Background: an optimization exercise with open tools, aiming at small area. Do not read the settings as production practice. Only simulation tests tie the RTL to the original design; equivalence was not proved. Some runs may be left out. An edit can pass the tests and still lose a function that they never use.

Figure 1. Cell sizes after repair (run 1).
Scale: 1.5 px per um.
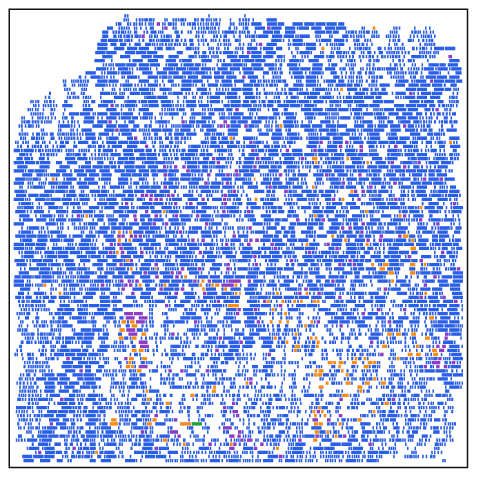
Figure 2. Top view of the die (run 1).
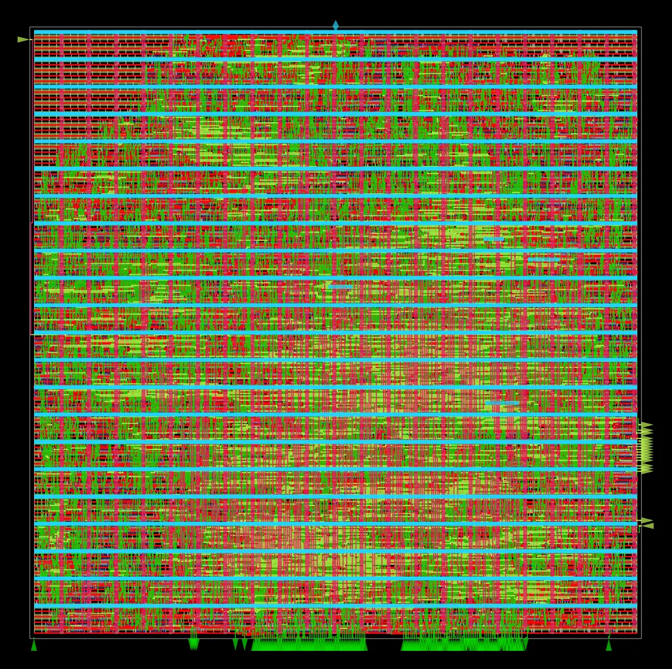
Figure 3. Gate-type map (run 1).
Scale: 2 px per um.
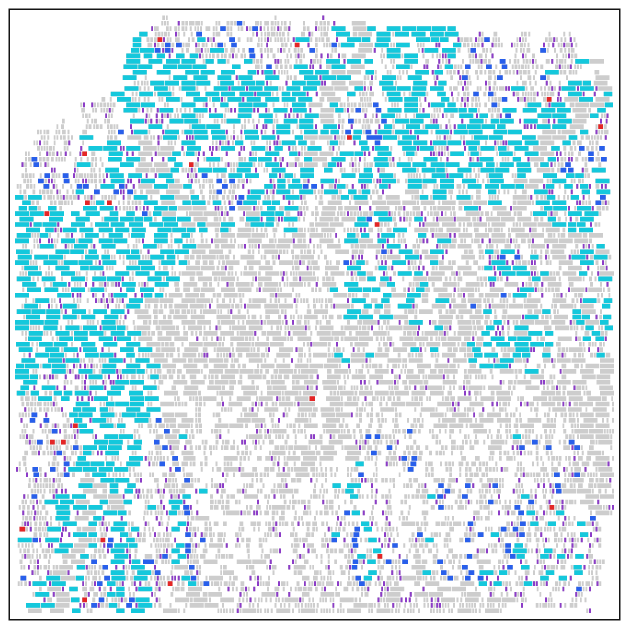
### flow/flow/run.sh
#!/bin/bash
set -euo pipefail
R=orfs/results/${FLOW_PLATFORM}/pe_unit/base
bash standard.sh synth > synth.log 2>&1
cp "$R/1_2_yosys.v" "$R/1_2_yosys.orig.v"
python3 flow/fixinv.py "$R/1_2_yosys.orig.v" "$R/1_2_yosys.v" > fixinv.log 2>&1
rm -f "$R/1_synth.odb" "$R/1_synth.sdc"
bash standard.sh finish "BUFFER_PORTS_ARGS=-buffer_cell sky130_fd_sc_hd__buf_1" \
  "CTS_ARGS=-sink_clustering_enable -repair_clock_nets -buf_list {sky130_fd_sc_hd__clkbuf_4} -dont_use_dummy_load" \
  > finish.log 2>&1
### flow/flow/fixinv.py
#!/usr/bin/env python3
"""Remove inverters around full adders in a mapped sky130 netlist.

A full adder is self-dual: FA(~a, ~b, ~c) = (~sum, ~cout). Each FA cell may
therefore be "flipped" (fed complemented inputs, giving complemented outputs)
without changing what the design computes. This script collapses every
inverter, chooses by local search which FA cells to flip so that as few
signals as possible are needed in both polarities, and then puts back one
inverter for each signal that some load needs complemented. Flip-flops, ports
and every other cell keep their connections and polarity.

usage: fixinv.py IN.v OUT.v
"""
import re
import sys

INV = re.compile(r"^sky130_fd_sc_hd__(inv|clkinv)_\d+$")
FA = re.compile(r"^sky130_fd_sc_hd__fa_\d+$")
OUTPINS = {"X", "Y", "Q", "Q_N", "SUM", "COUT", "HI", "LO"}
FA_IN = ("A", "B", "CIN")


def main(src, dst):
    text = open(src).read()
    m = re.search(r"\bmodule\s+(\w+)\s*\((.*?)\);", text, re.S)
    body_start = m.end()
    end = text.rindex("endmodule")
    header, body = text[:body_start], text[body_start:end]
    ports = set()
    for d in re.finditer(r"^\s*(input|output|inout)\s+(\[[^\]]*\]\s*)?([^;]+);", body, re.M):
        for nm in d.group(3).split(","):
            ports.add(nm.strip())
    cell_re = re.compile(r"^\s*(sky130_fd_sc_hd__\w+)\s+(\S+)\s*\((.*?)\);\s*$", re.S | re.M)
    cells, order, decl_parts = {}, [], []
    pos = 0
    for cm in cell_re.finditer(body):
        decl_parts.append(body[pos:cm.start()])
        pos = cm.end()
        conns = {}
        for pm in re.finditer(r"\.(\w+)\(\s*(.*?)\s*\)\s*(,|$)", cm.group(3), re.S):
            conns[pm.group(1)] = pm.group(2)
        cells[cm.group(2)] = [cm.group(1), conns]
        order.append(cm.group(2))
    tail = body[pos:]
    decls = "".join(decl_parts)

    def is_port(net):
        return net.split("[")[0].strip() in ports

    drv = {}
    for n, (t, c) in cells.items():
        for p, net in c.items():
            if p in OUTPINS:
                drv[net] = (n, p)

    def is_inv(n):
        return INV.match(cells[n][0]) is not None

    # resolve a net through inverter chains to (source net, inverted)
    def resolve(net):
        inv = False
        seen = 0
        while True:
            d = drv.get(net)
            if d is None or not is_inv(d[0]) or seen > 50:
                return net, inv
            net = cells[d[0]][1]["A"]
            inv = not inv
            seen += 1

    # inverters whose output is a port must stay as they are (their input keeps
    # its polarity); keep them as ordinary cells
    keep_inv = set()
    for n in order:
        if is_inv(n) and is_port(cells[n][1]["Y"]):
            keep_inv.add(n)

    # loads in resolved form: list of (cell, pin, source, inverted)
    loads = []
    for n in order:
        t, c = cells[n]
        if is_inv(n) and n not in keep_inv:
            continue
        for p, net in c.items():
            if p in OUTPINS:
                continue
            if n in keep_inv:
                src_, inv = net, False   # keep exactly
            else:
                src_, inv = resolve(net)
            loads.append((n, p, src_, inv))
    # port outputs driven through inverters: the port net itself is a load
    # of its resolved source
    port_loads = []
    for net, (dn, dp) in drv.items():
        if is_port(net) and is_inv(dn) and dn not in keep_inv:
            pass  # (covered by keep_inv)

    fas = [n for n in order if FA.match(cells[n][0])
           and not is_port(cells[n][1]["SUM"]) and not is_port(cells[n][1]["COUT"])]
    x = {f: False for f in fas}

    # signal polarity: a signal driven by a flipped FA carries its complement
    def drv_flip(s):
        d = drv.get(s)
        return d is not None and d[0] in x and x[d[0]]

    by_src = {}
    for ld in loads:
        by_src.setdefault(ld[2], []).append(ld)

    def need_comp(s):
        # does any load of s need the complement of what the net carries?
        df = drv_flip(s)
        for (c, p, _, inv) in by_src.get(s, []):
            want = inv ^ (x[c] if c in x and p in FA_IN else False)
            if want ^ df:
                return True
        return False

    def touched(f):
        ss = set()
        c = cells[f][1]
        for p in FA_IN:
            ss.add(resolve(c[p])[0])
        for p in ("SUM", "COUT"):
            ss.add(c[p])
        return ss

    def cost(ss):
        return sum(1 for s in ss if need_comp(s))

    improved = True
    rounds = 0
    while improved and rounds < 20:
        improved = False
        rounds += 1
        for f in fas:
            ss = touched(f)
            before = cost(ss)
            x[f] = not x[f]
            after = cost(ss)
            if after < before:
                improved = True
            else:
                x[f] = not x[f]

    # rebuild the netlist
    newcells = {}
    neworder = []
    comp = {}
    newwires = []
    cnt = [0]

    def comp_net(s):
        if s not in comp:
            cnt[0] += 1
            nn = f"fixinv_n{cnt[0]}"
            newwires.append(nn)
            comp[s] = nn
            newcells[f"fixinv_i{cnt[0]}"] = ["sky130_fd_sc_hd__inv_1", {"A": R(s), "Y": nn}]
            neworder.append(f"fixinv_i{cnt[0]}")
        return comp[s]

    # outputs of flipped FAs carry the complement of the old net: new names
    ren = {}
    for f in fas:
        if x[f]:
            for p in ("SUM", "COUT"):
                cnt[0] += 1
                ren[cells[f][1][p]] = f"fixinv_c{cnt[0]}"
                newwires.append(f"fixinv_c{cnt[0]}")

    def R(net):
        return ren.get(net, net)

    n_inv_before = sum(1 for n in order if is_inv(n))
    for n in order:
        if is_inv(n) and n not in keep_inv:
            continue
        t, c = cells[n]
        nc = dict(c)
        if n not in keep_inv:
            for p, net in c.items():
                if p in OUTPINS:
                    continue
                s, inv = resolve(net)
                want = inv ^ (x[n] if n in x and p in FA_IN else False)
                nc[p] = comp_net(s) if (want ^ drv_flip(s)) else R(s)
        else:
            for p, net in c.items():
                if p not in OUTPINS:
                    nc[p] = R(net)
        for p, net in c.items():
            if p in OUTPINS:
                nc[p] = R(net)
        newcells[n] = [t, nc]
        neworder.insert(len(neworder), n)
    # a net that was driven by a removed inverter and read by nobody now needs no driver;
    # nets of flipped FA outputs keep their names (they now carry the complement)
    n_inv_after = sum(1 for n in neworder if INV.match(newcells[n][0]))
    out = [header, decls.rstrip("\n") + "\n"]
    for nn in newwires:
        out.append(f"  wire {nn};\n")
    for n in neworder:
        t, c = newcells[n]
        pins = ",\n".join(f"    .{p}({v} )" if v.startswith("\\") else f"    .{p}({v})"
                          for p, v in c.items())
        out.append(f"  {t} {n} (\n{pins}\n  );\n")
    out.append(tail)
    out.append(text[end:])
    open(dst, "w").write("".join(out))
    print(f"fixinv: {sum(x.values())} of {len(fas)} full adders flipped; "
          f"inverters {n_inv_before} -> {n_inv_after}", file=sys.stderr)


if __name__ == "__main__":
    main(sys.argv[1], sys.argv[2])
### flow/standard.sh
#!/bin/bash
# synth_recipe.tcl (not shown) runs the flow's synth.tcl, then flattens the netlist and writes it again
# the make line also repeats each setting of config.mk as NAME=value (left out here)
make -C /OpenROAD-flow-scripts/flow DESIGN_CONFIG=/design/flow/config.mk WORK_HOME=/design/flow/orfs CLKGATE_MAP_FILE= SYNTH_SCRIPT=/design/flow/synth_recipe.tcl "${@:-finish}"
### flow/config.mk
export PLATFORM = sky130hd
export DESIGN_NAME = pe_unit
export DESIGN_NICKNAME = pe_unit
export VERILOG_FILES = /design/flow/design.v
export SDC_FILE = /design/flow/constraint.sdc
export NUM_CORES = 4
export LEC_CHECK = 0
export ABC_AREA = 1
export CAP_MARGIN = 20
export CORE_MARGIN = 2
export CORE_UTILIZATION = 60
export CTS_BUF_LIST = sky130_fd_sc_hd__clkbuf_4
export PLACE_DENSITY = 0.75
export SLEW_MARGIN = 20
### flow/constraint.sdc
create_clock -name core_clock -period 9.5 [get_ports {clk}]
set_input_delay 1.9000 -clock core_clock [delete_from_list [all_inputs] [get_ports {clk}]]
set_output_delay 1.9000 -clock core_clock [all_outputs]
set_load 0.01 [all_outputs]
### flow/design.v
package poly_arith_pkg;
    parameter int DWIDTH        = 256;           
    parameter int KEEP_WIDTH    = DWIDTH / 8;    
    parameter int BYTE_SIZE     = 8;
    parameter int Q             = 3329;          
    parameter int N             = 256;           
    parameter int LOG_N         = 8;             
    parameter int COEFF_WIDTH   = 12;            
    parameter int STORE_WIDTH   = 16;            
    parameter int COEFFS_PER_BEAT = DWIDTH / STORE_WIDTH;
    parameter int BEATS_PER_POLY  = N / COEFFS_PER_BEAT;
    typedef logic [11:0] coeff_t;  
    parameter logic [11:0] OMEGA_4_NTT  = 12'd1729;    
    parameter logic [11:0] OMEGA_4_INTT = 12'd1600;    
    parameter logic [11:0] INV_2_MOD_Q  = 12'd1665;    
    typedef enum logic [3:0] {
        PE_MODE_CWM    = 4'b1000,  
        PE_MODE_NTT    = 4'b1010,  
        PE_MODE_INTT   = 4'b1111,  
        PE_MODE_ADDSUB = 4'b0011,  
        PE_MODE_COMP   = 4'b1100,  
        PE_MODE_DECOMP = 4'b0100   
    } pe_mode_e;
endpackage : poly_arith_pkg
module mod_add_sub_rc (
    input  logic [11:0] op1_i,
    input  logic [11:0] op2_i,
    input  logic        is_sub_i,
    output logic [11:0] result_o
);
    logic [12:0] t, u, k;
    logic [13:0] c;
    logic [12:0] cu;
    logic [11:0] bx;
    assign bx = op2_i ^ {12{is_sub_i}};
    assign c[0] = is_sub_i;
    for (genvar i = 0; i < 12; i++) begin : g_t
        assign t[i] = op1_i[i] ^ bx[i] ^ c[i];
        assign c[i+1] = (op1_i[i] & bx[i]) | (c[i] & (op1_i[i] ^ bx[i]));
    end
    assign t[12] = c[12] ^ is_sub_i;
    assign k = is_sub_i ? 13'd3329 : 13'd4863;
    assign cu[0] = 1'b0;
    for (genvar i = 0; i < 13; i++) begin : g_u
        assign u[i] = t[i] ^ k[i] ^ cu[i];
        if (i < 12) begin : g_c
            assign cu[i+1] = (t[i] & k[i]) | (cu[i] & (t[i] ^ k[i]));
        end
    end
    logic sel;
    assign sel = is_sub_i ? t[12] : ~u[12];
    assign result_o = sel ? u[11:0] : t[11:0];
endmodule
module mod_uni_add_sub (
    input  logic [11:0] op1_i,
    input  logic [11:0] op2_i,
    input  logic        is_sub_i,
    output logic [11:0] result_o
);
    logic [12:0] op2, sum, red;
    assign op2 = is_sub_i ? (13'd3329 - 13'(op2_i)) : 13'(op2_i);
    assign sum = 13'(op1_i) + op2;
    assign red = sum - 13'd3329;
    assign result_o = red[12] ? sum[11:0] : red[11:0];
endmodule
module mod_div_by_2 (
    input  logic [11:0] op_i,
    output logic [11:0] op_o
);
    localparam logic [11:0] H = 12'd1665;
    logic [11:0] x, k;
    logic [12:0] c;
    assign x = {1'b0, op_i[11:1]};
    assign k = H & {12{op_i[0]}};
    assign c[0] = 1'b0;
    for (genvar i = 0; i < 12; i++) begin : g_r
        assign op_o[i] = x[i] ^ k[i] ^ c[i];
        assign c[i+1] = (x[i] & k[i]) | (c[i] & (x[i] ^ k[i]));
    end
endmodule
module mm_mul (
    input  logic [11:0] a_i,
    input  logic [11:0] b_i,
    output logic [12:0] x_o,
    output logic [12:0] y_o
);
    logic [23:0] p;
    mul12 u_mul (.a(a_i), .b(b_i), .p(p));
    mm_red_a u_red_a (.p_i(p), .x_o(x_o), .y_o(y_o));
endmodule
module mm_red_a (
    input  logic [23:0] p_i,
    output logic [12:0] x_o,
    output logic [12:0] y_o
);
    logic [3:0] l1_s;
    logic [11:0] l1;
    assign l1_s = p_i[15:12];
    assign l1[0] = (l1_s == 4'd1) | (l1_s == 4'd3) | (l1_s == 4'd6) | (l1_s == 4'd8) | (l1_s == 4'd9) | (l1_s == 4'd11) | (l1_s == 4'd13) | (l1_s == 4'd14);
    assign l1[1] = (l1_s == 4'd1) | (l1_s == 4'd2) | (l1_s == 4'd5) | (l1_s == 4'd8) | (l1_s == 4'd11) | (l1_s == 4'd12) | (l1_s == 4'd14) | (l1_s == 4'd15);
    assign l1[2] = (l1_s == 4'd1) | (l1_s == 4'd2) | (l1_s == 4'd3) | (l1_s == 4'd4) | (l1_s == 4'd8) | (l1_s == 4'd9) | (l1_s == 4'd10) | (l1_s == 4'd14) | (l1_s == 4'd15);
    assign l1[3] = (l1_s == 4'd1) | (l1_s == 4'd2) | (l1_s == 4'd3) | (l1_s == 4'd4) | (l1_s == 4'd5) | (l1_s == 4'd6) | (l1_s == 4'd7) | (l1_s == 4'd14) | (l1_s == 4'd15);
    assign l1[4] = (l1_s == 4'd1) | (l1_s == 4'd2) | (l1_s == 4'd3) | (l1_s == 4'd4) | (l1_s == 4'd5) | (l1_s == 4'd6) | (l1_s == 4'd7) | (l1_s == 4'd8) | (l1_s == 4'd9) | (l1_s == 4'd10) | (l1_s == 4'd11) | (l1_s == 4'd12) | (l1_s == 4'd13);
    assign l1[5] = (l1_s == 4'd1) | (l1_s == 4'd2) | (l1_s == 4'd3) | (l1_s == 4'd4) | (l1_s == 4'd5) | (l1_s == 4'd6) | (l1_s == 4'd7) | (l1_s == 4'd8) | (l1_s == 4'd9) | (l1_s == 4'd10) | (l1_s == 4'd11) | (l1_s == 4'd12) | (l1_s == 4'd13) | (l1_s == 4'd14) | (l1_s == 4'd15);
    assign l1[6] = (l1_s == 4'd1) | (l1_s == 4'd2) | (l1_s == 4'd3) | (l1_s == 4'd4) | (l1_s == 4'd5) | (l1_s == 4'd6) | (l1_s == 4'd7) | (l1_s == 4'd8) | (l1_s == 4'd9) | (l1_s == 4'd10) | (l1_s == 4'd11) | (l1_s == 4'd12) | (l1_s == 4'd13) | (l1_s == 4'd14) | (l1_s == 4'd15);
    assign l1[7] = (l1_s == 4'd1) | (l1_s == 4'd2) | (l1_s == 4'd3) | (l1_s == 4'd4) | (l1_s == 4'd5) | (l1_s == 4'd6) | (l1_s == 4'd7) | (l1_s == 4'd8) | (l1_s == 4'd9) | (l1_s == 4'd10) | (l1_s == 4'd11) | (l1_s == 4'd12) | (l1_s == 4'd13) | (l1_s == 4'd14) | (l1_s == 4'd15);
    assign l1[8] = (l1_s == 4'd2) | (l1_s == 4'd4) | (l1_s == 4'd5) | (l1_s == 4'd7) | (l1_s == 4'd10) | (l1_s == 4'd12) | (l1_s == 4'd15);
    assign l1[9] = (l1_s == 4'd1) | (l1_s == 4'd4) | (l1_s == 4'd7) | (l1_s == 4'd8) | (l1_s == 4'd10) | (l1_s == 4'd11) | (l1_s == 4'd14);
    assign l1[10] = (l1_s == 4'd2) | (l1_s == 4'd6) | (l1_s == 4'd7) | (l1_s == 4'd11) | (l1_s == 4'd13) | (l1_s == 4'd15);
    assign l1[11] = (l1_s == 4'd3) | (l1_s == 4'd4) | (l1_s == 4'd8) | (l1_s == 4'd12) | (l1_s == 4'd13);
    logic [3:0] l2_s;
    logic [11:0] l2;
    assign l2_s = p_i[19:16];
    assign l2[0] = (l2_s == 4'd1) | (l2_s == 4'd2) | (l2_s == 4'd3) | (l2_s == 4'd7) | (l2_s == 4'd8) | (l2_s == 4'd9) | (l2_s == 4'd13) | (l2_s == 4'd14) | (l2_s == 4'd15);
    assign l2[1] = (l2_s == 4'd4) | (l2_s == 4'd5) | (l2_s == 4'd6) | (l2_s == 4'd7) | (l2_s == 4'd8) | (l2_s == 4'd9);
    assign l2[2] = (l2_s == 4'd1) | (l2_s == 4'd3) | (l2_s == 4'd5) | (l2_s == 4'd7) | (l2_s == 4'd9) | (l2_s == 4'd10) | (l2_s == 4'd12) | (l2_s == 4'd14);
    assign l2[3] = (l2_s == 4'd1) | (l2_s == 4'd2) | (l2_s == 4'd5) | (l2_s == 4'd6) | (l2_s == 4'd9) | (l2_s == 4'd10) | (l2_s == 4'd11) | (l2_s == 4'd14) | (l2_s == 4'd15);
    assign l2[4] = (l2_s == 4'd2) | (l2_s == 4'd4) | (l2_s == 4'd5) | (l2_s == 4'd7) | (l2_s == 4'd10) | (l2_s == 4'd12) | (l2_s == 4'd15);
    assign l2[5] = (l2_s == 4'd1) | (l2_s == 4'd4) | (l2_s == 4'd7) | (l2_s == 4'd8) | (l2_s == 4'd10) | (l2_s == 4'd11) | (l2_s == 4'd14);
    assign l2[6] = (l2_s == 4'd1) | (l2_s == 4'd2) | (l2_s == 4'd3) | (l2_s == 4'd7) | (l2_s == 4'd8) | (l2_s == 4'd9) | (l2_s == 4'd14) | (l2_s == 4'd15);
    assign l2[7] = (l2_s == 4'd1) | (l2_s == 4'd2) | (l2_s == 4'd3) | (l2_s == 4'd4) | (l2_s == 4'd5) | (l2_s == 4'd6) | (l2_s == 4'd14) | (l2_s == 4'd15);
    assign l2[8] = (l2_s == 4'd4) | (l2_s == 4'd5) | (l2_s == 4'd6) | (l2_s == 4'd10) | (l2_s == 4'd11) | (l2_s == 4'd12) | (l2_s == 4'd14) | (l2_s == 4'd15);
    assign l2[9] = (l2_s == 4'd7) | (l2_s == 4'd8) | (l2_s == 4'd9) | (l2_s == 4'd10) | (l2_s == 4'd11) | (l2_s == 4'd12) | (l2_s == 4'd14) | (l2_s == 4'd15);
    assign l2[10] = (l2_s == 4'd2) | (l2_s == 4'd5) | (l2_s == 4'd8) | (l2_s == 4'd11) | (l2_s == 4'd13) | (l2_s == 4'd14);
    assign l2[11] = (l2_s == 4'd1) | (l2_s == 4'd4) | (l2_s == 4'd7) | (l2_s == 4'd10) | (l2_s == 4'd13);
    logic [3:0] l3_s;
    logic [11:0] l3;
    assign l3_s = p_i[23:20];
    assign l3[0] = (l3_s == 4'd2) | (l3_s == 4'd4) | (l3_s == 4'd6) | (l3_s == 4'd8) | (l3_s == 4'd10);
    assign l3[1] = (l3_s == 4'd1) | (l3_s == 4'd2) | (l3_s == 4'd5) | (l3_s == 4'd6) | (l3_s == 4'd9) | (l3_s == 4'd10);
    assign l3[2] = (l3_s == 4'd1) | (l3_s == 4'd4) | (l3_s == 4'd6) | (l3_s == 4'd7) | (l3_s == 4'd9);
    assign l3[3] = (l3_s == 4'd2) | (l3_s == 4'd5) | (l3_s == 4'd6) | (l3_s == 4'd8) | (l3_s == 4'd9);
    assign l3[4] = (l3_s == 4'd3) | (l3_s == 4'd4) | (l3_s == 4'd5) | (l3_s == 4'd6) | (l3_s == 4'd10);
    assign l3[5] = (l3_s == 4'd7) | (l3_s == 4'd8) | (l3_s == 4'd9) | (l3_s == 4'd10);
    assign l3[6] = (l3_s == 4'd1) | (l3_s == 4'd3) | (l3_s == 4'd5) | (l3_s == 4'd7) | (l3_s == 4'd9);
    assign l3[7] = (l3_s == 4'd1) | (l3_s == 4'd2) | (l3_s == 4'd5) | (l3_s == 4'd6) | (l3_s == 4'd9) | (l3_s == 4'd10);
    assign l3[8] = (l3_s == 4'd5) | (l3_s == 4'd6) | (l3_s == 4'd7) | (l3_s == 4'd8);
    assign l3[9] = (l3_s == 4'd5) | (l3_s == 4'd6) | (l3_s == 4'd7) | (l3_s == 4'd8) | (l3_s == 4'd9) | (l3_s == 4'd10);
    assign l3[10] = (l3_s == 4'd1) | (l3_s == 4'd2) | (l3_s == 4'd3) | (l3_s == 4'd4);
    assign l3[11] = (l3_s == 4'd1) | (l3_s == 4'd2) | (l3_s == 4'd3) | (l3_s == 4'd4) | (l3_s == 4'd5) | (l3_s == 4'd6) | (l3_s == 4'd7) | (l3_s == 4'd8) | (l3_s == 4'd9) | (l3_s == 4'd10);
    logic [11:0] x1, y1;
    assign x1 = l1 ^ l2 ^ l3;
    assign y1 = (l1 & l2) | (l1 & l3) | (l2 & l3);
    logic [12:0] e0, e1, e2;
    assign e0 = {1'b0, x1};
    assign e1 = {y1, 1'b0};
    assign e2 = {1'b0, p_i[11:0]};
    assign x_o = e0 ^ e1 ^ e2;
    assign y_o = (e0 & e1) | (e0 & e2) | (e1 & e2);
endmodule
module mm_red_b (
    input  logic [12:0] x_i,
    input  logic [12:0] y_i,
    output logic [11:0] r_o
);
    logic [13:0] s;
    assign s = 14'(x_i) + {y_i, 1'b0};
    logic [12:0] k0, k1, f0, f1;
    always_comb begin
        case (s[13:12])
            2'd0: begin k0 = 13'd0; k1 = 13'd4863; end
            2'd1: begin k0 = 13'd767; k1 = 13'd5630; end
            2'd2: begin k0 = 13'd1534; k1 = 13'd6397; end
            default: begin k0 = 13'd2301; k1 = 13'd7164; end
        endcase
    end
    logic [13:0] c0, c1;
    logic [12:0] sl;
    assign sl = {1'b0, s[11:0]};
    assign c0[0] = 1'b0;
    assign c1[0] = 1'b0;
    for (genvar i = 0; i < 13; i++) begin : g_f
        assign f0[i] = sl[i] ^ k0[i] ^ c0[i];
        assign c0[i+1] = (sl[i] & k0[i]) | (c0[i] & (sl[i] ^ k0[i]));
        assign f1[i] = sl[i] ^ k1[i] ^ c1[i];
        assign c1[i+1] = (sl[i] & k1[i]) | (c1[i] & (sl[i] ^ k1[i]));
    end
    assign r_o = f1[12] ? f0[11:0] : f1[11:0];
endmodule
module mul12(input [11:0] a, input [11:0] b, output [23:0] p);
  wire [143:0] pp;
  assign pp[0] = (a[0] & b[0]);
  assign pp[1] = (a[0] & b[1]);
  assign pp[2] = (a[0] & b[2]);
  assign pp[3] = (a[0] & b[3]);
  assign pp[4] = (a[0] & b[4]);
  assign pp[5] = (a[0] & b[5]);
  assign pp[6] = (a[0] & b[6]);
  assign pp[7] = (a[0] & b[7]);
  assign pp[8] = (a[0] & b[8]);
  assign pp[9] = (a[0] & b[9]);
  assign pp[10] = (a[0] & b[10]);
  assign pp[11] = (a[0] & b[11]);
  assign pp[12] = (a[1] & b[0]);
  assign pp[13] = (a[1] & b[1]);
  assign pp[14] = (a[1] & b[2]);
  assign pp[15] = (a[1] & b[3]);
  assign pp[16] = (a[1] & b[4]);
  assign pp[17] = (a[1] & b[5]);
  assign pp[18] = (a[1] & b[6]);
  assign pp[19] = (a[1] & b[7]);
  assign pp[20] = (a[1] & b[8]);
  assign pp[21] = (a[1] & b[9]);
  assign pp[22] = (a[1] & b[10]);
  assign pp[23] = (a[1] & b[11]);
  assign pp[24] = (a[2] & b[0]);
  assign pp[25] = (a[2] & b[1]);
  assign pp[26] = (a[2] & b[2]);
  assign pp[27] = (a[2] & b[3]);
  assign pp[28] = (a[2] & b[4]);
  assign pp[29] = (a[2] & b[5]);
  assign pp[30] = (a[2] & b[6]);
  assign pp[31] = (a[2] & b[7]);
  assign pp[32] = (a[2] & b[8]);
  assign pp[33] = (a[2] & b[9]);
  assign pp[34] = (a[2] & b[10]);
  assign pp[35] = (a[2] & b[11]);
  assign pp[36] = (a[3] & b[0]);
  assign pp[37] = (a[3] & b[1]);
  assign pp[38] = (a[3] & b[2]);
  assign pp[39] = (a[3] & b[3]);
  assign pp[40] = (a[3] & b[4]);
  assign pp[41] = (a[3] & b[5]);
  assign pp[42] = (a[3] & b[6]);
  assign pp[43] = (a[3] & b[7]);
  assign pp[44] = (a[3] & b[8]);
  assign pp[45] = (a[3] & b[9]);
  assign pp[46] = (a[3] & b[10]);
  assign pp[47] = (a[3] & b[11]);
  assign pp[48] = (a[4] & b[0]);
  assign pp[49] = (a[4] & b[1]);
  assign pp[50] = (a[4] & b[2]);
  assign pp[51] = (a[4] & b[3]);
  assign pp[52] = (a[4] & b[4]);
  assign pp[53] = (a[4] & b[5]);
  assign pp[54] = (a[4] & b[6]);
  assign pp[55] = (a[4] & b[7]);
  assign pp[56] = (a[4] & b[8]);
  assign pp[57] = (a[4] & b[9]);
  assign pp[58] = (a[4] & b[10]);
  assign pp[59] = (a[4] & b[11]);
  assign pp[60] = (a[5] & b[0]);
  assign pp[61] = (a[5] & b[1]);
  assign pp[62] = (a[5] & b[2]);
  assign pp[63] = (a[5] & b[3]);
  assign pp[64] = (a[5] & b[4]);
  assign pp[65] = (a[5] & b[5]);
  assign pp[66] = (a[5] & b[6]);
  assign pp[67] = (a[5] & b[7]);
  assign pp[68] = (a[5] & b[8]);
  assign pp[69] = (a[5] & b[9]);
  assign pp[70] = (a[5] & b[10]);
  assign pp[71] = (a[5] & b[11]);
  assign pp[72] = (a[6] & b[0]);
  assign pp[73] = (a[6] & b[1]);
  assign pp[74] = (a[6] & b[2]);
  assign pp[75] = (a[6] & b[3]);
  assign pp[76] = (a[6] & b[4]);
  assign pp[77] = (a[6] & b[5]);
  assign pp[78] = (a[6] & b[6]);
  assign pp[79] = (a[6] & b[7]);
  assign pp[80] = (a[6] & b[8]);
  assign pp[81] = (a[6] & b[9]);
  assign pp[82] = (a[6] & b[10]);
  assign pp[83] = (a[6] & b[11]);
  assign pp[84] = (a[7] & b[0]);
  assign pp[85] = (a[7] & b[1]);
  assign pp[86] = (a[7] & b[2]);
  assign pp[87] = (a[7] & b[3]);
  assign pp[88] = (a[7] & b[4]);
  assign pp[89] = (a[7] & b[5]);
  assign pp[90] = (a[7] & b[6]);
  assign pp[91] = (a[7] & b[7]);
  assign pp[92] = (a[7] & b[8]);
  assign pp[93] = (a[7] & b[9]);
  assign pp[94] = (a[7] & b[10]);
  assign pp[95] = (a[7] & b[11]);
  assign pp[96] = (a[8] & b[0]);
  assign pp[97] = (a[8] & b[1]);
  assign pp[98] = (a[8] & b[2]);
  assign pp[99] = (a[8] & b[3]);
  assign pp[100] = (a[8] & b[4]);
  assign pp[101] = (a[8] & b[5]);
  assign pp[102] = (a[8] & b[6]);
  assign pp[103] = (a[8] & b[7]);
  assign pp[104] = (a[8] & b[8]);
  assign pp[105] = (a[8] & b[9]);
  assign pp[106] = (a[8] & b[10]);
  assign pp[107] = (a[8] & b[11]);
  assign pp[108] = (a[9] & b[0]);
  assign pp[109] = (a[9] & b[1]);
  assign pp[110] = (a[9] & b[2]);
  assign pp[111] = (a[9] & b[3]);
  assign pp[112] = (a[9] & b[4]);
  assign pp[113] = (a[9] & b[5]);
  assign pp[114] = (a[9] & b[6]);
  assign pp[115] = (a[9] & b[7]);
  assign pp[116] = (a[9] & b[8]);
  assign pp[117] = (a[9] & b[9]);
  assign pp[118] = (a[9] & b[10]);
  assign pp[119] = (a[9] & b[11]);
  assign pp[120] = (a[10] & b[0]);
  assign pp[121] = (a[10] & b[1]);
  assign pp[122] = (a[10] & b[2]);
  assign pp[123] = (a[10] & b[3]);
  assign pp[124] = (a[10] & b[4]);
  assign pp[125] = (a[10] & b[5]);
  assign pp[126] = (a[10] & b[6]);
  assign pp[127] = (a[10] & b[7]);
  assign pp[128] = (a[10] & b[8]);
  assign pp[129] = (a[10] & b[9]);
  assign pp[130] = (a[10] & b[10]);
  assign pp[131] = (a[10] & b[11]);
  assign pp[132] = (a[11] & b[0]);
  assign pp[133] = (a[11] & b[1]);
  assign pp[134] = (a[11] & b[2]);
  assign pp[135] = (a[11] & b[3]);
  assign pp[136] = (a[11] & b[4]);
  assign pp[137] = (a[11] & b[5]);
  assign pp[138] = (a[11] & b[6]);
  assign pp[139] = (a[11] & b[7]);
  assign pp[140] = (a[11] & b[8]);
  assign pp[141] = (a[11] & b[9]);
  assign pp[142] = (a[11] & b[10]);
  assign pp[143] = (a[11] & b[11]);
  wire mul12_t1 = pp[9] ^ pp[20];
  wire mul12_t2 = pp[9] & pp[20];
  wire mul12_t3 = pp[10] ^ pp[21] ^ pp[32];
  wire mul12_t4 = (pp[10] & pp[21]) | (pp[10] & pp[32]) | (pp[21] & pp[32]);
  wire mul12_t5 = pp[43] ^ pp[54];
  wire mul12_t6 = pp[43] & pp[54];
  wire mul12_t7 = pp[11] ^ pp[22] ^ pp[33];
  wire mul12_t8 = (pp[11] & pp[22]) | (pp[11] & pp[33]) | (pp[22] & pp[33]);
  wire mul12_t9 = pp[44] ^ pp[55] ^ pp[66];
  wire mul12_t10 = (pp[44] & pp[55]) | (pp[44] & pp[66]) | (pp[55] & pp[66]);
  wire mul12_t11 = pp[77] ^ pp[88];
  wire mul12_t12 = pp[77] & pp[88];
  wire mul12_t13 = pp[23] ^ pp[34] ^ pp[45];
  wire mul12_t14 = (pp[23] & pp[34]) | (pp[23] & pp[45]) | (pp[34] & pp[45]);
  wire mul12_t15 = pp[56] ^ pp[67] ^ pp[78];
  wire mul12_t16 = (pp[56] & pp[67]) | (pp[56] & pp[78]) | (pp[67] & pp[78]);
  wire mul12_t17 = pp[89] ^ pp[100];
  wire mul12_t18 = pp[89] & pp[100];
  wire mul12_t19 = pp[35] ^ pp[46] ^ pp[57];
  wire mul12_t20 = (pp[35] & pp[46]) | (pp[35] & pp[57]) | (pp[46] & pp[57]);
  wire mul12_t21 = pp[68] ^ pp[79] ^ pp[90];
  wire mul12_t22 = (pp[68] & pp[79]) | (pp[68] & pp[90]) | (pp[79] & pp[90]);
  wire mul12_t23 = pp[47] ^ pp[58] ^ pp[69];
  wire mul12_t24 = (pp[47] & pp[58]) | (pp[47] & pp[69]) | (pp[58] & pp[69]);
  wire mul12_t25 = pp[6] ^ pp[17];
  wire mul12_t26 = pp[6] & pp[17];
  wire mul12_t27 = pp[7] ^ pp[18] ^ pp[29];
  wire mul12_t28 = (pp[7] & pp[18]) | (pp[7] & pp[29]) | (pp[18] & pp[29]);
  wire mul12_t29 = pp[40] ^ pp[51];
  wire mul12_t30 = pp[40] & pp[51];
  wire mul12_t31 = pp[8] ^ pp[19] ^ pp[30];
  wire mul12_t32 = (pp[8] & pp[19]) | (pp[8] & pp[30]) | (pp[19] & pp[30]);
  wire mul12_t33 = pp[41] ^ pp[52] ^ pp[63];
  wire mul12_t34 = (pp[41] & pp[52]) | (pp[41] & pp[63]) | (pp[52] & pp[63]);
  wire mul12_t35 = pp[74] ^ pp[85];
  wire mul12_t36 = pp[74] & pp[85];
  wire mul12_t37 = mul12_t1 ^ pp[31] ^ pp[42];
  wire mul12_t38 = (mul12_t1 & pp[31]) | (mul12_t1 & pp[42]) | (pp[31] & pp[42]);
  wire mul12_t39 = pp[53] ^ pp[64] ^ pp[75];
  wire mul12_t40 = (pp[53] & pp[64]) | (pp[53] & pp[75]) | (pp[64] & pp[75]);
  wire mul12_t41 = pp[86] ^ pp[97] ^ pp[108];
  wire mul12_t42 = (pp[86] & pp[97]) | (pp[86] & pp[108]) | (pp[97] & pp[108]);
  wire mul12_t43 = mul12_t2 ^ mul12_t3 ^ mul12_t5;
  wire mul12_t44 = (mul12_t2 & mul12_t3) | (mul12_t2 & mul12_t5) | (mul12_t3 & mul12_t5);
  wire mul12_t45 = pp[65] ^ pp[76] ^ pp[87];
  wire mul12_t46 = (pp[65] & pp[76]) | (pp[65] & pp[87]) | (pp[76] & pp[87]);
  wire mul12_t47 = pp[98] ^ pp[109] ^ pp[120];
  wire mul12_t48 = (pp[98] & pp[109]) | (pp[98] & pp[120]) | (pp[109] & pp[120]);
  wire mul12_t49 = mul12_t4 ^ mul12_t6 ^ mul12_t7;
  wire mul12_t50 = (mul12_t4 & mul12_t6) | (mul12_t4 & mul12_t7) | (mul12_t6 & mul12_t7);
  wire mul12_t51 = mul12_t9 ^ mul12_t11 ^ pp[99];
  wire mul12_t52 = (mul12_t9 & mul12_t11) | (mul12_t9 & pp[99]) | (mul12_t11 & pp[99]);
  wire mul12_t53 = pp[110] ^ pp[121] ^ pp[132];
  wire mul12_t54 = (pp[110] & pp[121]) | (pp[110] & pp[132]) | (pp[121] & pp[132]);
  wire mul12_t55 = mul12_t8 ^ mul12_t10 ^ mul12_t12;
  wire mul12_t56 = (mul12_t8 & mul12_t10) | (mul12_t8 & mul12_t12) | (mul12_t10 & mul12_t12);
  wire mul12_t57 = mul12_t13 ^ mul12_t15 ^ mul12_t17;
  wire mul12_t58 = (mul12_t13 & mul12_t15) | (mul12_t13 & mul12_t17) | (mul12_t15 & mul12_t17);
  wire mul12_t59 = pp[111] ^ pp[122] ^ pp[133];
  wire mul12_t60 = (pp[111] & pp[122]) | (pp[111] & pp[133]) | (pp[122] & pp[133]);
  wire mul12_t61 = mul12_t14 ^ mul12_t16 ^ mul12_t18;
  wire mul12_t62 = (mul12_t14 & mul12_t16) | (mul12_t14 & mul12_t18) | (mul12_t16 & mul12_t18);
  wire mul12_t63 = mul12_t19 ^ mul12_t21 ^ pp[101];
  wire mul12_t64 = (mul12_t19 & mul12_t21) | (mul12_t19 & pp[101]) | (mul12_t21 & pp[101]);
  wire mul12_t65 = pp[112] ^ pp[123] ^ pp[134];
  wire mul12_t66 = (pp[112] & pp[123]) | (pp[112] & pp[134]) | (pp[123] & pp[134]);
  wire mul12_t67 = mul12_t20 ^ mul12_t22 ^ mul12_t23;
  wire mul12_t68 = (mul12_t20 & mul12_t22) | (mul12_t20 & mul12_t23) | (mul12_t22 & mul12_t23);
  wire mul12_t69 = pp[80] ^ pp[91] ^ pp[102];
  wire mul12_t70 = (pp[80] & pp[91]) | (pp[80] & pp[102]) | (pp[91] & pp[102]);
  wire mul12_t71 = pp[113] ^ pp[124] ^ pp[135];
  wire mul12_t72 = (pp[113] & pp[124]) | (pp[113] & pp[135]) | (pp[124] & pp[135]);
  wire mul12_t73 = mul12_t24 ^ pp[59] ^ pp[70];
  wire mul12_t74 = (mul12_t24 & pp[59]) | (mul12_t24 & pp[70]) | (pp[59] & pp[70]);
  wire mul12_t75 = pp[81] ^ pp[92] ^ pp[103];
  wire mul12_t76 = (pp[81] & pp[92]) | (pp[81] & pp[103]) | (pp[92] & pp[103]);
  wire mul12_t77 = pp[114] ^ pp[125] ^ pp[136];
  wire mul12_t78 = (pp[114] & pp[125]) | (pp[114] & pp[136]) | (pp[125] & pp[136]);
  wire mul12_t79 = pp[71] ^ pp[82] ^ pp[93];
  wire mul12_t80 = (pp[71] & pp[82]) | (pp[71] & pp[93]) | (pp[82] & pp[93]);
  wire mul12_t81 = pp[104] ^ pp[115] ^ pp[126];
  wire mul12_t82 = (pp[104] & pp[115]) | (pp[104] & pp[126]) | (pp[115] & pp[126]);
  wire mul12_t83 = pp[83] ^ pp[94] ^ pp[105];
  wire mul12_t84 = (pp[83] & pp[94]) | (pp[83] & pp[105]) | (pp[94] & pp[105]);
  wire mul12_t85 = pp[4] ^ pp[15];
  wire mul12_t86 = pp[4] & pp[15];
  wire mul12_t87 = pp[5] ^ pp[16] ^ pp[27];
  wire mul12_t88 = (pp[5] & pp[16]) | (pp[5] & pp[27]) | (pp[16] & pp[27]);
  wire mul12_t89 = pp[38] ^ pp[49];
  wire mul12_t90 = pp[38] & pp[49];
  wire mul12_t91 = mul12_t25 ^ pp[28] ^ pp[39];
  wire mul12_t92 = (mul12_t25 & pp[28]) | (mul12_t25 & pp[39]) | (pp[28] & pp[39]);
  wire mul12_t93 = pp[50] ^ pp[61] ^ pp[72];
  wire mul12_t94 = (pp[50] & pp[61]) | (pp[50] & pp[72]) | (pp[61] & pp[72]);
  wire mul12_t95 = mul12_t26 ^ mul12_t27 ^ mul12_t29;
  wire mul12_t96 = (mul12_t26 & mul12_t27) | (mul12_t26 & mul12_t29) | (mul12_t27 & mul12_t29);
  wire mul12_t97 = pp[62] ^ pp[73] ^ pp[84];
  wire mul12_t98 = (pp[62] & pp[73]) | (pp[62] & pp[84]) | (pp[73] & pp[84]);
  wire mul12_t99 = mul12_t28 ^ mul12_t30 ^ mul12_t31;
  wire mul12_t100 = (mul12_t28 & mul12_t30) | (mul12_t28 & mul12_t31) | (mul12_t30 & mul12_t31);
  wire mul12_t101 = mul12_t33 ^ mul12_t35 ^ pp[96];
  wire mul12_t102 = (mul12_t33 & mul12_t35) | (mul12_t33 & pp[96]) | (mul12_t35 & pp[96]);
  wire mul12_t103 = mul12_t32 ^ mul12_t34 ^ mul12_t36;
  wire mul12_t104 = (mul12_t32 & mul12_t34) | (mul12_t32 & mul12_t36) | (mul12_t34 & mul12_t36);
  wire mul12_t105 = mul12_t37 ^ mul12_t39 ^ mul12_t41;
  wire mul12_t106 = (mul12_t37 & mul12_t39) | (mul12_t37 & mul12_t41) | (mul12_t39 & mul12_t41);
  wire mul12_t107 = mul12_t38 ^ mul12_t40 ^ mul12_t42;
  wire mul12_t108 = (mul12_t38 & mul12_t40) | (mul12_t38 & mul12_t42) | (mul12_t40 & mul12_t42);
  wire mul12_t109 = mul12_t43 ^ mul12_t45 ^ mul12_t47;
  wire mul12_t110 = (mul12_t43 & mul12_t45) | (mul12_t43 & mul12_t47) | (mul12_t45 & mul12_t47);
  wire mul12_t111 = mul12_t44 ^ mul12_t46 ^ mul12_t48;
  wire mul12_t112 = (mul12_t44 & mul12_t46) | (mul12_t44 & mul12_t48) | (mul12_t46 & mul12_t48);
  wire mul12_t113 = mul12_t49 ^ mul12_t51 ^ mul12_t53;
  wire mul12_t114 = (mul12_t49 & mul12_t51) | (mul12_t49 & mul12_t53) | (mul12_t51 & mul12_t53);
  wire mul12_t115 = mul12_t50 ^ mul12_t52 ^ mul12_t54;
  wire mul12_t116 = (mul12_t50 & mul12_t52) | (mul12_t50 & mul12_t54) | (mul12_t52 & mul12_t54);
  wire mul12_t117 = mul12_t55 ^ mul12_t57 ^ mul12_t59;
  wire mul12_t118 = (mul12_t55 & mul12_t57) | (mul12_t55 & mul12_t59) | (mul12_t57 & mul12_t59);
  wire mul12_t119 = mul12_t56 ^ mul12_t58 ^ mul12_t60;
  wire mul12_t120 = (mul12_t56 & mul12_t58) | (mul12_t56 & mul12_t60) | (mul12_t58 & mul12_t60);
  wire mul12_t121 = mul12_t61 ^ mul12_t63 ^ mul12_t65;
  wire mul12_t122 = (mul12_t61 & mul12_t63) | (mul12_t61 & mul12_t65) | (mul12_t63 & mul12_t65);
  wire mul12_t123 = mul12_t62 ^ mul12_t64 ^ mul12_t66;
  wire mul12_t124 = (mul12_t62 & mul12_t64) | (mul12_t62 & mul12_t66) | (mul12_t64 & mul12_t66);
  wire mul12_t125 = mul12_t67 ^ mul12_t69 ^ mul12_t71;
  wire mul12_t126 = (mul12_t67 & mul12_t69) | (mul12_t67 & mul12_t71) | (mul12_t69 & mul12_t71);
  wire mul12_t127 = mul12_t68 ^ mul12_t70 ^ mul12_t72;
  wire mul12_t128 = (mul12_t68 & mul12_t70) | (mul12_t68 & mul12_t72) | (mul12_t70 & mul12_t72);
  wire mul12_t129 = mul12_t73 ^ mul12_t75 ^ mul12_t77;
  wire mul12_t130 = (mul12_t73 & mul12_t75) | (mul12_t73 & mul12_t77) | (mul12_t75 & mul12_t77);
  wire mul12_t131 = mul12_t74 ^ mul12_t76 ^ mul12_t78;
  wire mul12_t132 = (mul12_t74 & mul12_t76) | (mul12_t74 & mul12_t78) | (mul12_t76 & mul12_t78);
  wire mul12_t133 = mul12_t79 ^ mul12_t81 ^ pp[137];
  wire mul12_t134 = (mul12_t79 & mul12_t81) | (mul12_t79 & pp[137]) | (mul12_t81 & pp[137]);
  wire mul12_t135 = mul12_t80 ^ mul12_t82 ^ mul12_t83;
  wire mul12_t136 = (mul12_t80 & mul12_t82) | (mul12_t80 & mul12_t83) | (mul12_t82 & mul12_t83);
  wire mul12_t137 = pp[116] ^ pp[127] ^ pp[138];
  wire mul12_t138 = (pp[116] & pp[127]) | (pp[116] & pp[138]) | (pp[127] & pp[138]);
  wire mul12_t139 = mul12_t84 ^ pp[95] ^ pp[106];
  wire mul12_t140 = (mul12_t84 & pp[95]) | (mul12_t84 & pp[106]) | (pp[95] & pp[106]);
  wire mul12_t141 = pp[117] ^ pp[128] ^ pp[139];
  wire mul12_t142 = (pp[117] & pp[128]) | (pp[117] & pp[139]) | (pp[128] & pp[139]);
  wire mul12_t143 = pp[107] ^ pp[118] ^ pp[129];
  wire mul12_t144 = (pp[107] & pp[118]) | (pp[107] & pp[129]) | (pp[118] & pp[129]);
  wire mul12_t145 = pp[3] ^ pp[14];
  wire mul12_t146 = pp[3] & pp[14];
  wire mul12_t147 = mul12_t85 ^ pp[26] ^ pp[37];
  wire mul12_t148 = (mul12_t85 & pp[26]) | (mul12_t85 & pp[37]) | (pp[26] & pp[37]);
  wire mul12_t149 = mul12_t86 ^ mul12_t87 ^ mul12_t89;
  wire mul12_t150 = (mul12_t86 & mul12_t87) | (mul12_t86 & mul12_t89) | (mul12_t87 & mul12_t89);
  wire mul12_t151 = mul12_t88 ^ mul12_t90 ^ mul12_t91;
  wire mul12_t152 = (mul12_t88 & mul12_t90) | (mul12_t88 & mul12_t91) | (mul12_t90 & mul12_t91);
  wire mul12_t153 = mul12_t92 ^ mul12_t94 ^ mul12_t95;
  wire mul12_t154 = (mul12_t92 & mul12_t94) | (mul12_t92 & mul12_t95) | (mul12_t94 & mul12_t95);
  wire mul12_t155 = mul12_t96 ^ mul12_t98 ^ mul12_t99;
  wire mul12_t156 = (mul12_t96 & mul12_t98) | (mul12_t96 & mul12_t99) | (mul12_t98 & mul12_t99);
  wire mul12_t157 = mul12_t100 ^ mul12_t102 ^ mul12_t103;
  wire mul12_t158 = (mul12_t100 & mul12_t102) | (mul12_t100 & mul12_t103) | (mul12_t102 & mul12_t103);
  wire mul12_t159 = mul12_t104 ^ mul12_t106 ^ mul12_t107;
  wire mul12_t160 = (mul12_t104 & mul12_t106) | (mul12_t104 & mul12_t107) | (mul12_t106 & mul12_t107);
  wire mul12_t161 = mul12_t108 ^ mul12_t110 ^ mul12_t111;
  wire mul12_t162 = (mul12_t108 & mul12_t110) | (mul12_t108 & mul12_t111) | (mul12_t110 & mul12_t111);
  wire mul12_t163 = mul12_t112 ^ mul12_t114 ^ mul12_t115;
  wire mul12_t164 = (mul12_t112 & mul12_t114) | (mul12_t112 & mul12_t115) | (mul12_t114 & mul12_t115);
  wire mul12_t165 = mul12_t116 ^ mul12_t118 ^ mul12_t119;
  wire mul12_t166 = (mul12_t116 & mul12_t118) | (mul12_t116 & mul12_t119) | (mul12_t118 & mul12_t119);
  wire mul12_t167 = mul12_t120 ^ mul12_t122 ^ mul12_t123;
  wire mul12_t168 = (mul12_t120 & mul12_t122) | (mul12_t120 & mul12_t123) | (mul12_t122 & mul12_t123);
  wire mul12_t169 = mul12_t124 ^ mul12_t126 ^ mul12_t127;
  wire mul12_t170 = (mul12_t124 & mul12_t126) | (mul12_t124 & mul12_t127) | (mul12_t126 & mul12_t127);
  wire mul12_t171 = mul12_t128 ^ mul12_t130 ^ mul12_t131;
  wire mul12_t172 = (mul12_t128 & mul12_t130) | (mul12_t128 & mul12_t131) | (mul12_t130 & mul12_t131);
  wire mul12_t173 = mul12_t132 ^ mul12_t134 ^ mul12_t135;
  wire mul12_t174 = (mul12_t132 & mul12_t134) | (mul12_t132 & mul12_t135) | (mul12_t134 & mul12_t135);
  wire mul12_t175 = mul12_t136 ^ mul12_t138 ^ mul12_t139;
  wire mul12_t176 = (mul12_t136 & mul12_t138) | (mul12_t136 & mul12_t139) | (mul12_t138 & mul12_t139);
  wire mul12_t177 = mul12_t140 ^ mul12_t142 ^ mul12_t143;
  wire mul12_t178 = (mul12_t140 & mul12_t142) | (mul12_t140 & mul12_t143) | (mul12_t142 & mul12_t143);
  wire mul12_t179 = mul12_t144 ^ pp[119] ^ pp[130];
  wire mul12_t180 = (mul12_t144 & pp[119]) | (mul12_t144 & pp[130]) | (pp[119] & pp[130]);
  wire mul12_t181 = pp[2] ^ pp[13];
  wire mul12_t182 = pp[2] & pp[13];
  wire mul12_t183 = mul12_t145 ^ pp[25] ^ pp[36];
  wire mul12_t184 = (mul12_t145 & pp[25]) | (mul12_t145 & pp[36]) | (pp[25] & pp[36]);
  wire mul12_t185 = mul12_t146 ^ mul12_t147 ^ pp[48];
  wire mul12_t186 = (mul12_t146 & mul12_t147) | (mul12_t146 & pp[48]) | (mul12_t147 & pp[48]);
  wire mul12_t187 = mul12_t148 ^ mul12_t149 ^ pp[60];
  wire mul12_t188 = (mul12_t148 & mul12_t149) | (mul12_t148 & pp[60]) | (mul12_t149 & pp[60]);
  wire mul12_t189 = mul12_t150 ^ mul12_t151 ^ mul12_t93;
  wire mul12_t190 = (mul12_t150 & mul12_t151) | (mul12_t150 & mul12_t93) | (mul12_t151 & mul12_t93);
  wire mul12_t191 = mul12_t152 ^ mul12_t153 ^ mul12_t97;
  wire mul12_t192 = (mul12_t152 & mul12_t153) | (mul12_t152 & mul12_t97) | (mul12_t153 & mul12_t97);
  wire mul12_t193 = mul12_t154 ^ mul12_t155 ^ mul12_t101;
  wire mul12_t194 = (mul12_t154 & mul12_t155) | (mul12_t154 & mul12_t101) | (mul12_t155 & mul12_t101);
  wire mul12_t195 = mul12_t156 ^ mul12_t157 ^ mul12_t105;
  wire mul12_t196 = (mul12_t156 & mul12_t157) | (mul12_t156 & mul12_t105) | (mul12_t157 & mul12_t105);
  wire mul12_t197 = mul12_t158 ^ mul12_t159 ^ mul12_t109;
  wire mul12_t198 = (mul12_t158 & mul12_t159) | (mul12_t158 & mul12_t109) | (mul12_t159 & mul12_t109);
  wire mul12_t199 = mul12_t160 ^ mul12_t161 ^ mul12_t113;
  wire mul12_t200 = (mul12_t160 & mul12_t161) | (mul12_t160 & mul12_t113) | (mul12_t161 & mul12_t113);
  wire mul12_t201 = mul12_t162 ^ mul12_t163 ^ mul12_t117;
  wire mul12_t202 = (mul12_t162 & mul12_t163) | (mul12_t162 & mul12_t117) | (mul12_t163 & mul12_t117);
  wire mul12_t203 = mul12_t164 ^ mul12_t165 ^ mul12_t121;
  wire mul12_t204 = (mul12_t164 & mul12_t165) | (mul12_t164 & mul12_t121) | (mul12_t165 & mul12_t121);
  wire mul12_t205 = mul12_t166 ^ mul12_t167 ^ mul12_t125;
  wire mul12_t206 = (mul12_t166 & mul12_t167) | (mul12_t166 & mul12_t125) | (mul12_t167 & mul12_t125);
  wire mul12_t207 = mul12_t168 ^ mul12_t169 ^ mul12_t129;
  wire mul12_t208 = (mul12_t168 & mul12_t169) | (mul12_t168 & mul12_t129) | (mul12_t169 & mul12_t129);
  wire mul12_t209 = mul12_t170 ^ mul12_t171 ^ mul12_t133;
  wire mul12_t210 = (mul12_t170 & mul12_t171) | (mul12_t170 & mul12_t133) | (mul12_t171 & mul12_t133);
  wire mul12_t211 = mul12_t172 ^ mul12_t173 ^ mul12_t137;
  wire mul12_t212 = (mul12_t172 & mul12_t173) | (mul12_t172 & mul12_t137) | (mul12_t173 & mul12_t137);
  wire mul12_t213 = mul12_t174 ^ mul12_t175 ^ mul12_t141;
  wire mul12_t214 = (mul12_t174 & mul12_t175) | (mul12_t174 & mul12_t141) | (mul12_t175 & mul12_t141);
  wire mul12_t215 = mul12_t176 ^ mul12_t177 ^ pp[140];
  wire mul12_t216 = (mul12_t176 & mul12_t177) | (mul12_t176 & pp[140]) | (mul12_t177 & pp[140]);
  wire mul12_t217 = mul12_t178 ^ mul12_t179 ^ pp[141];
  wire mul12_t218 = (mul12_t178 & mul12_t179) | (mul12_t178 & pp[141]) | (mul12_t179 & pp[141]);
  wire mul12_t219 = mul12_t180 ^ pp[131] ^ pp[142];
  wire mul12_t220 = (mul12_t180 & pp[131]) | (mul12_t180 & pp[142]) | (pp[131] & pp[142]);
  wire [23:0] ra = {1'b0, mul12_t220, mul12_t218, mul12_t216, mul12_t214, mul12_t212, mul12_t210, mul12_t208, mul12_t206, mul12_t204, mul12_t202, mul12_t200, mul12_t198, mul12_t196, mul12_t194, mul12_t192, mul12_t190, mul12_t188, mul12_t186, mul12_t184, mul12_t182, mul12_t181, pp[1], pp[0]};
  wire [23:0] rb = {1'b0, pp[143], mul12_t219, mul12_t217, mul12_t215, mul12_t213, mul12_t211, mul12_t209, mul12_t207, mul12_t205, mul12_t203, mul12_t201, mul12_t199, mul12_t197, mul12_t195, mul12_t193, mul12_t191, mul12_t189, mul12_t187, mul12_t185, mul12_t183, pp[24], pp[12], 1'b0};
  wire [6:0] lc; assign lc[0] = 1'b0;
  wire [5:0] lo;
  assign lo[0] = ra[0] ^ rb[0] ^ lc[0];
  assign lc[1] = (ra[0] & rb[0]) | (lc[0] & (ra[0] ^ rb[0]));
  assign lo[1] = ra[1] ^ rb[1] ^ lc[1];
  assign lc[2] = (ra[1] & rb[1]) | (lc[1] & (ra[1] ^ rb[1]));
  assign lo[2] = ra[2] ^ rb[2] ^ lc[2];
  assign lc[3] = (ra[2] & rb[2]) | (lc[2] & (ra[2] ^ rb[2]));
  assign lo[3] = ra[3] ^ rb[3] ^ lc[3];
  assign lc[4] = (ra[3] & rb[3]) | (lc[3] & (ra[3] ^ rb[3]));
  assign lo[4] = ra[4] ^ rb[4] ^ lc[4];
  assign lc[5] = (ra[4] & rb[4]) | (lc[4] & (ra[4] ^ rb[4]));
  assign lo[5] = ra[5] ^ rb[5] ^ lc[5];
  assign lc[6] = (ra[5] & rb[5]) | (lc[5] & (ra[5] ^ rb[5]));
  wire [17:0] hi = ra[23:6] + rb[23:6] + lc[6];
  assign p = {hi, lo};
endmodule
module pe_unit (
    input   logic           clk,
    input   logic           rst,
    input   logic           valid_i,
    input   logic [3:0]     ctrl_i,
    input   logic           mode_i,
    input   poly_arith_pkg::coeff_t         op_a0_i,
    input   poly_arith_pkg::coeff_t         op_a1_i,
    input   poly_arith_pkg::coeff_t         op_a2_i,
    input   poly_arith_pkg::coeff_t         op_a3_i,
    input   poly_arith_pkg::coeff_t         op_b0_i,
    input   poly_arith_pkg::coeff_t         op_b1_i,
    input   poly_arith_pkg::coeff_t         op_b2_i,
    input   poly_arith_pkg::coeff_t         op_b3_i,
    output  poly_arith_pkg::coeff_t         z0_o,
    output  poly_arith_pkg::coeff_t         z1_o,
    output  poly_arith_pkg::coeff_t         z2_o,
    output  poly_arith_pkg::coeff_t         z3_o,
    output  logic           valid_o
);
    logic m_as, m_comp, m_intt, m_ntt, m_cwm;
    assign m_as   = ~ctrl_i[3] & ~ctrl_i[2];                
    assign m_comp =  ctrl_i[2] & ~ctrl_i[1];                
    assign m_intt =  ctrl_i[2] &  ctrl_i[1];                
    assign m_ntt  =  ctrl_i[3] & ~ctrl_i[2] &  ctrl_i[1];   
    assign m_cwm  =  ctrl_i[3] & ~ctrl_i[2] & ~ctrl_i[1];   
    logic r_as, r_comp, r_intt, r_ntt, r_cwm, r_intt4, r_lat4;
    always_ff @(posedge clk) begin
        r_as    <= m_as;
        r_comp  <= m_comp;
        r_intt  <= m_intt;
        r_ntt   <= m_ntt;
        r_cwm   <= m_cwm;
        r_intt4 <= m_intt & ~mode_i;                 
        r_lat4  <= (m_ntt | m_intt) & mode_i;        
    end
    logic [8:1] v;
    always_ff @(posedge clk) begin
        if (rst) begin
            v <= '0;
        end else begin
            v[1] <= valid_i;
            v[2] <= v[1] & ~r_as;
            v[3] <= v[2];
            v[4] <= v[3] & ~r_comp;
            v[5] <= v[4] & ~r_lat4;
            v[6] <= v[5];
            v[7] <= v[6];
            v[8] <= v[7];
        end
    end
    assign valid_o = r_as ? v[1] : r_comp ? v[3] : r_lat4 ? v[4] : v[8];
    logic [7:0][11:0] b1;
    logic [5:0][11:0] d2;
    logic [3:0][11:0] d3;
    logic [4:0][11:0] d4;
    logic [2:0][11:0] d5;
    logic [2:0][11:0] d6;
    logic [3:0][11:0] d7;
    logic [3:0][11:0] z;
    logic [3:0][12:0] px, py;  
    logic [3:0][11:0] r;      
    logic [3:0][11:0] ma, mb;
    logic [3:0][12:0] mx, my;
    logic [3:0][11:0] mr;
    assign ma[0] = r_intt4 ? d2[1] : b1[2];
    assign mb[0] = r_intt4 ? d2[3] : b1[4];
    assign ma[1] = r_intt4 ? d4[1] : b1[1];
    assign mb[1] = r_intt4 ? d4[3] : b1[5];
    assign ma[2] = r_intt4 ? d4[2] : b1[3];
    assign mb[2] = r_intt4 ? d4[4] : b1[6];
    assign ma[3] = ({12{r_ntt | r_cwm}} & d4[3]) | ({12{r_comp}} & b1[0]) | ({12{r_intt}} & b1[2]);
    assign mb[3] = (r_ntt | r_cwm) ? d4[4] : b1[7];
    for (genvar k = 0; k < 4; k++) begin : g_mm
        mm_mul  u_mul (.a_i(ma[k]), .b_i(mb[k]), .x_o(mx[k]), .y_o(my[k]));
        mm_red_b u_red (.x_i(px[k]), .y_i(py[k]), .r_o(mr[k]));
    end
    logic [7:0][11:0] as_a, as_b, as_r;
    logic [7:0]       as_sub;
    assign as_a[0]   = m_ntt ? d3[0] : op_a0_i;
    assign as_b[0]   = ({12{m_ntt}} & r[0]) | ({12{m_as}} & op_b0_i) | ({12{m_intt | m_cwm}} & op_a1_i);
    assign as_sub[0] = m_as & mode_i;
    assign as_a[1]   = ({12{m_ntt}} & d3[0]) | ({12{m_as}} & op_a1_i) | ({12{m_intt | m_cwm}} & op_a0_i);
    assign as_b[1]   = ({12{m_ntt}} & r[0]) | ({12{m_as}} & op_b1_i) | ({12{m_intt | m_cwm}} & op_a1_i);
    assign as_sub[1] = m_as ? mode_i : ~m_cwm;
    assign as_a[2]   = (m_ntt | m_cwm) ? r[1] : op_a2_i;
    assign as_b[2]   = ({12{m_ntt | m_cwm}} & r[2]) | ({12{m_as}} & op_b2_i) | ({12{m_intt}} & op_a3_i);
    assign as_sub[2] = m_as & mode_i;
    assign as_a[3]   = ({12{m_ntt}} & r[1]) | ({12{m_as}} & op_a3_i) | ({12{m_intt | m_cwm}} & op_a2_i);
    assign as_b[3]   = ({12{m_ntt}} & r[2]) | ({12{m_as}} & op_b3_i) | ({12{m_intt | m_cwm}} & op_a3_i);
    assign as_sub[3] = m_as ? mode_i : ~m_cwm;
    assign as_a[4]   = r_intt ? b1[0] : d4[0];
    assign as_b[4]   = r_intt ? b1[1] : d4[2];
    assign as_sub[4] = 1'b0;
    assign as_a[5]   = as_a[4];
    assign as_b[5]   = as_b[4];
    assign as_sub[5] = 1'b1;
    assign as_a[6]   = r_intt ? d3[1] : d6[2];
    assign as_b[6]   = r[3];
    assign as_sub[6] = 1'b0;
    assign as_a[7]   = r_intt ? r[3] : d6[2];
    assign as_b[7]   = r_intt ? d3[1] : r[3];
    assign as_sub[7] = 1'b1;
    for (genvar k = 0; k < 4; k++) begin : g_as_fast
        mod_uni_add_sub u_as (.op1_i(as_a[k]), .op2_i(as_b[k]), .is_sub_i(as_sub[k]), .result_o(as_r[k]));
    end
    for (genvar k = 4; k < 8; k++) begin : g_as_rc
        mod_add_sub_rc u_as (.op1_i(as_a[k]), .op2_i(as_b[k]), .is_sub_i(as_sub[k]), .result_o(as_r[k]));
    end
    logic [11:0] h_in, h_q, h_z0, h_z2;
    mod_div_by_2 u_div_q  (.op_i(d2[0]), .op_o(h_q));
    assign h_in = r_intt4 ? h_q : d2[0];
    mod_div_by_2 u_div_z0 (.op_i(h_in), .op_o(h_z0));
    mod_div_by_2 u_div_z2 (.op_i(r[0]), .op_o(h_z2));
    always_ff @(posedge clk) begin
        b1[0] <= m_intt ? as_r[0] : op_a0_i;
        b1[1] <= ({12{m_intt}} & as_r[2]) | ({12{m_cwm}} & op_a0_i) | ({12{m_ntt | m_comp}} & op_a1_i);
        b1[2] <= (m_intt | m_cwm) ? as_r[1] : op_a2_i;
        b1[3] <= ({12{m_intt}} & as_r[3]) | ({12{m_cwm}} & op_a1_i) | ({12{m_ntt | m_comp}} & op_a3_i);
        b1[4] <= ({12{m_cwm}} & as_r[3]) | ({12{m_comp}} & op_b2_i) | ({12{m_ntt | m_intt}} & op_b0_i);
        b1[5] <= m_cwm ? op_a2_i : op_b1_i;
        b1[6] <= ({12{m_cwm}} & op_a3_i) | ({12{m_comp}} & op_b3_i) | ({12{m_ntt | m_intt}} & op_b2_i);
        b1[7] <= (m_comp | m_cwm) ? op_b0_i : op_b3_i;
        px <= mx;
        py <= my;
        r <= mr;
        d2[0] <= r_intt4 ? as_r[4] : b1[0];
        d2[1] <= r_intt4 ? as_r[5] : b1[7];
        d2[2] <= b1[3];
        d2[3] <= b1[4];
        d2[4] <= b1[5];
        d2[5] <= b1[6];
        d3[0] <= r_intt ? h_z0 : d2[0];
        d3[1] <= r_intt4 ? d2[2] : d2[1];
        d3[2] <= d2[4];
        d3[3] <= d2[5];
        d4[0] <= ({12{r_ntt}} & as_r[0]) | ({12{r_cwm}} & r[0]) | ({12{r_intt}} & d3[0]);
        d4[1] <= ({12{r_ntt}} & as_r[1]) | ({12{r_cwm}} & r[1]) | ({12{r_intt}} & as_r[6]);
        d4[2] <= r_intt ? as_r[7] : as_r[2];
        d4[3] <= ({12{r_ntt}} & as_r[3]) | ({12{r_cwm}} & r[2]) | ({12{r_intt}} & d3[2]);
        d4[4] <= r_intt ? d3[3] : d3[1];
        d5[0] <= r_intt ? d4[0] : as_r[4];
        d5[1] <= r_intt ? h_z2 : as_r[5];
        d5[2] <= d4[1];
        d6 <= d5;
        d7[0] <= d6[0];
        d7[1] <= ({12{r_intt}} & r[1]) | ({12{r_cwm}} & as_r[6]) | ({12{r_ntt}} & d6[1]);
        d7[2] <= r_ntt ? as_r[6] : d6[1];
        d7[3] <= r_intt ? r[2] : as_r[7];
        if (m_as | (r_ntt & r_lat4)) begin
            z <= as_r[3:0];
        end else begin
            z[0] <= ({12{r_comp}} & mr[3]) | ({12{r_intt & r_lat4}} & d3[0]) | ({12{~r_comp & ~r_lat4}} & d7[0]);
            z[1] <= ({12{r_comp}} & mr[1]) | ({12{r_intt & r_lat4}} & r[0]) | ({12{~r_comp & ~r_lat4}} & d7[1]);
            z[2] <= ({12{r_comp}} & mr[0]) | ({12{r_intt & r_lat4}} & r[1]) | ({12{~r_comp & ~r_lat4}} & d7[2]);
            z[3] <= ({12{r_comp}} & mr[2]) | ({12{r_intt & r_lat4}} & r[2]) | ({12{~r_comp & ~r_lat4}} & d7[3]);
        end
    end
    assign z0_o = z[0];
    assign z1_o = z[1];
    assign z2_o = z[2];
    assign z3_o = z[3];
endmodule
==> flow_summary.html, run 1 <==
<table>
<tr><th>Metric</th><th>Value</th></tr>
<tr><th colspan="2">Clock tree</th></tr>
<tr><td>Clock transition at the register clock pins on the worst setup and hold paths after CTS</td><td>80 ps</td></tr>
<tr><td>Number of buffers inserted by hold repair at cts</td><td>0</td></tr>
<tr><td>Deepest clock path buffer count</td><td>3</td></tr>
<tr><td>Maximum level of the CTS H-tree</td><td>4</td></tr>
<tr><td>Postcts setup bufs</td><td>0</td></tr>
<tr><td>Number of sinks driven by the clock tree</td><td>607</td></tr>
<tr><td>Number of gates resized after cts</td><td>0</td></tr>
<tr><td>Insertion delay of the later-clocked pin in the worst-skew pair</td><td>1090 ps</td></tr>
<tr><td>Clock buffer count from CTS</td><td>156</td></tr>
<tr><td>Clock tree from TritonCTS</td><td>yes</td></tr>
<tr><td>CTS root buffer</td><td>sky130_fd_sc_hd__clkbuf_4</td></tr>
<tr><th colspan="2">Worst setup path</th></tr>
<tr><td>Kind of end point of the critical path</td><td>flip-flop</td></tr>
<tr><td>Data required time of the critical path</td><td>10380 ps</td></tr>
<tr><td>Worst r2r src</td><td>r_intt4</td></tr>
<tr><td>Reg2reg setup slack</td><td>900 ps</td></tr>
<tr><td>Crit Reg-Reg Endpoint</td><td>px[27]</td></tr>
<tr><td>Critical path peak fanout</td><td>54</td></tr>
<tr><td>Crit path arrival time</td><td>9480 ps</td></tr>
<tr><td>Count of cells along the worst register-to-register path</td><td>25</td></tr>
<tr><td>Setup Crit Path Kind</td><td>reg2reg</td></tr>
<tr><td>CP Launch Type</td><td>flip-flop</td></tr>
<tr><th colspan="2">Job</th></tr>
<tr><td>Number of max-cap violations</td><td>0</td></tr>
<tr><th colspan="2">Floorplan</th></tr>
<tr><td>Initial Util</td><td>0.604</td></tr>
<tr><td>Standard-cell rows</td><td>110</td></tr>
<tr><td>Number of I/O pins</td><td>153</td></tr>
<tr><td>Floorplan die area</td><td>0.0927 mm2</td></tr>
<tr><td>Std-Cell Core Area</td><td>0.0897 mm2</td></tr>
<tr><th colspan="2">STA</th></tr>
<tr><td>Actual slew at the worst max-slew pin</td><td>1340 ps</td></tr>
<tr><td>Crit path time final</td><td>8600 ps</td></tr>
<tr><td>Setup TNS after final layout</td><td>0 ps</td></tr>
<tr><td>Final worst hold slack</td><td>263 ps</td></tr>
<tr><td>Final number of setup-violating endpoints</td><td>0</td></tr>
<tr><td>Number of max-slew violations in the final report</td><td>0</td></tr>
<tr><td>Slew headroom</td><td>0.100</td></tr>
<tr><td>Maximum operating frequency</td><td>0.116 GHz</td></tr>
<tr><td>Setup skew after layout</td><td>133 ps</td></tr>
<tr><td>RSZ-0062 raised after global routing</td><td>false</td></tr>
<tr><td>Tcrit/Tclk final</td><td>0.905</td></tr>
<tr><td>Number of endpoints with negative hold slack in the final report</td><td>0</td></tr>
<tr><th colspan="2">Global route</th></tr>
<tr><td>Antenna violations before repair</td><td>20</td></tr>
<tr><td>Pin count of the biggest net entering global routing</td><td>76</td></tr>
<tr><td>Total overflow reported by the global router</td><td>0</td></tr>
<tr><td>Wire length of the first global-routing pass</td><td>281000 um</td></tr>
<tr><td>GRT Resource Usage Total</td><td>0.402</td></tr>
<tr><td>Via count of the first global-routing pass</td><td>48247</td></tr>
<tr><th colspan="2">Min path</th></tr>
<tr><td>End of the worst hold path</td><td>d6[14]</td></tr>
<tr><td>Worst Hold Path Cells</td><td>0</td></tr>
<tr><td>Worst hold path startpoint</td><td>d5[14]</td></tr>
<tr><td>Worst hold path class</td><td>reg2reg</td></tr>
<tr><th colspan="2">Drt</th></tr>
<tr><td>Mean number of vias per cell</td><td>5.83</td></tr>
<tr><td>Detailed-route wire length per cell</td><td>21.9 um</td></tr>
<tr><td>Metal1 wirelength</td><td>68200 um</td></tr>
<tr><td>First-pass iteration count of the detailed router</td><td>8</td></tr>
<tr><td>Post-route DRC</td><td>0</td></tr>
<tr><td>Highest routing layer actually used</td><td>met5</td></tr>
<tr><td>Length of routed met2 wiring</td><td>80400 um</td></tr>
<tr><td>Via count</td><td>49170</td></tr>
<tr><td>Initial drt markers</td><td>5310</td></tr>
<tr><td>Post-route ant nets</td><td>0</td></tr>
<tr><td>Routed wl met3</td><td>19900 um</td></tr>
<tr><th colspan="2">Synth</th></tr>
<tr><td>Per-instance average area after synthesis</td><td>7.69 um2</td></tr>
<tr><td>Mapped Cells</td><td>7043</td></tr>
<tr><td>Count of yosys warnings during synthesis</td><td>2</td></tr>
<tr><td>Post-synthesis net count</td><td>8116</td></tr>
<tr><td>Post-synthesis instance area</td><td>0.0542 mm2</td></tr>
<tr><th colspan="2">Cells and area</th></tr>
<tr><td>Area added between synthesis and finish</td><td>5.70%</td></tr>
<tr><td>Filler cells</td><td>8039</td></tr>
<tr><td>Final design area excluding fillers</td><td>0.0573 mm2</td></tr>
<tr><td>Ratio of cells with drive above 1 in the final layout</td><td>0.0612</td></tr>
<tr><td>Net count, final</td><td>8311</td></tr>
<tr><td>Most used cells in the layout excluding fill and tap cells</td><td>1716 x sky130_fd_sc_hd__nand2_1, 1000 x sky130_fd_sc_hd__inv_1, 756 x sky130_fd_sc_hd__nor2_1</td></tr>
<tr><th colspan="2">Placed design</th></tr>
<tr><td>Number of I/O port buffers</td><td>151</td></tr>
<tr><td>HPWL after DPL</td><td>149000 um</td></tr>
<tr><td>Post-place instance area</td><td>0.0560 mm2</td></tr>
<tr><td>RePlAce Congestion</td><td>1.07</td></tr>
<tr><td>Placed Instances</td><td>8255</td></tr>
<tr><th colspan="2">Status</th></tr>
<tr><td>Status</td><td>complete, no violations</td></tr>
</table>
About Figure 1:
size	colour	cells
x1 and smaller	blue	6793
x6 and larger	green	1
x2	orange	169
x3 and x4	purple	273

About Figure 2:
wire length reported by the detailed router: 184000 um
Die Span X: 304 um

About Figure 3:
family	colour	cells	where
fa/ha/maj cells	cyan	969	all over the die
xor and xnor cells	blue	192	all over the die
inv cells	purple	1004	all over the die
non-inverting ao/oa cells	red	21	all over the die
share of cell area taken by multi-input logic gates: 0.652
most common cell after layout, fill and taps aside: sky130_fd_sc_hd__nand2_1
Finished Layout Cells: 8430

-- run 1: cell type report --
class	count	area, um2	area share
inverter	1004	3770	0.0658
timing repair buffer	248	1310	0.0228
multi-input combinational	5221	37300	0.652
tap	1176	1470	0.0257
clock buffer	156	1170	0.0205
sequential	607	12200	0.212
antenna	18	45.0	0.000787
-- run 1: worst max-delay path, stage by stage, from the launching register on --
cell and delay [ps]:
sky130_fd_sc_hd__dfxtp_4 690, sky130_fd_sc_hd__inv_2 420, sky130_fd_sc_hd__or2_2 380, sky130_fd_sc_hd__o21ai_1 520, sky130_fd_sc_hd__nor2_1 100, sky130_fd_sc_hd__ha_1 360, sky130_fd_sc_hd__fa_1 530, sky130_fd_sc_hd__fa_1 450
sky130_fd_sc_hd__fa_1 430, sky130_fd_sc_hd__fa_1 460, sky130_fd_sc_hd__fa_1 550, sky130_fd_sc_hd__fa_1 500, sky130_fd_sc_hd__nand3_1 90, sky130_fd_sc_hd__nand2_1 110, sky130_fd_sc_hd__nand3_1 100, sky130_fd_sc_hd__nand2_1 100
sky130_fd_sc_hd__nand2_1 80, sky130_fd_sc_hd__nand2_1 80, sky130_fd_sc_hd__xnor2_1 610, sky130_fd_sc_hd__nor2_1 150, sky130_fd_sc_hd__nand3_1 160, sky130_fd_sc_hd__o21ai_0 130, sky130_fd_sc_hd__nor3_1 320, sky130_fd_sc_hd__nand2_1 130
sky130_fd_sc_hd__fa_1 450, sky130_fd_sc_hd__fa_1 460
-- run 1: routing by layer --
layer	up-vias	GRT usage
li1	22559	-
met1	23076	0.494
met2	2778	0.613
met3	749	0.103
met4	8	0.293
met5	-	0
-- run 1: worst max-delay path by stage --
stage	start	slack, ps	endpoint	cells after the start
CTS	r_intt4	1020	px[27]	25
finish	r_intt4	900	px[27]	25
detailed placement	r_intt4	1080	px[27]	25
global placement	r_intt4	1200	px[27]	25
global route	r_intt4	420	px[27]	25
floorplan	py[39]	2190	z[11]	26
-- run 1: registers in the layout, summed over array words and instances, names as in the netlist, 36 cells and up --
name	flops
b1	96
d2	72
d4	60
px	52
d3	48
d7	48
py	48
r	48
z	48
d5	36
d6	36
-- run 1: stage by stage --
| stage | util | setup slack, ps |
|---|---|---|
| 2_1_floorplan | - | 2190 |
| 3_3_place_gp | 0.624 | 1200 |
| 3_5_place_dp | 0.624 | 1080 |
| 4_1_cts | 0.637 | 1020 |
| 5_1_grt | 0.638 | 417 |
| 6_report | 0.638 | 901 |
Figure 4. Clock wires, drivers and flops (run 1).
Scale: 1.5 px per um.
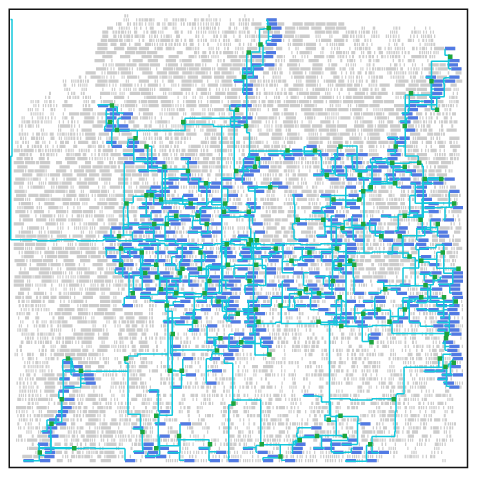

==> run 2: changes to the inputs <==
--- a/flow/flow/run.sh
+++ b/flow/flow/run.sh
@@ -8,3 +8,3 @@
 bash standard.sh finish "BUFFER_PORTS_ARGS=-buffer_cell sky130_fd_sc_hd__buf_1" \
-  "CTS_ARGS=-sink_clustering_enable -repair_clock_nets -buf_list {sky130_fd_sc_hd__clkbuf_4} -dont_use_dummy_load" \
+  "CTS_ARGS=-sink_clustering_enable -repair_clock_nets -buf_list {sky130_fd_sc_hd__clkbuf_4 sky130_fd_sc_hd__clkbuf_8} -dont_use_dummy_load" \
   > finish.log 2>&1
--- a/flow/config.mk
+++ b/flow/config.mk
@@ -7,3 +7,2 @@
 export LEC_CHECK = 0
-export ABC_AREA = 1
 export CAP_MARGIN = 20
@@ -11,3 +10,3 @@
 export CORE_UTILIZATION = 60
-export CTS_BUF_LIST = sky130_fd_sc_hd__clkbuf_4
+export CTS_BUF_LIST = sky130_fd_sc_hd__clkbuf_4 sky130_fd_sc_hd__clkbuf_8
 export PLACE_DENSITY = 0.75
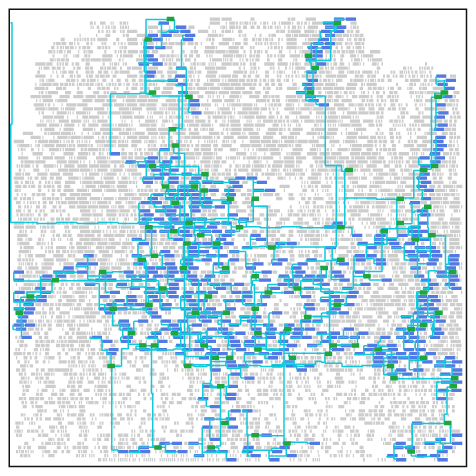
Figure 5: run 2, clock wires, drivers and flops.
Scale: 1.5 px per um.
[clock-net drivers] green | count: 96
[flip-flops] blue | count: 607
[clock wires] cyan | length: 7670 um
routed clock nets	97

==> run 2 against run 1 <==
Against the previous run:
- design area up 0.35%
- count of clock-buffer cells in the layout down 60
- core utilization up 0.91 points
- sequential cell count unchanged
- non-clock buffer count up 62
- synthesized cell count down 18%
==> flow_summary.html, run 2 <==
<table>
<tr><th>Metric</th><th>Value</th></tr>
<tr><th colspan="2">Job</th></tr>
<tr><td>Number of max-cap violations</td><td>0 (unchanged)</td></tr>
<tr><th colspan="2">Clock tree</th></tr>
<tr><td>Number of buffers inserted by hold repair at cts</td><td>0 (unchanged)</td></tr>
<tr><td>Maximum level of the CTS H-tree</td><td>3 (-1)</td></tr>
<tr><td>Clock buffer count from CTS</td><td>96 (-38%)</td></tr>
<tr><td>Clock tree from TritonCTS</td><td>yes</td></tr>
<tr><td>Deepest clock path buffer count</td><td>3 (unchanged)</td></tr>
<tr><td>Clock transition at the register clock pins on the worst setup and hold paths after CTS</td><td>60 ps (-20 ps)</td></tr>
<tr><td>Insertion delay of the later-clocked pin in the worst-skew pair</td><td>790 ps (-300 ps)</td></tr>
<tr><td>Postcts setup bufs</td><td>0 (unchanged)</td></tr>
<tr><td>Number of gates resized after cts</td><td>0 (unchanged)</td></tr>
<tr><td>CTS root buffer</td><td>sky130_fd_sc_hd__clkbuf_8</td></tr>
<tr><td>Number of sinks driven by the clock tree</td><td>607 (unchanged)</td></tr>
<tr><th colspan="2">Global route</th></tr>
<tr><td>Via count of the first global-routing pass</td><td>43837 (-9.1%)</td></tr>
<tr><td>Pin count of the biggest net entering global routing</td><td>67 (-12%)</td></tr>
<tr><td>GRT Resource Usage Total</td><td>0.392 (-0.00998)</td></tr>
<tr><td>Wire length of the first global-routing pass</td><td>271000 um (-3.4%)</td></tr>
<tr><td>Total overflow reported by the global router</td><td>0 (unchanged)</td></tr>
<tr><td>Antenna violations before repair</td><td>7 (-65%)</td></tr>
<tr><th colspan="2">Cells and area</th></tr>
<tr><td>Number of flip-flops in the largest register</td><td>96 (unchanged)</td></tr>
<tr><td>Top Registers</td><td>b1: 96 flops, d2: 72 flops, d4: 60 flops</td></tr>
<tr><td>Most common cell after layout, fill and taps aside</td><td>sky130_fd_sc_hd__nor2_1</td></tr>
<tr><td>Total area of sequential cells</td><td>0.0122 mm2 (about the same)</td></tr>
<tr><td>Multi-input logic area</td><td>0.0390 mm2 (+4.4%)</td></tr>
<tr><td>Most used cells in the layout excluding fill and tap cells</td><td>664 x sky130_fd_sc_hd__nor2_1, 633 x sky130_fd_sc_hd__fa_1, 602 x sky130_fd_sc_hd__dfxtp_1</td></tr>
<tr><td>Ratio of cells with drive above 1 in the final layout</td><td>0.104 (+0.0423)</td></tr>
<tr><td>Most flop-heavy register</td><td>b1</td></tr>
<tr><td>Area added between synthesis and finish</td><td>6.47%</td></tr>
<tr><td>Finished Layout Cells</td><td>7096 (-16%)</td></tr>
<tr><td>Net count, final</td><td>6996 (-16%)</td></tr>
<tr><td>Filler cells</td><td>7438 (-7.5%)</td></tr>
<tr><th colspan="2">Worst setup path</th></tr>
<tr><td>CP max stage delay</td><td>860 ps (+170 ps)</td></tr>
<tr><td>Crit path arrival time</td><td>9450 ps (-30 ps)</td></tr>
<tr><td>Count of cells along the worst register-to-register path</td><td>23 (-8.0%)</td></tr>
<tr><td>Setup Crit Path Kind</td><td>reg2reg</td></tr>
<tr><td>Most used cell, CP</td><td>sky130_fd_sc_hd__fa_1</td></tr>
<tr><td>Critical path buffers and inverters</td><td>3 (+2)</td></tr>
<tr><td>CP delay by family, top</td><td>adder cells</td></tr>
<tr><td>Kind of end point of the critical path</td><td>flip-flop</td></tr>
<tr><td>Series of cell instances along the critical path</td><td>nor2_1 &gt; buf_4 &gt; mux2i_1 &gt; buf_4 &gt; or2_2 &gt; fa_1 &gt; inv_1 &gt; fa_1 &gt; fa_1 &gt; fa_1 &gt; fa_1 &gt; ha_1 &gt; o21ai_0 &gt; nor2b_1 &gt; o31ai_1 &gt; a21oi_1 &gt; a21boi_0 &gt; o31ai_1 &gt; xnor2_1 &gt; or2_2 &gt; and3_1 &gt; fa_1 &gt; fa_1</td></tr>
<tr><td>Data required time of the critical path</td><td>10070 ps (-310 ps)</td></tr>
<tr><td>Reg2reg setup slack</td><td>620 ps (-280 ps)</td></tr>
<tr><td>CP Launch Type</td><td>flip-flop</td></tr>
<tr><td>Critical path peak fanout</td><td>11 (-80%)</td></tr>
<tr><td>Critical-path top delay cell</td><td>sky130_fd_sc_hd__nor2_1</td></tr>
<tr><td>Crit Reg-Reg Endpoint</td><td>px[40]</td></tr>
<tr><td>Worst r2r src</td><td>r_cwm</td></tr>
<tr><th colspan="2">STA</th></tr>
<tr><td>Setup TNS after final layout</td><td>0 ps (unchanged)</td></tr>
<tr><td>Number of endpoints with negative hold slack in the final report</td><td>0 (unchanged)</td></tr>
<tr><td>RSZ-0062 raised after global routing</td><td>false</td></tr>
<tr><td>Setup skew after layout</td><td>124 ps (-9.75 ps)</td></tr>
<tr><td>Slew headroom</td><td>0.121 (+0.0209)</td></tr>
<tr><td>Crit path time final</td><td>8880 ps (+285 ps)</td></tr>
<tr><td>Final number of setup-violating endpoints</td><td>0 (unchanged)</td></tr>
<tr><td>Tcrit/Tclk final</td><td>0.935 (+0.0300)</td></tr>
<tr><td>Number of max-slew violations in the final report</td><td>0 (unchanged)</td></tr>
<tr><td>Actual slew at the worst max-slew pin</td><td>1300 ps (-31.0 ps)</td></tr>
<tr><td>Maximum operating frequency</td><td>0.113 GHz (-3.2%)</td></tr>
<tr><th colspan="2">Synth</th></tr>
<tr><td>Post-synthesis net count</td><td>6862 (-15%)</td></tr>
<tr><td>Count of yosys warnings during synthesis</td><td>2 (unchanged)</td></tr>
<tr><td>Mapped Cells</td><td>5789 (-18%)</td></tr>
<tr><td>Per-instance average area after synthesis</td><td>9.32 um2 (+21%)</td></tr>
<tr><td>Post-synthesis instance area</td><td>0.0540 mm2 (-0.36%)</td></tr>
<tr><th colspan="2">Drt</th></tr>
<tr><td>Post-route ant nets</td><td>0 (unchanged)</td></tr>
<tr><td>Detailed-route wire length per cell</td><td>25.8 um (+18%)</td></tr>
<tr><td>Post-route DRC</td><td>0 (unchanged)</td></tr>
<tr><td>First-pass iteration count of the detailed router</td><td>9 (+1)</td></tr>
<tr><td>Initial drt markers</td><td>5385 (+1.4%)</td></tr>
<tr><td>Via count</td><td>44813 (-8.9%)</td></tr>
<tr><td>Wire length reported by the detailed router</td><td>183000 um (-0.76%)</td></tr>
<tr><td>Mean number of vias per cell</td><td>6.32 (+8.3%)</td></tr>
<tr><th colspan="2">Placed design</th></tr>
<tr><td>Placed Instances</td><td>6990 (-15%)</td></tr>
<tr><td>Number of I/O port buffers</td><td>151 (unchanged)</td></tr>
<tr><td>RePlAce Congestion</td><td>1.07 (+0.21%)</td></tr>
<tr><td>HPWL after DPL</td><td>148000 um (-1.0%)</td></tr>
<tr><th colspan="2">Floorplan</th></tr>
<tr><td>Initial Util</td><td>0.608 (+0.00425)</td></tr>
<tr><td>Die Span X</td><td>304 um (-0.18%)</td></tr>
<tr><td>Standard-cell rows</td><td>109 (-0.91%)</td></tr>
<tr><td>Floorplan die height</td><td>304 um</td></tr>
<tr><td>Std-Cell Core Area</td><td>0.0888 mm2 (-1.1%)</td></tr>
<tr><td>Number of I/O pins</td><td>153 (unchanged)</td></tr>
<tr><th colspan="2">Min path</th></tr>
<tr><td>Worst Hold Path Cells</td><td>0 (unchanged)</td></tr>
<tr><td>Worst hold path class</td><td>reg2reg</td></tr>
<tr><td>End of the worst hold path</td><td>d6[16]</td></tr>
<tr><td>Worst hold path startpoint</td><td>d5[16]</td></tr>
<tr><th colspan="2">Status</th></tr>
<tr><td>Status</td><td>complete, no violations</td></tr>
</table>
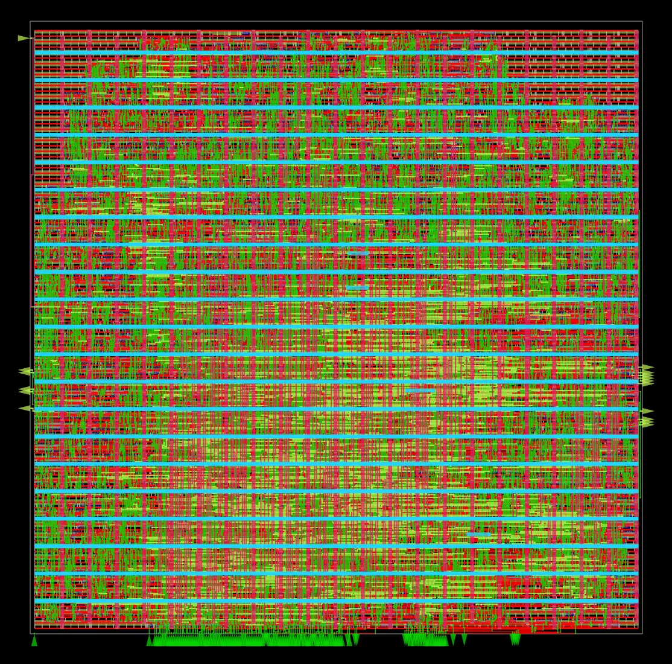
Figure 6: run 2, top view of the die.
floorplan die area: 0.0924 mm2
final design area excluding fillers: 0.0575 mm2

run 2: cell types whose count changed in the layout (fill, tap and decap cells not counted), sizes merged, moves of 72 or more:
cell | previous run | this run
nand2 | 1751 | 416
inv | 1003 | 468
nand3 | 394 | 80
mux2i | 41 | 278
o21ai | 457 | 276
mux2 | 8 | 187
nor2 | 772 | 665
a21oi | 211 | 289
xnor2 | 76 | 151
nand2b | 2 | 74
run 2: per-stage QoR:
stage	setup WS, ps	hold WS [ps]	utilization	cell area (um2)
floorplan	1370	310	-	54000
global placement	921	310	0.632	56100
detailed placement	774	312	0.632	56100
CTS	720	261	0.647	57400
global route	83.2	269	0.647	57400
finish	617	269	0.647	57500
run 2: metal layers:
layer	vias up	track usage	routed length [um]
met1	21783	0.511	70100
met3	598	0.0975	20300
met5	-	0	40
met4	8	0.234	13500
li1	19886	-	-
met2	2538	0.590	79000
run 2: area by class of cell:
class,count,share of cell area
clock buffer,96,0.0230
sequential,607,0.212
antenna,10,0.000436
multi-input combinational,4440,0.678
inverter,468,0.0306
tap,1165,0.0254
timing repair buffer,310,0.0309
run 2: worst register-to-register path, delay by kind of cell, from the launching register on:
family	cells	cell delay (ps)
xor gates and xnor gates	1	370
and+or+nand+nor	5	2070
adders and majority gates	8	3790
buffers and inverters	3	590
AOI/OAI and AO/OA	5	1410
DFF	1	320
muxes	1	90
run 2: worst max-delay path by stage:
stage | start | to | slack [ps] | cells after the start
after floorplan | r_intt4 | px[21] | 1370 | 26
after global placement | py[42] | z[11] | 920 | 25
after detailed placement | px[42] | z[11] | 770 | 25
after CTS | px[42] | z[11] | 720 | 25
after global routing | r_cwm | px[44] | 80 | 28
final | r_cwm | px[40] | 620 | 23
Figure 7. Gate-type map (run 2).
Scale: 2 px per um.
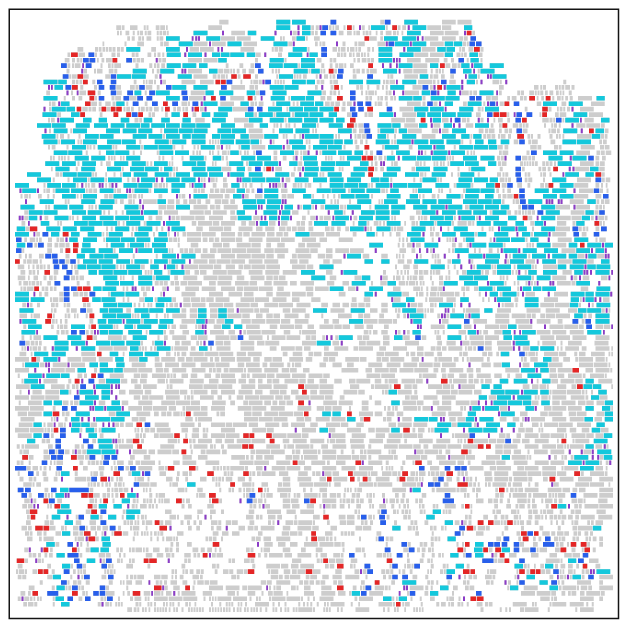

==> run 3: changes to the inputs <==
--- a/flow/flow/run.sh
+++ b/flow/flow/run.sh
@@ -8,2 +8,3 @@
 bash standard.sh finish "BUFFER_PORTS_ARGS=-buffer_cell sky130_fd_sc_hd__buf_1" \
+  "GLOBAL_PLACEMENT_ARGS=-keep_resize_below_overflow 0" \
   "CTS_ARGS=-sink_clustering_enable -repair_clock_nets -buf_list {sky130_fd_sc_hd__clkbuf_4 sky130_fd_sc_hd__clkbuf_8} -dont_use_dummy_load" \
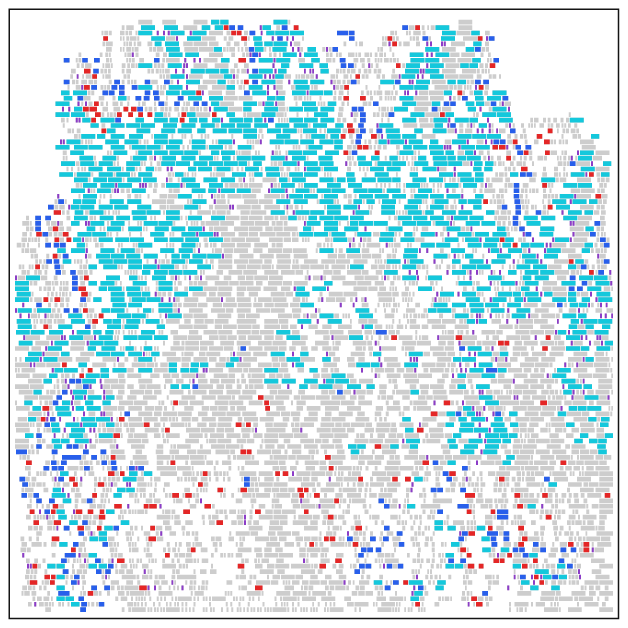
Figure 8: run 3, gate-type map.
Scale: 2 px per um.
family	colour	cells
xor and xnor cells	blue	257
inv cells	purple	468
fa/ha/maj cells	cyan	970
non-inverting ao/oa cells	red	217

==> run 3 against run 2 <==
Against the previous run:
- sequential cell count stayed put
- first-iteration DRC count grew 8.4%
- global-route usage grew 0.18 points
- register-to-register slack worse by 260 ps
- via count fell by 0.32%
- core utilization is 0.063 points lower
- die area stayed put
- worst hold slack got worse by 56 ps
- critical path type unchanged
- critical endpoint is now px[21]
==> flow_summary.html, run 3 <==
<table>
<tr><th>Metric</th><th>Value</th></tr>
<tr><th colspan="2">Drt</th></tr>
<tr><td>First-pass iteration count of the detailed router</td><td>10 (+1)</td></tr>
<tr><td>Wire length reported by the detailed router</td><td>183000 um (+0.19%)</td></tr>
<tr><td>Initial drt markers</td><td>5835 (+8.4%)</td></tr>
<tr><td>Detailed-route wire length per cell</td><td>26.2 um (+1.7%)</td></tr>
<tr><td>Post-route DRC</td><td>0 (unchanged)</td></tr>
<tr><td>Post-route ant nets</td><td>0 (unchanged)</td></tr>
<tr><td>Mean number of vias per cell</td><td>6.39 (+1.2%)</td></tr>
<tr><td>Via count</td><td>44670 (-0.32%)</td></tr>
<tr><th colspan="2">Clock tree</th></tr>
<tr><td>Number of gates resized after cts</td><td>0 (unchanged)</td></tr>
<tr><td>CTS root buffer</td><td>sky130_fd_sc_hd__clkbuf_8</td></tr>
<tr><td>Insertion delay of the later-clocked pin in the worst-skew pair</td><td>810 ps (+20 ps)</td></tr>
<tr><td>Postcts setup bufs</td><td>0 (unchanged)</td></tr>
<tr><td>Number of buffers inserted by hold repair at cts</td><td>0 (unchanged)</td></tr>
<tr><td>Number of sinks driven by the clock tree</td><td>607 (unchanged)</td></tr>
<tr><td>Clock tree from TritonCTS</td><td>yes</td></tr>
<tr><td>Clock buffer count from CTS</td><td>99 (+3.1%)</td></tr>
<tr><td>Clock transition at the register clock pins on the worst setup and hold paths after CTS</td><td>60 ps (about the same)</td></tr>
<tr><td>Maximum level of the CTS H-tree</td><td>3 (unchanged)</td></tr>
<tr><td>Deepest clock path buffer count</td><td>3 (unchanged)</td></tr>
<tr><th colspan="2">Floorplan</th></tr>
<tr><td>Std-Cell Core Area</td><td>0.0888 mm2 (unchanged)</td></tr>
<tr><td>Die Span X</td><td>304 um (unchanged)</td></tr>
<tr><td>Standard-cell rows</td><td>109 (unchanged)</td></tr>
<tr><td>Number of I/O pins</td><td>153 (unchanged)</td></tr>
<tr><td>Floorplan die height</td><td>304 um (unchanged)</td></tr>
<tr><td>Floorplan die area</td><td>0.0924 mm2 (unchanged)</td></tr>
<tr><td>Initial Util</td><td>0.608 (unchanged)</td></tr>
<tr><th colspan="2">Min path</th></tr>
<tr><td>Worst Hold Path Cells</td><td>0 (unchanged)</td></tr>
<tr><td>Worst hold path class</td><td>reg2reg</td></tr>
<tr><td>Worst hold path startpoint</td><td>d6[11]</td></tr>
<tr><td>End of the worst hold path</td><td>d7[11]</td></tr>
<tr><th colspan="2">STA</th></tr>
<tr><td>Slew headroom</td><td>0.149 (+0.0279)</td></tr>
<tr><td>Maximum operating frequency</td><td>0.109 GHz (-2.8%)</td></tr>
<tr><td>RSZ-0062 raised after global routing</td><td>true</td></tr>
<tr><td>Number of endpoints with negative hold slack in the final report</td><td>0 (unchanged)</td></tr>
<tr><td>Number of max-slew violations in the final report</td><td>0 (unchanged)</td></tr>
<tr><td>Setup skew after layout</td><td>128 ps (+4.16 ps)</td></tr>
<tr><td>Final number of setup-violating endpoints</td><td>0 (unchanged)</td></tr>
<tr><td>Setup TNS after final layout</td><td>0 ps (unchanged)</td></tr>
<tr><td>Crit path time final</td><td>9140 ps (+259 ps)</td></tr>
<tr><td>Tcrit/Tclk final</td><td>0.962 (+0.0272)</td></tr>
<tr><td>Actual slew at the worst max-slew pin</td><td>1240 ps (-63.6 ps)</td></tr>
<tr><th colspan="2">Placed design</th></tr>
<tr><td>Number of I/O port buffers</td><td>151 (unchanged)</td></tr>
<tr><td>HPWL after DPL</td><td>145000 um (-1.9%)</td></tr>
<tr><td>RePlAce Congestion</td><td>1.04 (-2.9%)</td></tr>
<tr><th colspan="2">Worst setup path</th></tr>
<tr><td>Crit Reg-Reg Endpoint</td><td>px[21]</td></tr>
<tr><td>Critical path peak fanout</td><td>47 (+36)</td></tr>
<tr><td>Critical-path top delay cell</td><td>sky130_fd_sc_hd__mux2i_2</td></tr>
<tr><td>Kind of end point of the critical path</td><td>flip-flop</td></tr>
<tr><td>Reg2reg setup slack</td><td>360 ps (-260 ps)</td></tr>
<tr><td>Most used cell, CP</td><td>sky130_fd_sc_hd__fa_1</td></tr>
<tr><td>Worst r2r src</td><td>r_intt4</td></tr>
<tr><td>Data required time of the critical path</td><td>10070 ps (about the same)</td></tr>
<tr><td>CP Launch Type</td><td>flip-flop</td></tr>
<tr><td>Series of cell instances along the critical path</td><td>buf_16 &gt; buf_16 &gt; mux2i_2 &gt; nor2_1 &gt; ha_1 &gt; fa_1 &gt; fa_1 &gt; fa_1 &gt; fa_1 &gt; fa_1 &gt; fa_1 &gt; inv_1 &gt; nor2b_1 &gt; o31a_1 &gt; o211a_1 &gt; nor3_1 &gt; o31ai_1 &gt; a2111oi_0 &gt; a21oi_1 &gt; xnor2_2 &gt; nor2_1 &gt; mux2_2 &gt; fa_1 &gt; fa_1</td></tr>
<tr><td>Setup Crit Path Kind</td><td>reg2reg</td></tr>
<tr><td>Crit path arrival time</td><td>9710 ps (+260 ps)</td></tr>
<tr><td>CP max stage delay</td><td>870 ps (about the same)</td></tr>
<tr><td>Count of cells along the worst register-to-register path</td><td>24 (+4.3%)</td></tr>
<tr><th colspan="2">Cells and area</th></tr>
<tr><td>Most flop-heavy register</td><td>b1</td></tr>
<tr><td>Top Registers</td><td>b1: 96 flops, d2: 72 flops, d4: 60 flops</td></tr>
<tr><td>Area added between synthesis and finish</td><td>6.36% (about the same)</td></tr>
<tr><td>Ratio of cells with drive above 1 in the final layout</td><td>0.100 (-0.00348)</td></tr>
<tr><td>Number of flip-flops in the largest register</td><td>96 (unchanged)</td></tr>
<tr><td>Net count, final</td><td>6892 (-1.5%)</td></tr>
<tr><td>Most used cells in the layout excluding fill and tap cells</td><td>663 x sky130_fd_sc_hd__nor2_1, 633 x sky130_fd_sc_hd__fa_1, 602 x sky130_fd_sc_hd__dfxtp_1</td></tr>
<tr><td>Most common cell after layout, fill and taps aside</td><td>sky130_fd_sc_hd__nor2_1</td></tr>
<tr><th colspan="2">Global route</th></tr>
<tr><td>GRT Resource Usage Total</td><td>0.393 (+0.00179)</td></tr>
<tr><td>Pin count of the biggest net entering global routing</td><td>64 (-4.5%)</td></tr>
<tr><td>Wire length of the first global-routing pass</td><td>272000 um (+0.42%)</td></tr>
<tr><td>Total overflow reported by the global router</td><td>0 (unchanged)</td></tr>
<tr><td>Via count of the first global-routing pass</td><td>43739 (-0.22%)</td></tr>
<tr><td>Antenna violations before repair</td><td>13 (+6)</td></tr>
<tr><th colspan="2">Job</th></tr>
<tr><td>Number of max-cap violations</td><td>0 (unchanged)</td></tr>
<tr><th colspan="2">Synth</th></tr>
<tr><td>Mapped Cells</td><td>5789 (unchanged)</td></tr>
<tr><td>Count of yosys warnings during synthesis</td><td>2 (unchanged)</td></tr>
<tr><td>Per-instance average area after synthesis</td><td>9.32 um2 (unchanged)</td></tr>
<tr><td>Post-synthesis net count</td><td>6862 (unchanged)</td></tr>
<tr><td>Post-synthesis instance area</td><td>0.0540 mm2 (unchanged)</td></tr>
<tr><th colspan="2">Status</th></tr>
<tr><td>Status</td><td>complete, no violations</td></tr>
</table>
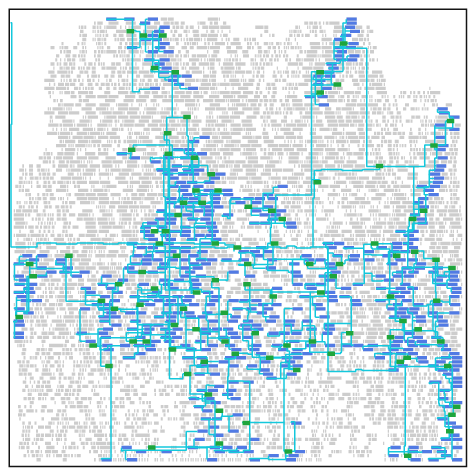
Figure 9: run 3, clock wires, drivers and flops.
Scale: 1.5 px per um.
[flip-flops] blue | count: 607
[clock wires] cyan | length: 8120 um
[clock-net drivers] green | count: 99
routed clock nets	100

[run 3: how the worst max path moves through the flow]
stage            start     end  cells after the start
2_1_floorplan  r_intt4  px[21]                     26
3_3_place_gp    r_intt  px[44]                     21
3_5_place_dp   r_intt4   px[7]                     23
4_1_cts        r_intt4  px[21]                     24
5_1_grt        r_intt4  px[21]                     24
6_report       r_intt4  px[21]                     24
[run 3: per-layer routing]
metal	wire length, um	global-route usage	up-vias
met1	70100	0.512	21766
met3	21100	0.103	574
met2	78400	0.587	2645
met4	13500	0.243	6
met5	39	0.00465	-
li1	-	-	19679
[run 3: per-stage QoR]
step | std cells | hold slack, ps | utilization | instance area [um2] | worst slack (ps)
final | 6991 | 213 | 0.647 | 57400 | 358
after global placement | 6831 | 310 | 0.618 | 54900 | -7260
after detailed placement | 6882 | 312 | 0.630 | 55900 | 281
after CTS | 6981 | 211 | 0.645 | 57300 | 254
after floorplan | 5789 | 310 | - | 54000 | 1370
after global routing | 6983 | 221 | 0.646 | 57400 | -35.0
[run 3: critical path: cells and delay by family (launching register included)]
kind / cells / cell delay [ps]
mux: 2 / 1190
buf+inv: 3 / 740
xor+xnor: 1 / 490
simple gates: 4 / 610
flops: 1 / 530
compound gates: 5 / 1250
fa+ha+maj: 9 / 4060
[run 3: cell type report]
class / instances / area, um2
clock buffer: 99 / 1360
timing repair buffer: 203 / 1330
tap: 1165 / 1460
antenna: 9 / 22.5
sequential: 607 / 12200
multi-input combinational: 4440 / 39300
fill: 7304 / 31400
inverter: 468 / 1760
Figure 10. Local utilization (run 3).
Scale: 1 px per um. 30 x 30 tiles, from dark blue (low) to red (high), 0 to 100% covered.
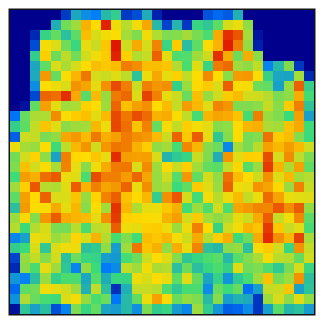

==> run 4: changes to the inputs <==
--- a/flow/design.v
+++ b/flow/design.v
@@ -53,14 +53,2 @@
 endmodule
-module mod_uni_add_sub (
-    input  logic [11:0] op1_i,
-    input  logic [11:0] op2_i,
-    input  logic        is_sub_i,
-    output logic [11:0] result_o
-);
-    logic [12:0] op2, sum, red;
-    assign op2 = is_sub_i ? (13'd3329 - 13'(op2_i)) : 13'(op2_i);
-    assign sum = 13'(op1_i) + op2;
-    assign red = sum - 13'd3329;
-    assign result_o = red[12] ? sum[11:0] : red[11:0];
-endmodule
 module mod_div_by_2 (
@@ -667,4 +655,4 @@
     assign as_sub[7] = 1'b1;
-    for (genvar k = 0; k < 4; k++) begin : g_as_fast
-        mod_uni_add_sub u_as (.op1_i(as_a[k]), .op2_i(as_b[k]), .is_sub_i(as_sub[k]), .result_o(as_r[k]));
+    for (genvar k = 0; k < 4; k++) begin : g_as_lo
+        mod_add_sub_rc u_as (.op1_i(as_a[k]), .op2_i(as_b[k]), .is_sub_i(as_sub[k]), .result_o(as_r[k]));
     end
--- a/flow/flow/run.sh
+++ b/flow/flow/run.sh
@@ -8,4 +8,3 @@
 bash standard.sh finish "BUFFER_PORTS_ARGS=-buffer_cell sky130_fd_sc_hd__buf_1" \
-  "GLOBAL_PLACEMENT_ARGS=-keep_resize_below_overflow 0" \
-  "CTS_ARGS=-sink_clustering_enable -repair_clock_nets -buf_list {sky130_fd_sc_hd__clkbuf_4 sky130_fd_sc_hd__clkbuf_8} -dont_use_dummy_load" \
+  "CTS_ARGS=-sink_clustering_enable -repair_clock_nets -buf_list {sky130_fd_sc_hd__clkbuf_4} -dont_use_dummy_load" \
   > finish.log 2>&1
--- a/flow/config.mk
+++ b/flow/config.mk
@@ -10,3 +10,3 @@
 export CORE_UTILIZATION = 60
-export CTS_BUF_LIST = sky130_fd_sc_hd__clkbuf_4 sky130_fd_sc_hd__clkbuf_8
+export CTS_BUF_LIST = sky130_fd_sc_hd__clkbuf_4
 export PLACE_DENSITY = 0.75
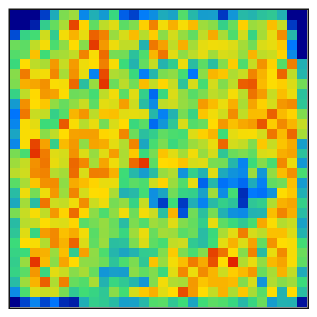
Figure 11: run 4, local utilization.
Scale: 1 px per um. 30 x 30 tiles, from dark blue (low) to red (high), 0 to 100% covered.
fullest tile	96%
mean over tiles	61%
densest ninth of the die	west
nearly empty tiles	1.3%
Initial Util: 0.606
Util after Layout: 0.651
Std-Cell Core Area: 0.0853 mm2

==> run 4 against run 3 <==
Against the previous run:
- count of clock-buffer cells in the layout increased by 61
- sequential share of layout area rose by 0.70 points
- highest routed layer unchanged
- critical endpoint is now px[44]
- critical path type unchanged
- still clean on timing, DRC and antenna
- non-clock buffer count grew 166
==> flow_summary.html, run 4 <==
<table>
<tr><th>Metric</th><th>Value</th></tr>
<tr><th colspan="2">Cells and area</th></tr>
<tr><td>Filler cells</td><td>7193 (-1.5%)</td></tr>
<tr><td>Top Registers</td><td>b1: 96 flops, d2: 72 flops, d4: 60 flops</td></tr>
<tr><td>Area added between synthesis and finish</td><td>7.49%</td></tr>
<tr><td>Finished Layout Cells</td><td>6778 (-3.0%)</td></tr>
<tr><td>Most flop-heavy register</td><td>b1</td></tr>
<tr><td>Net count, final</td><td>6725 (-2.4%)</td></tr>
<tr><td>Most common cell after layout, fill and taps aside</td><td>sky130_fd_sc_hd__fa_1</td></tr>
<tr><td>Final design area excluding fillers</td><td>0.0555 mm2 (-3.2%)</td></tr>
<tr><td>Ratio of cells with drive above 1 in the final layout</td><td>0.126 (+0.0260)</td></tr>
<tr><td>Number of flip-flops in the largest register</td><td>96 (unchanged)</td></tr>
<tr><td>Most used cells in the layout excluding fill and tap cells</td><td>713 x sky130_fd_sc_hd__fa_1, 660 x sky130_fd_sc_hd__nor2_1, 603 x sky130_fd_sc_hd__dfxtp_1</td></tr>
<tr><th colspan="2">STA</th></tr>
<tr><td>Slew headroom</td><td>0.147 (-0.00144)</td></tr>
<tr><td>Number of max-slew violations in the final report</td><td>0 (unchanged)</td></tr>
<tr><td>Maximum operating frequency</td><td>0.115 GHz (+4.7%)</td></tr>
<tr><td>Crit path time final</td><td>8730 ps (-411 ps)</td></tr>
<tr><td>RSZ-0062 raised after global routing</td><td>false</td></tr>
<tr><td>Final worst hold slack</td><td>237 ps (+24.1 ps)</td></tr>
<tr><td>Actual slew at the worst max-slew pin</td><td>1270 ps (+24.3 ps)</td></tr>
<tr><td>Final number of setup-violating endpoints</td><td>0 (unchanged)</td></tr>
<tr><td>Tcrit/Tclk final</td><td>0.919 (-0.0433)</td></tr>
<tr><td>Setup skew after layout</td><td>148 ps (+20.0 ps)</td></tr>
<tr><td>Setup TNS after final layout</td><td>0 ps (unchanged)</td></tr>
<tr><td>Number of endpoints with negative hold slack in the final report</td><td>0 (unchanged)</td></tr>
<tr><th colspan="2">Worst setup path</th></tr>
<tr><td>Critical path peak fanout</td><td>27 (-43%)</td></tr>
<tr><td>Kind of end point of the critical path</td><td>flip-flop</td></tr>
<tr><td>Critical path startpoint</td><td>r_ntt</td></tr>
<tr><td>Crit path arrival time</td><td>9630 ps (-80 ps)</td></tr>
<tr><td>Setup Crit Path Kind</td><td>reg2reg</td></tr>
<tr><td>CP Launch Type</td><td>flip-flop</td></tr>
<tr><td>Worst r2r src</td><td>r_ntt</td></tr>
<tr><td>Data required time of the critical path</td><td>10400 ps (+330 ps)</td></tr>
<tr><th colspan="2">Placed design</th></tr>
<tr><td>Post-place instance area</td><td>0.0543 mm2 (-2.8%)</td></tr>
<tr><td>RePlAce Congestion</td><td>1.07 (+2.3%)</td></tr>
<tr><td>Placed Instances</td><td>6609 (-4.0%)</td></tr>
<tr><td>HPWL after DPL</td><td>143000 um (-1.5%)</td></tr>
<tr><td>Number of I/O port buffers</td><td>151 (unchanged)</td></tr>
<tr><th colspan="2">Floorplan</th></tr>
<tr><td>Floorplan die height</td><td>297 um (-2.1%)</td></tr>
<tr><td>Number of I/O pins</td><td>153 (unchanged)</td></tr>
<tr><td>Die Span X</td><td>297 um (-2.1%)</td></tr>
<tr><td>Floorplan die area</td><td>0.0885 mm2 (-4.2%)</td></tr>
<tr><td>Standard-cell rows</td><td>107 (-1.8%)</td></tr>
<tr><th colspan="2">Clock tree</th></tr>
<tr><td>Insertion delay of the later-clocked pin in the worst-skew pair</td><td>1100 ps (+290 ps)</td></tr>
<tr><td>Maximum level of the CTS H-tree</td><td>4 (+1)</td></tr>
<tr><td>Clock tree from TritonCTS</td><td>yes</td></tr>
<tr><td>Number of sinks driven by the clock tree</td><td>607 (unchanged)</td></tr>
<tr><td>Clock buffer count from CTS</td><td>160 (+62%)</td></tr>
<tr><td>Clock transition at the register clock pins on the worst setup and hold paths after CTS</td><td>60 ps (about the same)</td></tr>
<tr><td>Number of buffers inserted by hold repair at cts</td><td>0 (unchanged)</td></tr>
<tr><td>Number of gates resized after cts</td><td>0 (unchanged)</td></tr>
<tr><td>CTS root buffer</td><td>sky130_fd_sc_hd__clkbuf_4</td></tr>
<tr><td>Deepest clock path buffer count</td><td>3 (unchanged)</td></tr>
<tr><td>Postcts setup bufs</td><td>0 (unchanged)</td></tr>
<tr><th colspan="2">Global route</th></tr>
<tr><td>Wire length of the first global-routing pass</td><td>263000 um (-3.7%)</td></tr>
<tr><td>Via count of the first global-routing pass</td><td>42001 (-4.0%)</td></tr>
<tr><td>Antenna violations before repair</td><td>14 (+1)</td></tr>
<tr><td>GRT Resource Usage Total</td><td>0.402 (+0.00863)</td></tr>
<tr><td>Pin count of the biggest net entering global routing</td><td>61 (-4.7%)</td></tr>
<tr><td>Total overflow reported by the global router</td><td>0 (unchanged)</td></tr>
<tr><th colspan="2">Min path</th></tr>
<tr><td>Worst hold path startpoint</td><td>d2[66]</td></tr>
<tr><td>Worst hold path class</td><td>reg2reg</td></tr>
<tr><th colspan="2">Drt</th></tr>
<tr><td>Mean number of vias per cell</td><td>6.19 (-3.1%)</td></tr>
<tr><td>Initial drt markers</td><td>4686 (-20%)</td></tr>
<tr><td>Via count</td><td>41966 (-6.1%)</td></tr>
<tr><td>Wire length reported by the detailed router</td><td>177000 um (-3.3%)</td></tr>
<tr><td>Detailed-route wire length per cell</td><td>26.1 um (-0.30%)</td></tr>
<tr><td>Post-route ant nets</td><td>0 (unchanged)</td></tr>
<tr><td>First-pass iteration count of the detailed router</td><td>10 (unchanged)</td></tr>
<tr><td>Post-route DRC</td><td>0 (unchanged)</td></tr>
<tr><th colspan="2">Synth</th></tr>
<tr><td>Mapped Cells</td><td>5379 (-7.1%)</td></tr>
<tr><td>Post-synthesis instance area</td><td>0.0517 mm2 (-4.2%)</td></tr>
<tr><td>Count of yosys warnings during synthesis</td><td>2 (unchanged)</td></tr>
<tr><td>Per-instance average area after synthesis</td><td>9.61 um2 (+3.1%)</td></tr>
<tr><td>Post-synthesis net count</td><td>6476 (-5.6%)</td></tr>
<tr><th colspan="2">Status</th></tr>
<tr><td>Status</td><td>complete, no violations</td></tr>
<tr><th colspan="2">Job</th></tr>
<tr><td>Number of max-cap violations</td><td>0 (unchanged)</td></tr>
</table>
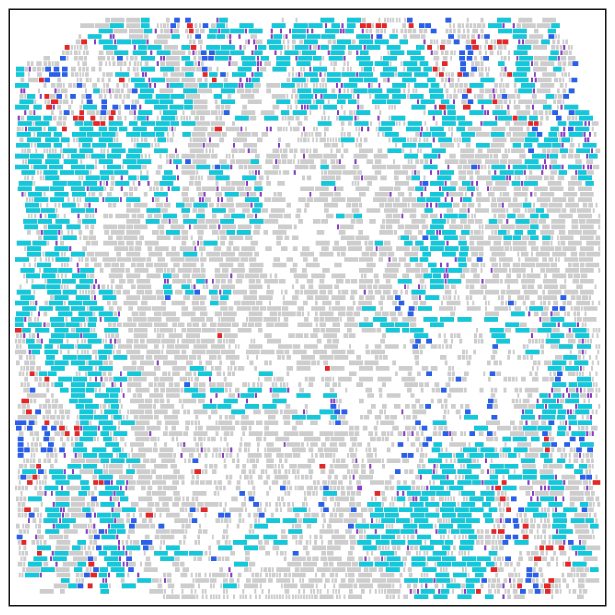
Figure 12: run 4, gate-type map.
Scale: 2 px per um.
family	colour	cells	where
non-inverting ao/oa cells	red	96	all over the die
fa/ha/maj cells	cyan	997	all over the die
xor and xnor cells	blue	201	all over the die
inv cells	purple	468	all over the die

run 4: final cells by class:
cell class | instances | area (um2) | area share
Sequential cell | 607 | 12200 | 0.219
Timing Repair Buffer | 369 | 2230 | 0.0402
Inverter | 468 | 1760 | 0.0317
Antenna cell | 8 | 20.0 | 0.000360
Multi-Input combinational cell | 4022 | 36700 | 0.661
Tap cell | 1144 | 1430 | 0.0258
Clock buffer | 160 | 1200 | 0.0216
run 4: worst paths after layout:
check                           endpoint  slack, ps  cells after the start
worst min register to register    d3[42]        240                      0
worst min-delay path              d3[42]        240                      0
worst max register to register    px[44]        770                     23
worst max-delay path              px[44]        770                     23
run 4: through the flow:
stage                      util  setup WS [ps]
after floorplan               -          -1.00
after global placement    0.637            100
after detailed placement  0.637          -53.1
after CTS                 0.651            884
after global routing      0.651            508
final                     0.651            769
run 4: critical path, cell delays in order (launching register included):
cell and delay, ps:
sky130_fd_sc_hd__dfxtp_1 810, sky130_fd_sc_hd__or2_2 590, sky130_fd_sc_hd__nand2_1 130, sky130_fd_sc_hd__a21boi_1 150, sky130_fd_sc_hd__buf_4 190, sky130_fd_sc_hd__or2_2 310, sky130_fd_sc_hd__fa_1 500, sky130_fd_sc_hd__inv_1 50
sky130_fd_sc_hd__fa_1 450, sky130_fd_sc_hd__fa_1 500, sky130_fd_sc_hd__fa_1 600, sky130_fd_sc_hd__fa_1 430, sky130_fd_sc_hd__ha_1 250, sky130_fd_sc_hd__or3_1 430, sky130_fd_sc_hd__or2_2 300, sky130_fd_sc_hd__o221ai_2 320
sky130_fd_sc_hd__nor2_1 100, sky130_fd_sc_hd__o31ai_1 200, sky130_fd_sc_hd__buf_4 210, sky130_fd_sc_hd__nand2_1 100, sky130_fd_sc_hd__nor3_1 730, sky130_fd_sc_hd__fa_1 570, sky130_fd_sc_hd__fa_1 550, sky130_fd_sc_hd__inv_1 40
run 4: metal layers:
| metal | vias up | part of all wire | wire length, um | track usage |
|---|---|---|---|---|
| li1 | 18447 | - | - | - |
| met1 | 20626 | 0.38 | 67700 | 0.515 |
| met2 | 2320 | 0.44 | 78800 | 0.619 |
| met3 | 567 | 0.11 | 19500 | 0.112 |
| met4 | 6 | 0.063 | 11100 | 0.219 |
| met5 | - | 0.00026 | 46 | 0 |
Figure 13. Top view of the die (run 4).
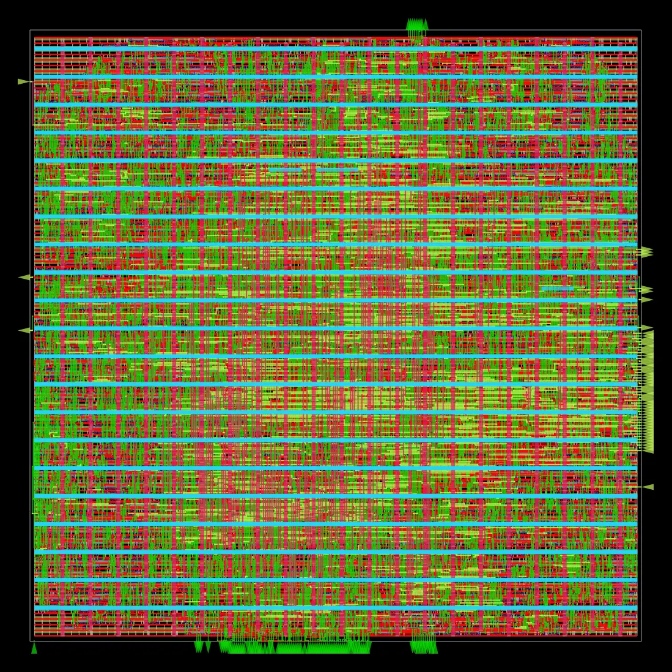

==> run 5: changes to the inputs <==
--- a/flow/design.v
+++ b/flow/design.v
@@ -143,4 +143,15 @@
 );
-    logic [13:0] s;
-    assign s = 14'(x_i) + {y_i, 1'b0};
+    logic [13:0] s, ya;
+    logic [14:0] cs;
+    assign ya = {y_i, 1'b0};
+    assign cs[0] = 1'b0;
+    for (genvar i = 0; i < 14; i++) begin : g_s
+        if (i < 13) begin : g_x
+            assign s[i] = x_i[i] ^ ya[i] ^ cs[i];
+            assign cs[i+1] = (x_i[i] & ya[i]) | (cs[i] & (x_i[i] ^ ya[i]));
+        end else begin : g_top
+            assign s[i] = ya[i] ^ cs[i];
+            assign cs[i+1] = ya[i] & cs[i];
+        end
+    end
     logic [12:0] k0, k1, f0, f1;
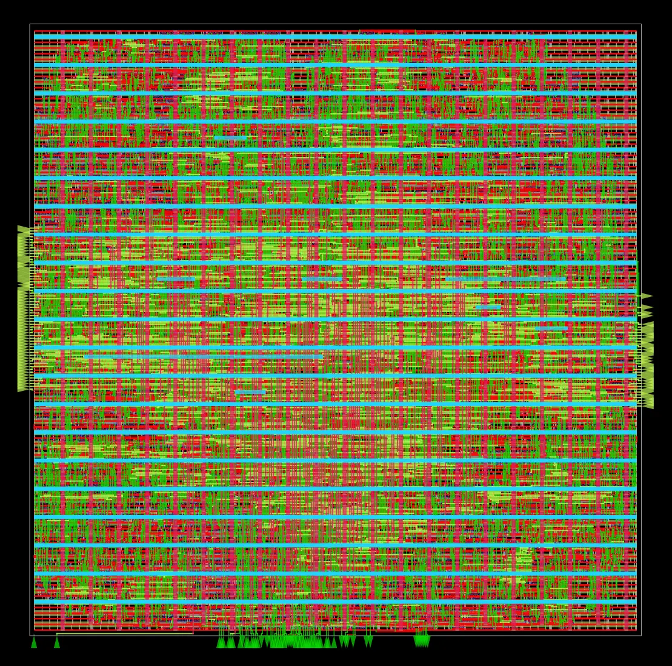
Figure 14: run 5, top view of the die.
standard-cell rows: 106
floorplan die height: 295 um

==> run 5 against run 4 <==
Against the previous run:
- non-clock buffer count increased by 51
- global-route usage is 0.52 points lower
- critical path depth rose by 4
- fmax is 7.4% lower
- worst hold slack improved by 2.3 ps
- still clean on timing, DRC and antenna
- die area is 2.0% lower
- synthesized cell count shrank 5.6%
==> flow_summary.html, run 5 <==
<table>
<tr><th>Metric</th><th>Value</th></tr>
<tr><th colspan="2">Status</th></tr>
<tr><td>Status</td><td>complete, no violations</td></tr>
<tr><th colspan="2">Floorplan</th></tr>
<tr><td>Floorplan die area</td><td>0.0867 mm2 (-2.0%)</td></tr>
<tr><td>Std-Cell Core Area</td><td>0.0836 mm2 (-2.0%)</td></tr>
<tr><td>Initial Util</td><td>0.606 (about the same)</td></tr>
<tr><td>Number of I/O pins</td><td>153 (unchanged)</td></tr>
<tr><th colspan="2">Global route</th></tr>
<tr><td>Wire length of the first global-routing pass</td><td>251000 um (-4.5%)</td></tr>
<tr><td>Total overflow reported by the global router</td><td>0 (unchanged)</td></tr>
<tr><td>GRT Resource Usage Total</td><td>0.397 (-0.00520)</td></tr>
<tr><th colspan="2">Clock tree</th></tr>
<tr><td>Clock transition at the register clock pins on the worst setup and hold paths after CTS</td><td>60 ps (about the same)</td></tr>
<tr><td>Clock tree from TritonCTS</td><td>yes</td></tr>
<tr><td>Maximum level of the CTS H-tree</td><td>4 (unchanged)</td></tr>
<tr><th colspan="2">STA</th></tr>
<tr><td>Crit path time final</td><td>9430 ps (+697 ps)</td></tr>
<tr><td>Setup TNS after final layout</td><td>0 ps (unchanged)</td></tr>
<tr><td>Maximum operating frequency</td><td>0.106 GHz (-7.4%)</td></tr>
<tr><td>Tcrit/Tclk final</td><td>0.992 (+0.0734)</td></tr>
<tr><td>Final number of setup-violating endpoints</td><td>0 (unchanged)</td></tr>
<tr><th colspan="2">Drt</th></tr>
<tr><td>Post-route ant nets</td><td>0 (unchanged)</td></tr>
<tr><td>Via count</td><td>40419 (-3.7%)</td></tr>
<tr><td>Post-route DRC</td><td>0 (unchanged)</td></tr>
<tr><td>Mean number of vias per cell</td><td>6.26 (+1.1%)</td></tr>
<tr><th colspan="2">Cells and area</th></tr>
<tr><td>Most used cells in the layout excluding fill and tap cells</td><td>664 x sky130_fd_sc_hd__fa_1, 644 x sky130_fd_sc_hd__nor2_1, 600 x sky130_fd_sc_hd__dfxtp_1</td></tr>
<tr><td>Net count, final</td><td>6458 (-4.0%)</td></tr>
<tr><td>Filler cells</td><td>6791 (-5.6%)</td></tr>
<tr><td>Ratio of cells with drive above 1 in the final layout</td><td>0.161 (+0.0348)</td></tr>
<tr><td>Most flop-heavy register</td><td>b1</td></tr>
<tr><th colspan="2">Synth</th></tr>
<tr><td>Per-instance average area after synthesis</td><td>9.97 um2 (+3.8%)</td></tr>
<tr><td>Count of yosys warnings during synthesis</td><td>2 (unchanged)</td></tr>
<tr><td>Post-synthesis instance area</td><td>0.0506 mm2 (-2.0%)</td></tr>
<tr><th colspan="2">Min path</th></tr>
<tr><td>Worst hold path class</td><td>reg2reg</td></tr>
<tr><th colspan="2">Placed design</th></tr>
<tr><td>RePlAce Congestion</td><td>1.07 (about the same)</td></tr>
<tr><td>Number of I/O port buffers</td><td>151 (unchanged)</td></tr>
<tr><th colspan="2">Worst setup path</th></tr>
<tr><td>Crit path arrival time</td><td>10370 ps (+740 ps)</td></tr>
<tr><td>Critical path buffers and inverters</td><td>1 (-3)</td></tr>
<tr><td>CP delay by family, top</td><td>adder cells</td></tr>
<tr><td>CP max stage delay</td><td>580 ps (-230 ps)</td></tr>
</table>
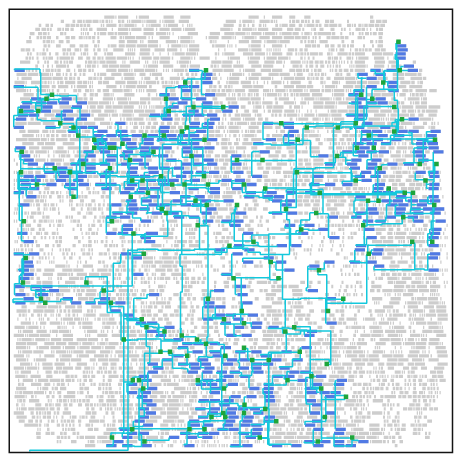
Figure 15: run 5, clock wires, drivers and flops.
Scale: 1.5 px per um.
[clock-net drivers] green | count: 158
[clock wires] cyan | length: 8590 um
[flip-flops] blue | count: 607
routed clock nets	159
flops lie	all over the die

run 5: path summary, 6_finish.rpt:
| path | slack, ps | from | cells past startpoint | end |
|---|---|---|---|---|
| worst min-delay path | 240 | d2[63] | 0 | d3[39] |
| worst max-delay path | 70 | py[39] | 27 | z[10] |
| worst max register to register | 70 | py[39] | 27 | z[10] |
| worst min register to register | 240 | d2[63] | 0 | d3[39] |
run 5: timing repair:
action | CTS | global route
hold buffers | 0 | 0
gates resized for setup | 26 | 19
cloned | 1 | 0
setup buffers | 1 | 2
hold endpoints to repair | 0 | 0
setup endpoints to repair | 12 | 29
pin swaps | 52 | 43
run 5: cell type report:
cell class	count	area, um2	area share
multi-input cells	3760	36200	0.655
well taps	1080	1350	0.0245
repair buffers	420	2710	0.0491
clock buffers	158	1190	0.0215
diodes	9	22.5	0.000408
flip-flops and latches	607	12200	0.220
inverters	426	1600	0.0290
run 5: per-stage QoR:
step | setup WS (ps) | utilization | hold slack (ps) | cells
floorplan | -19.0 | - | 310 | 5077
global placement | -281 | 0.644 | 310 | 6287
detailed placement | -421 | 0.644 | 312 | 6288
CTS | -93.6 | 0.659 | 245 | 6448
global route | -169 | 0.660 | 246 | 6457
finish | 71.9 | 0.660 | 239 | 6460
run 5: routing by layer:
metal	part of all wire	track usage
met1	0.39	0.553
met2	0.42	0.570
met3	0.12	0.115
met4	0.056	0.184
met5	0.0015	0.00964

==> layout pictures side by side <==
Cell sizes after repair.
Scale: 1.5 px per um.
picture 1
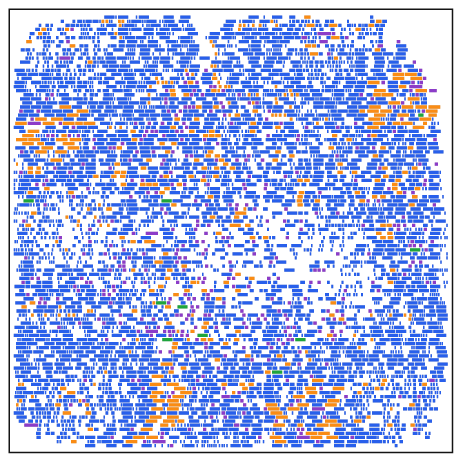
picture 2
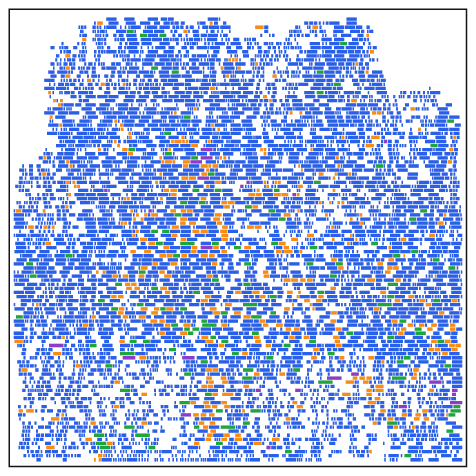
picture 3
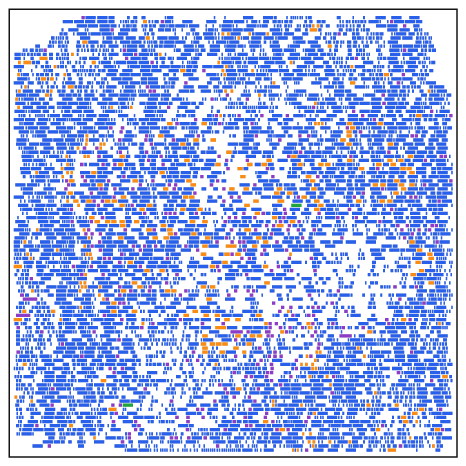
| from | picture |
|---|---|
| run 3 | picture 2 |
| run 4 | picture 3 |
| run 5 | picture 1 |

Key to picture 2:
size	colour	cells
x3 and x4	purple	25
x6 and larger	green	131
x1 and smaller	blue	5235
x2	orange	426


==> notes/layouts.md <==
Pictures saved along the way, in no particular order.

Local utilization.
Plate I
Scale: 1 px per um. 29 x 29 tiles, from dark blue (low) to red (high), 0 to 100% covered.
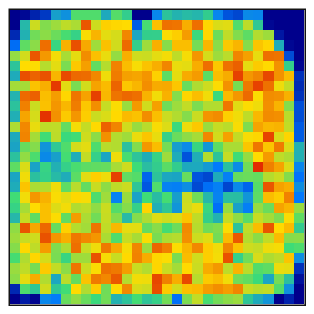
Plate II
Scale: 1 px per um. 30 x 30 tiles, from dark blue (low) to red (high), 0 to 100% covered.
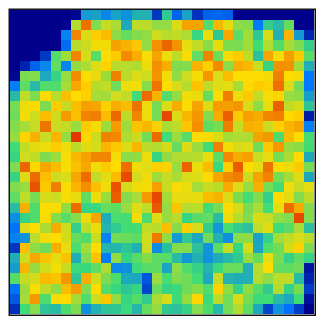
Plate III
Scale: 1 px per um. 30 x 30 tiles, from dark blue (low) to red (high), 0 to 100% covered.
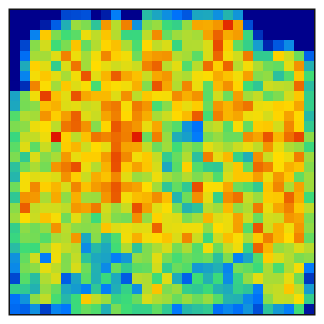
| from | picture |
|---|---|
| run 2 | Plate III |
| run 5 | Plate I |
| run 1 | Plate II |

Key to Plate I:
tiles over 75% full	32%
nearly empty tiles	2.9%
mean over tiles	62%

static timing again, ports no longer ideal:
In the flow no input, the clock included, has a driving cell. The finished layouts below were timed again as built, in two steps.
Step 1, drivers: a clkbuf_16 drives clk and a buf_2 each remaining input, both assumed.
Step 2 adds t to the input delays and takes it off the output delays; t is the mean of the earliest and latest rising clock arrival at the registers after step 1. Input paths then give back, and output paths get back, about the clock's delay inside the block.
Slacks: ideal ports / drivers / drivers and shift; pairs: ideal ports / drivers.
run | t, ns | setup slack, ns | worst hold slack (ns) | worst setup path after step 2 | cell pins on the clock port's net
run 1 | 1.081 | 0.901 / 0.901 / 0.901 | 0.263 / 0.263 / 0.263 | register to register | 1
run 2 | 0.794 | 0.617 / 0.617 / 0.617 | 0.269 / 0.269 / 0.269 | register to register | 1
run 3 | 0.797 | 0.358 / 0.358 / -0.057 | 0.213 / 0.213 / 0.213 | input to register | 1
run 4 | 1.103 | 0.769 / 0.769 / -0.150 | 0.237 / 0.237 / 0.237 | input to register | 1
run 5 | 1.119 | 0.072 / 0.072 / -0.077 | 0.239 / 0.239 / 0.239 | input to register | 1
Met with ideal ports but missed after step 2: setup timing in run 3, run 4 and run 5. The setup slack of run 4, which loses most, moves by 0.000 ns with the drivers and by -0.919 ns with both steps.
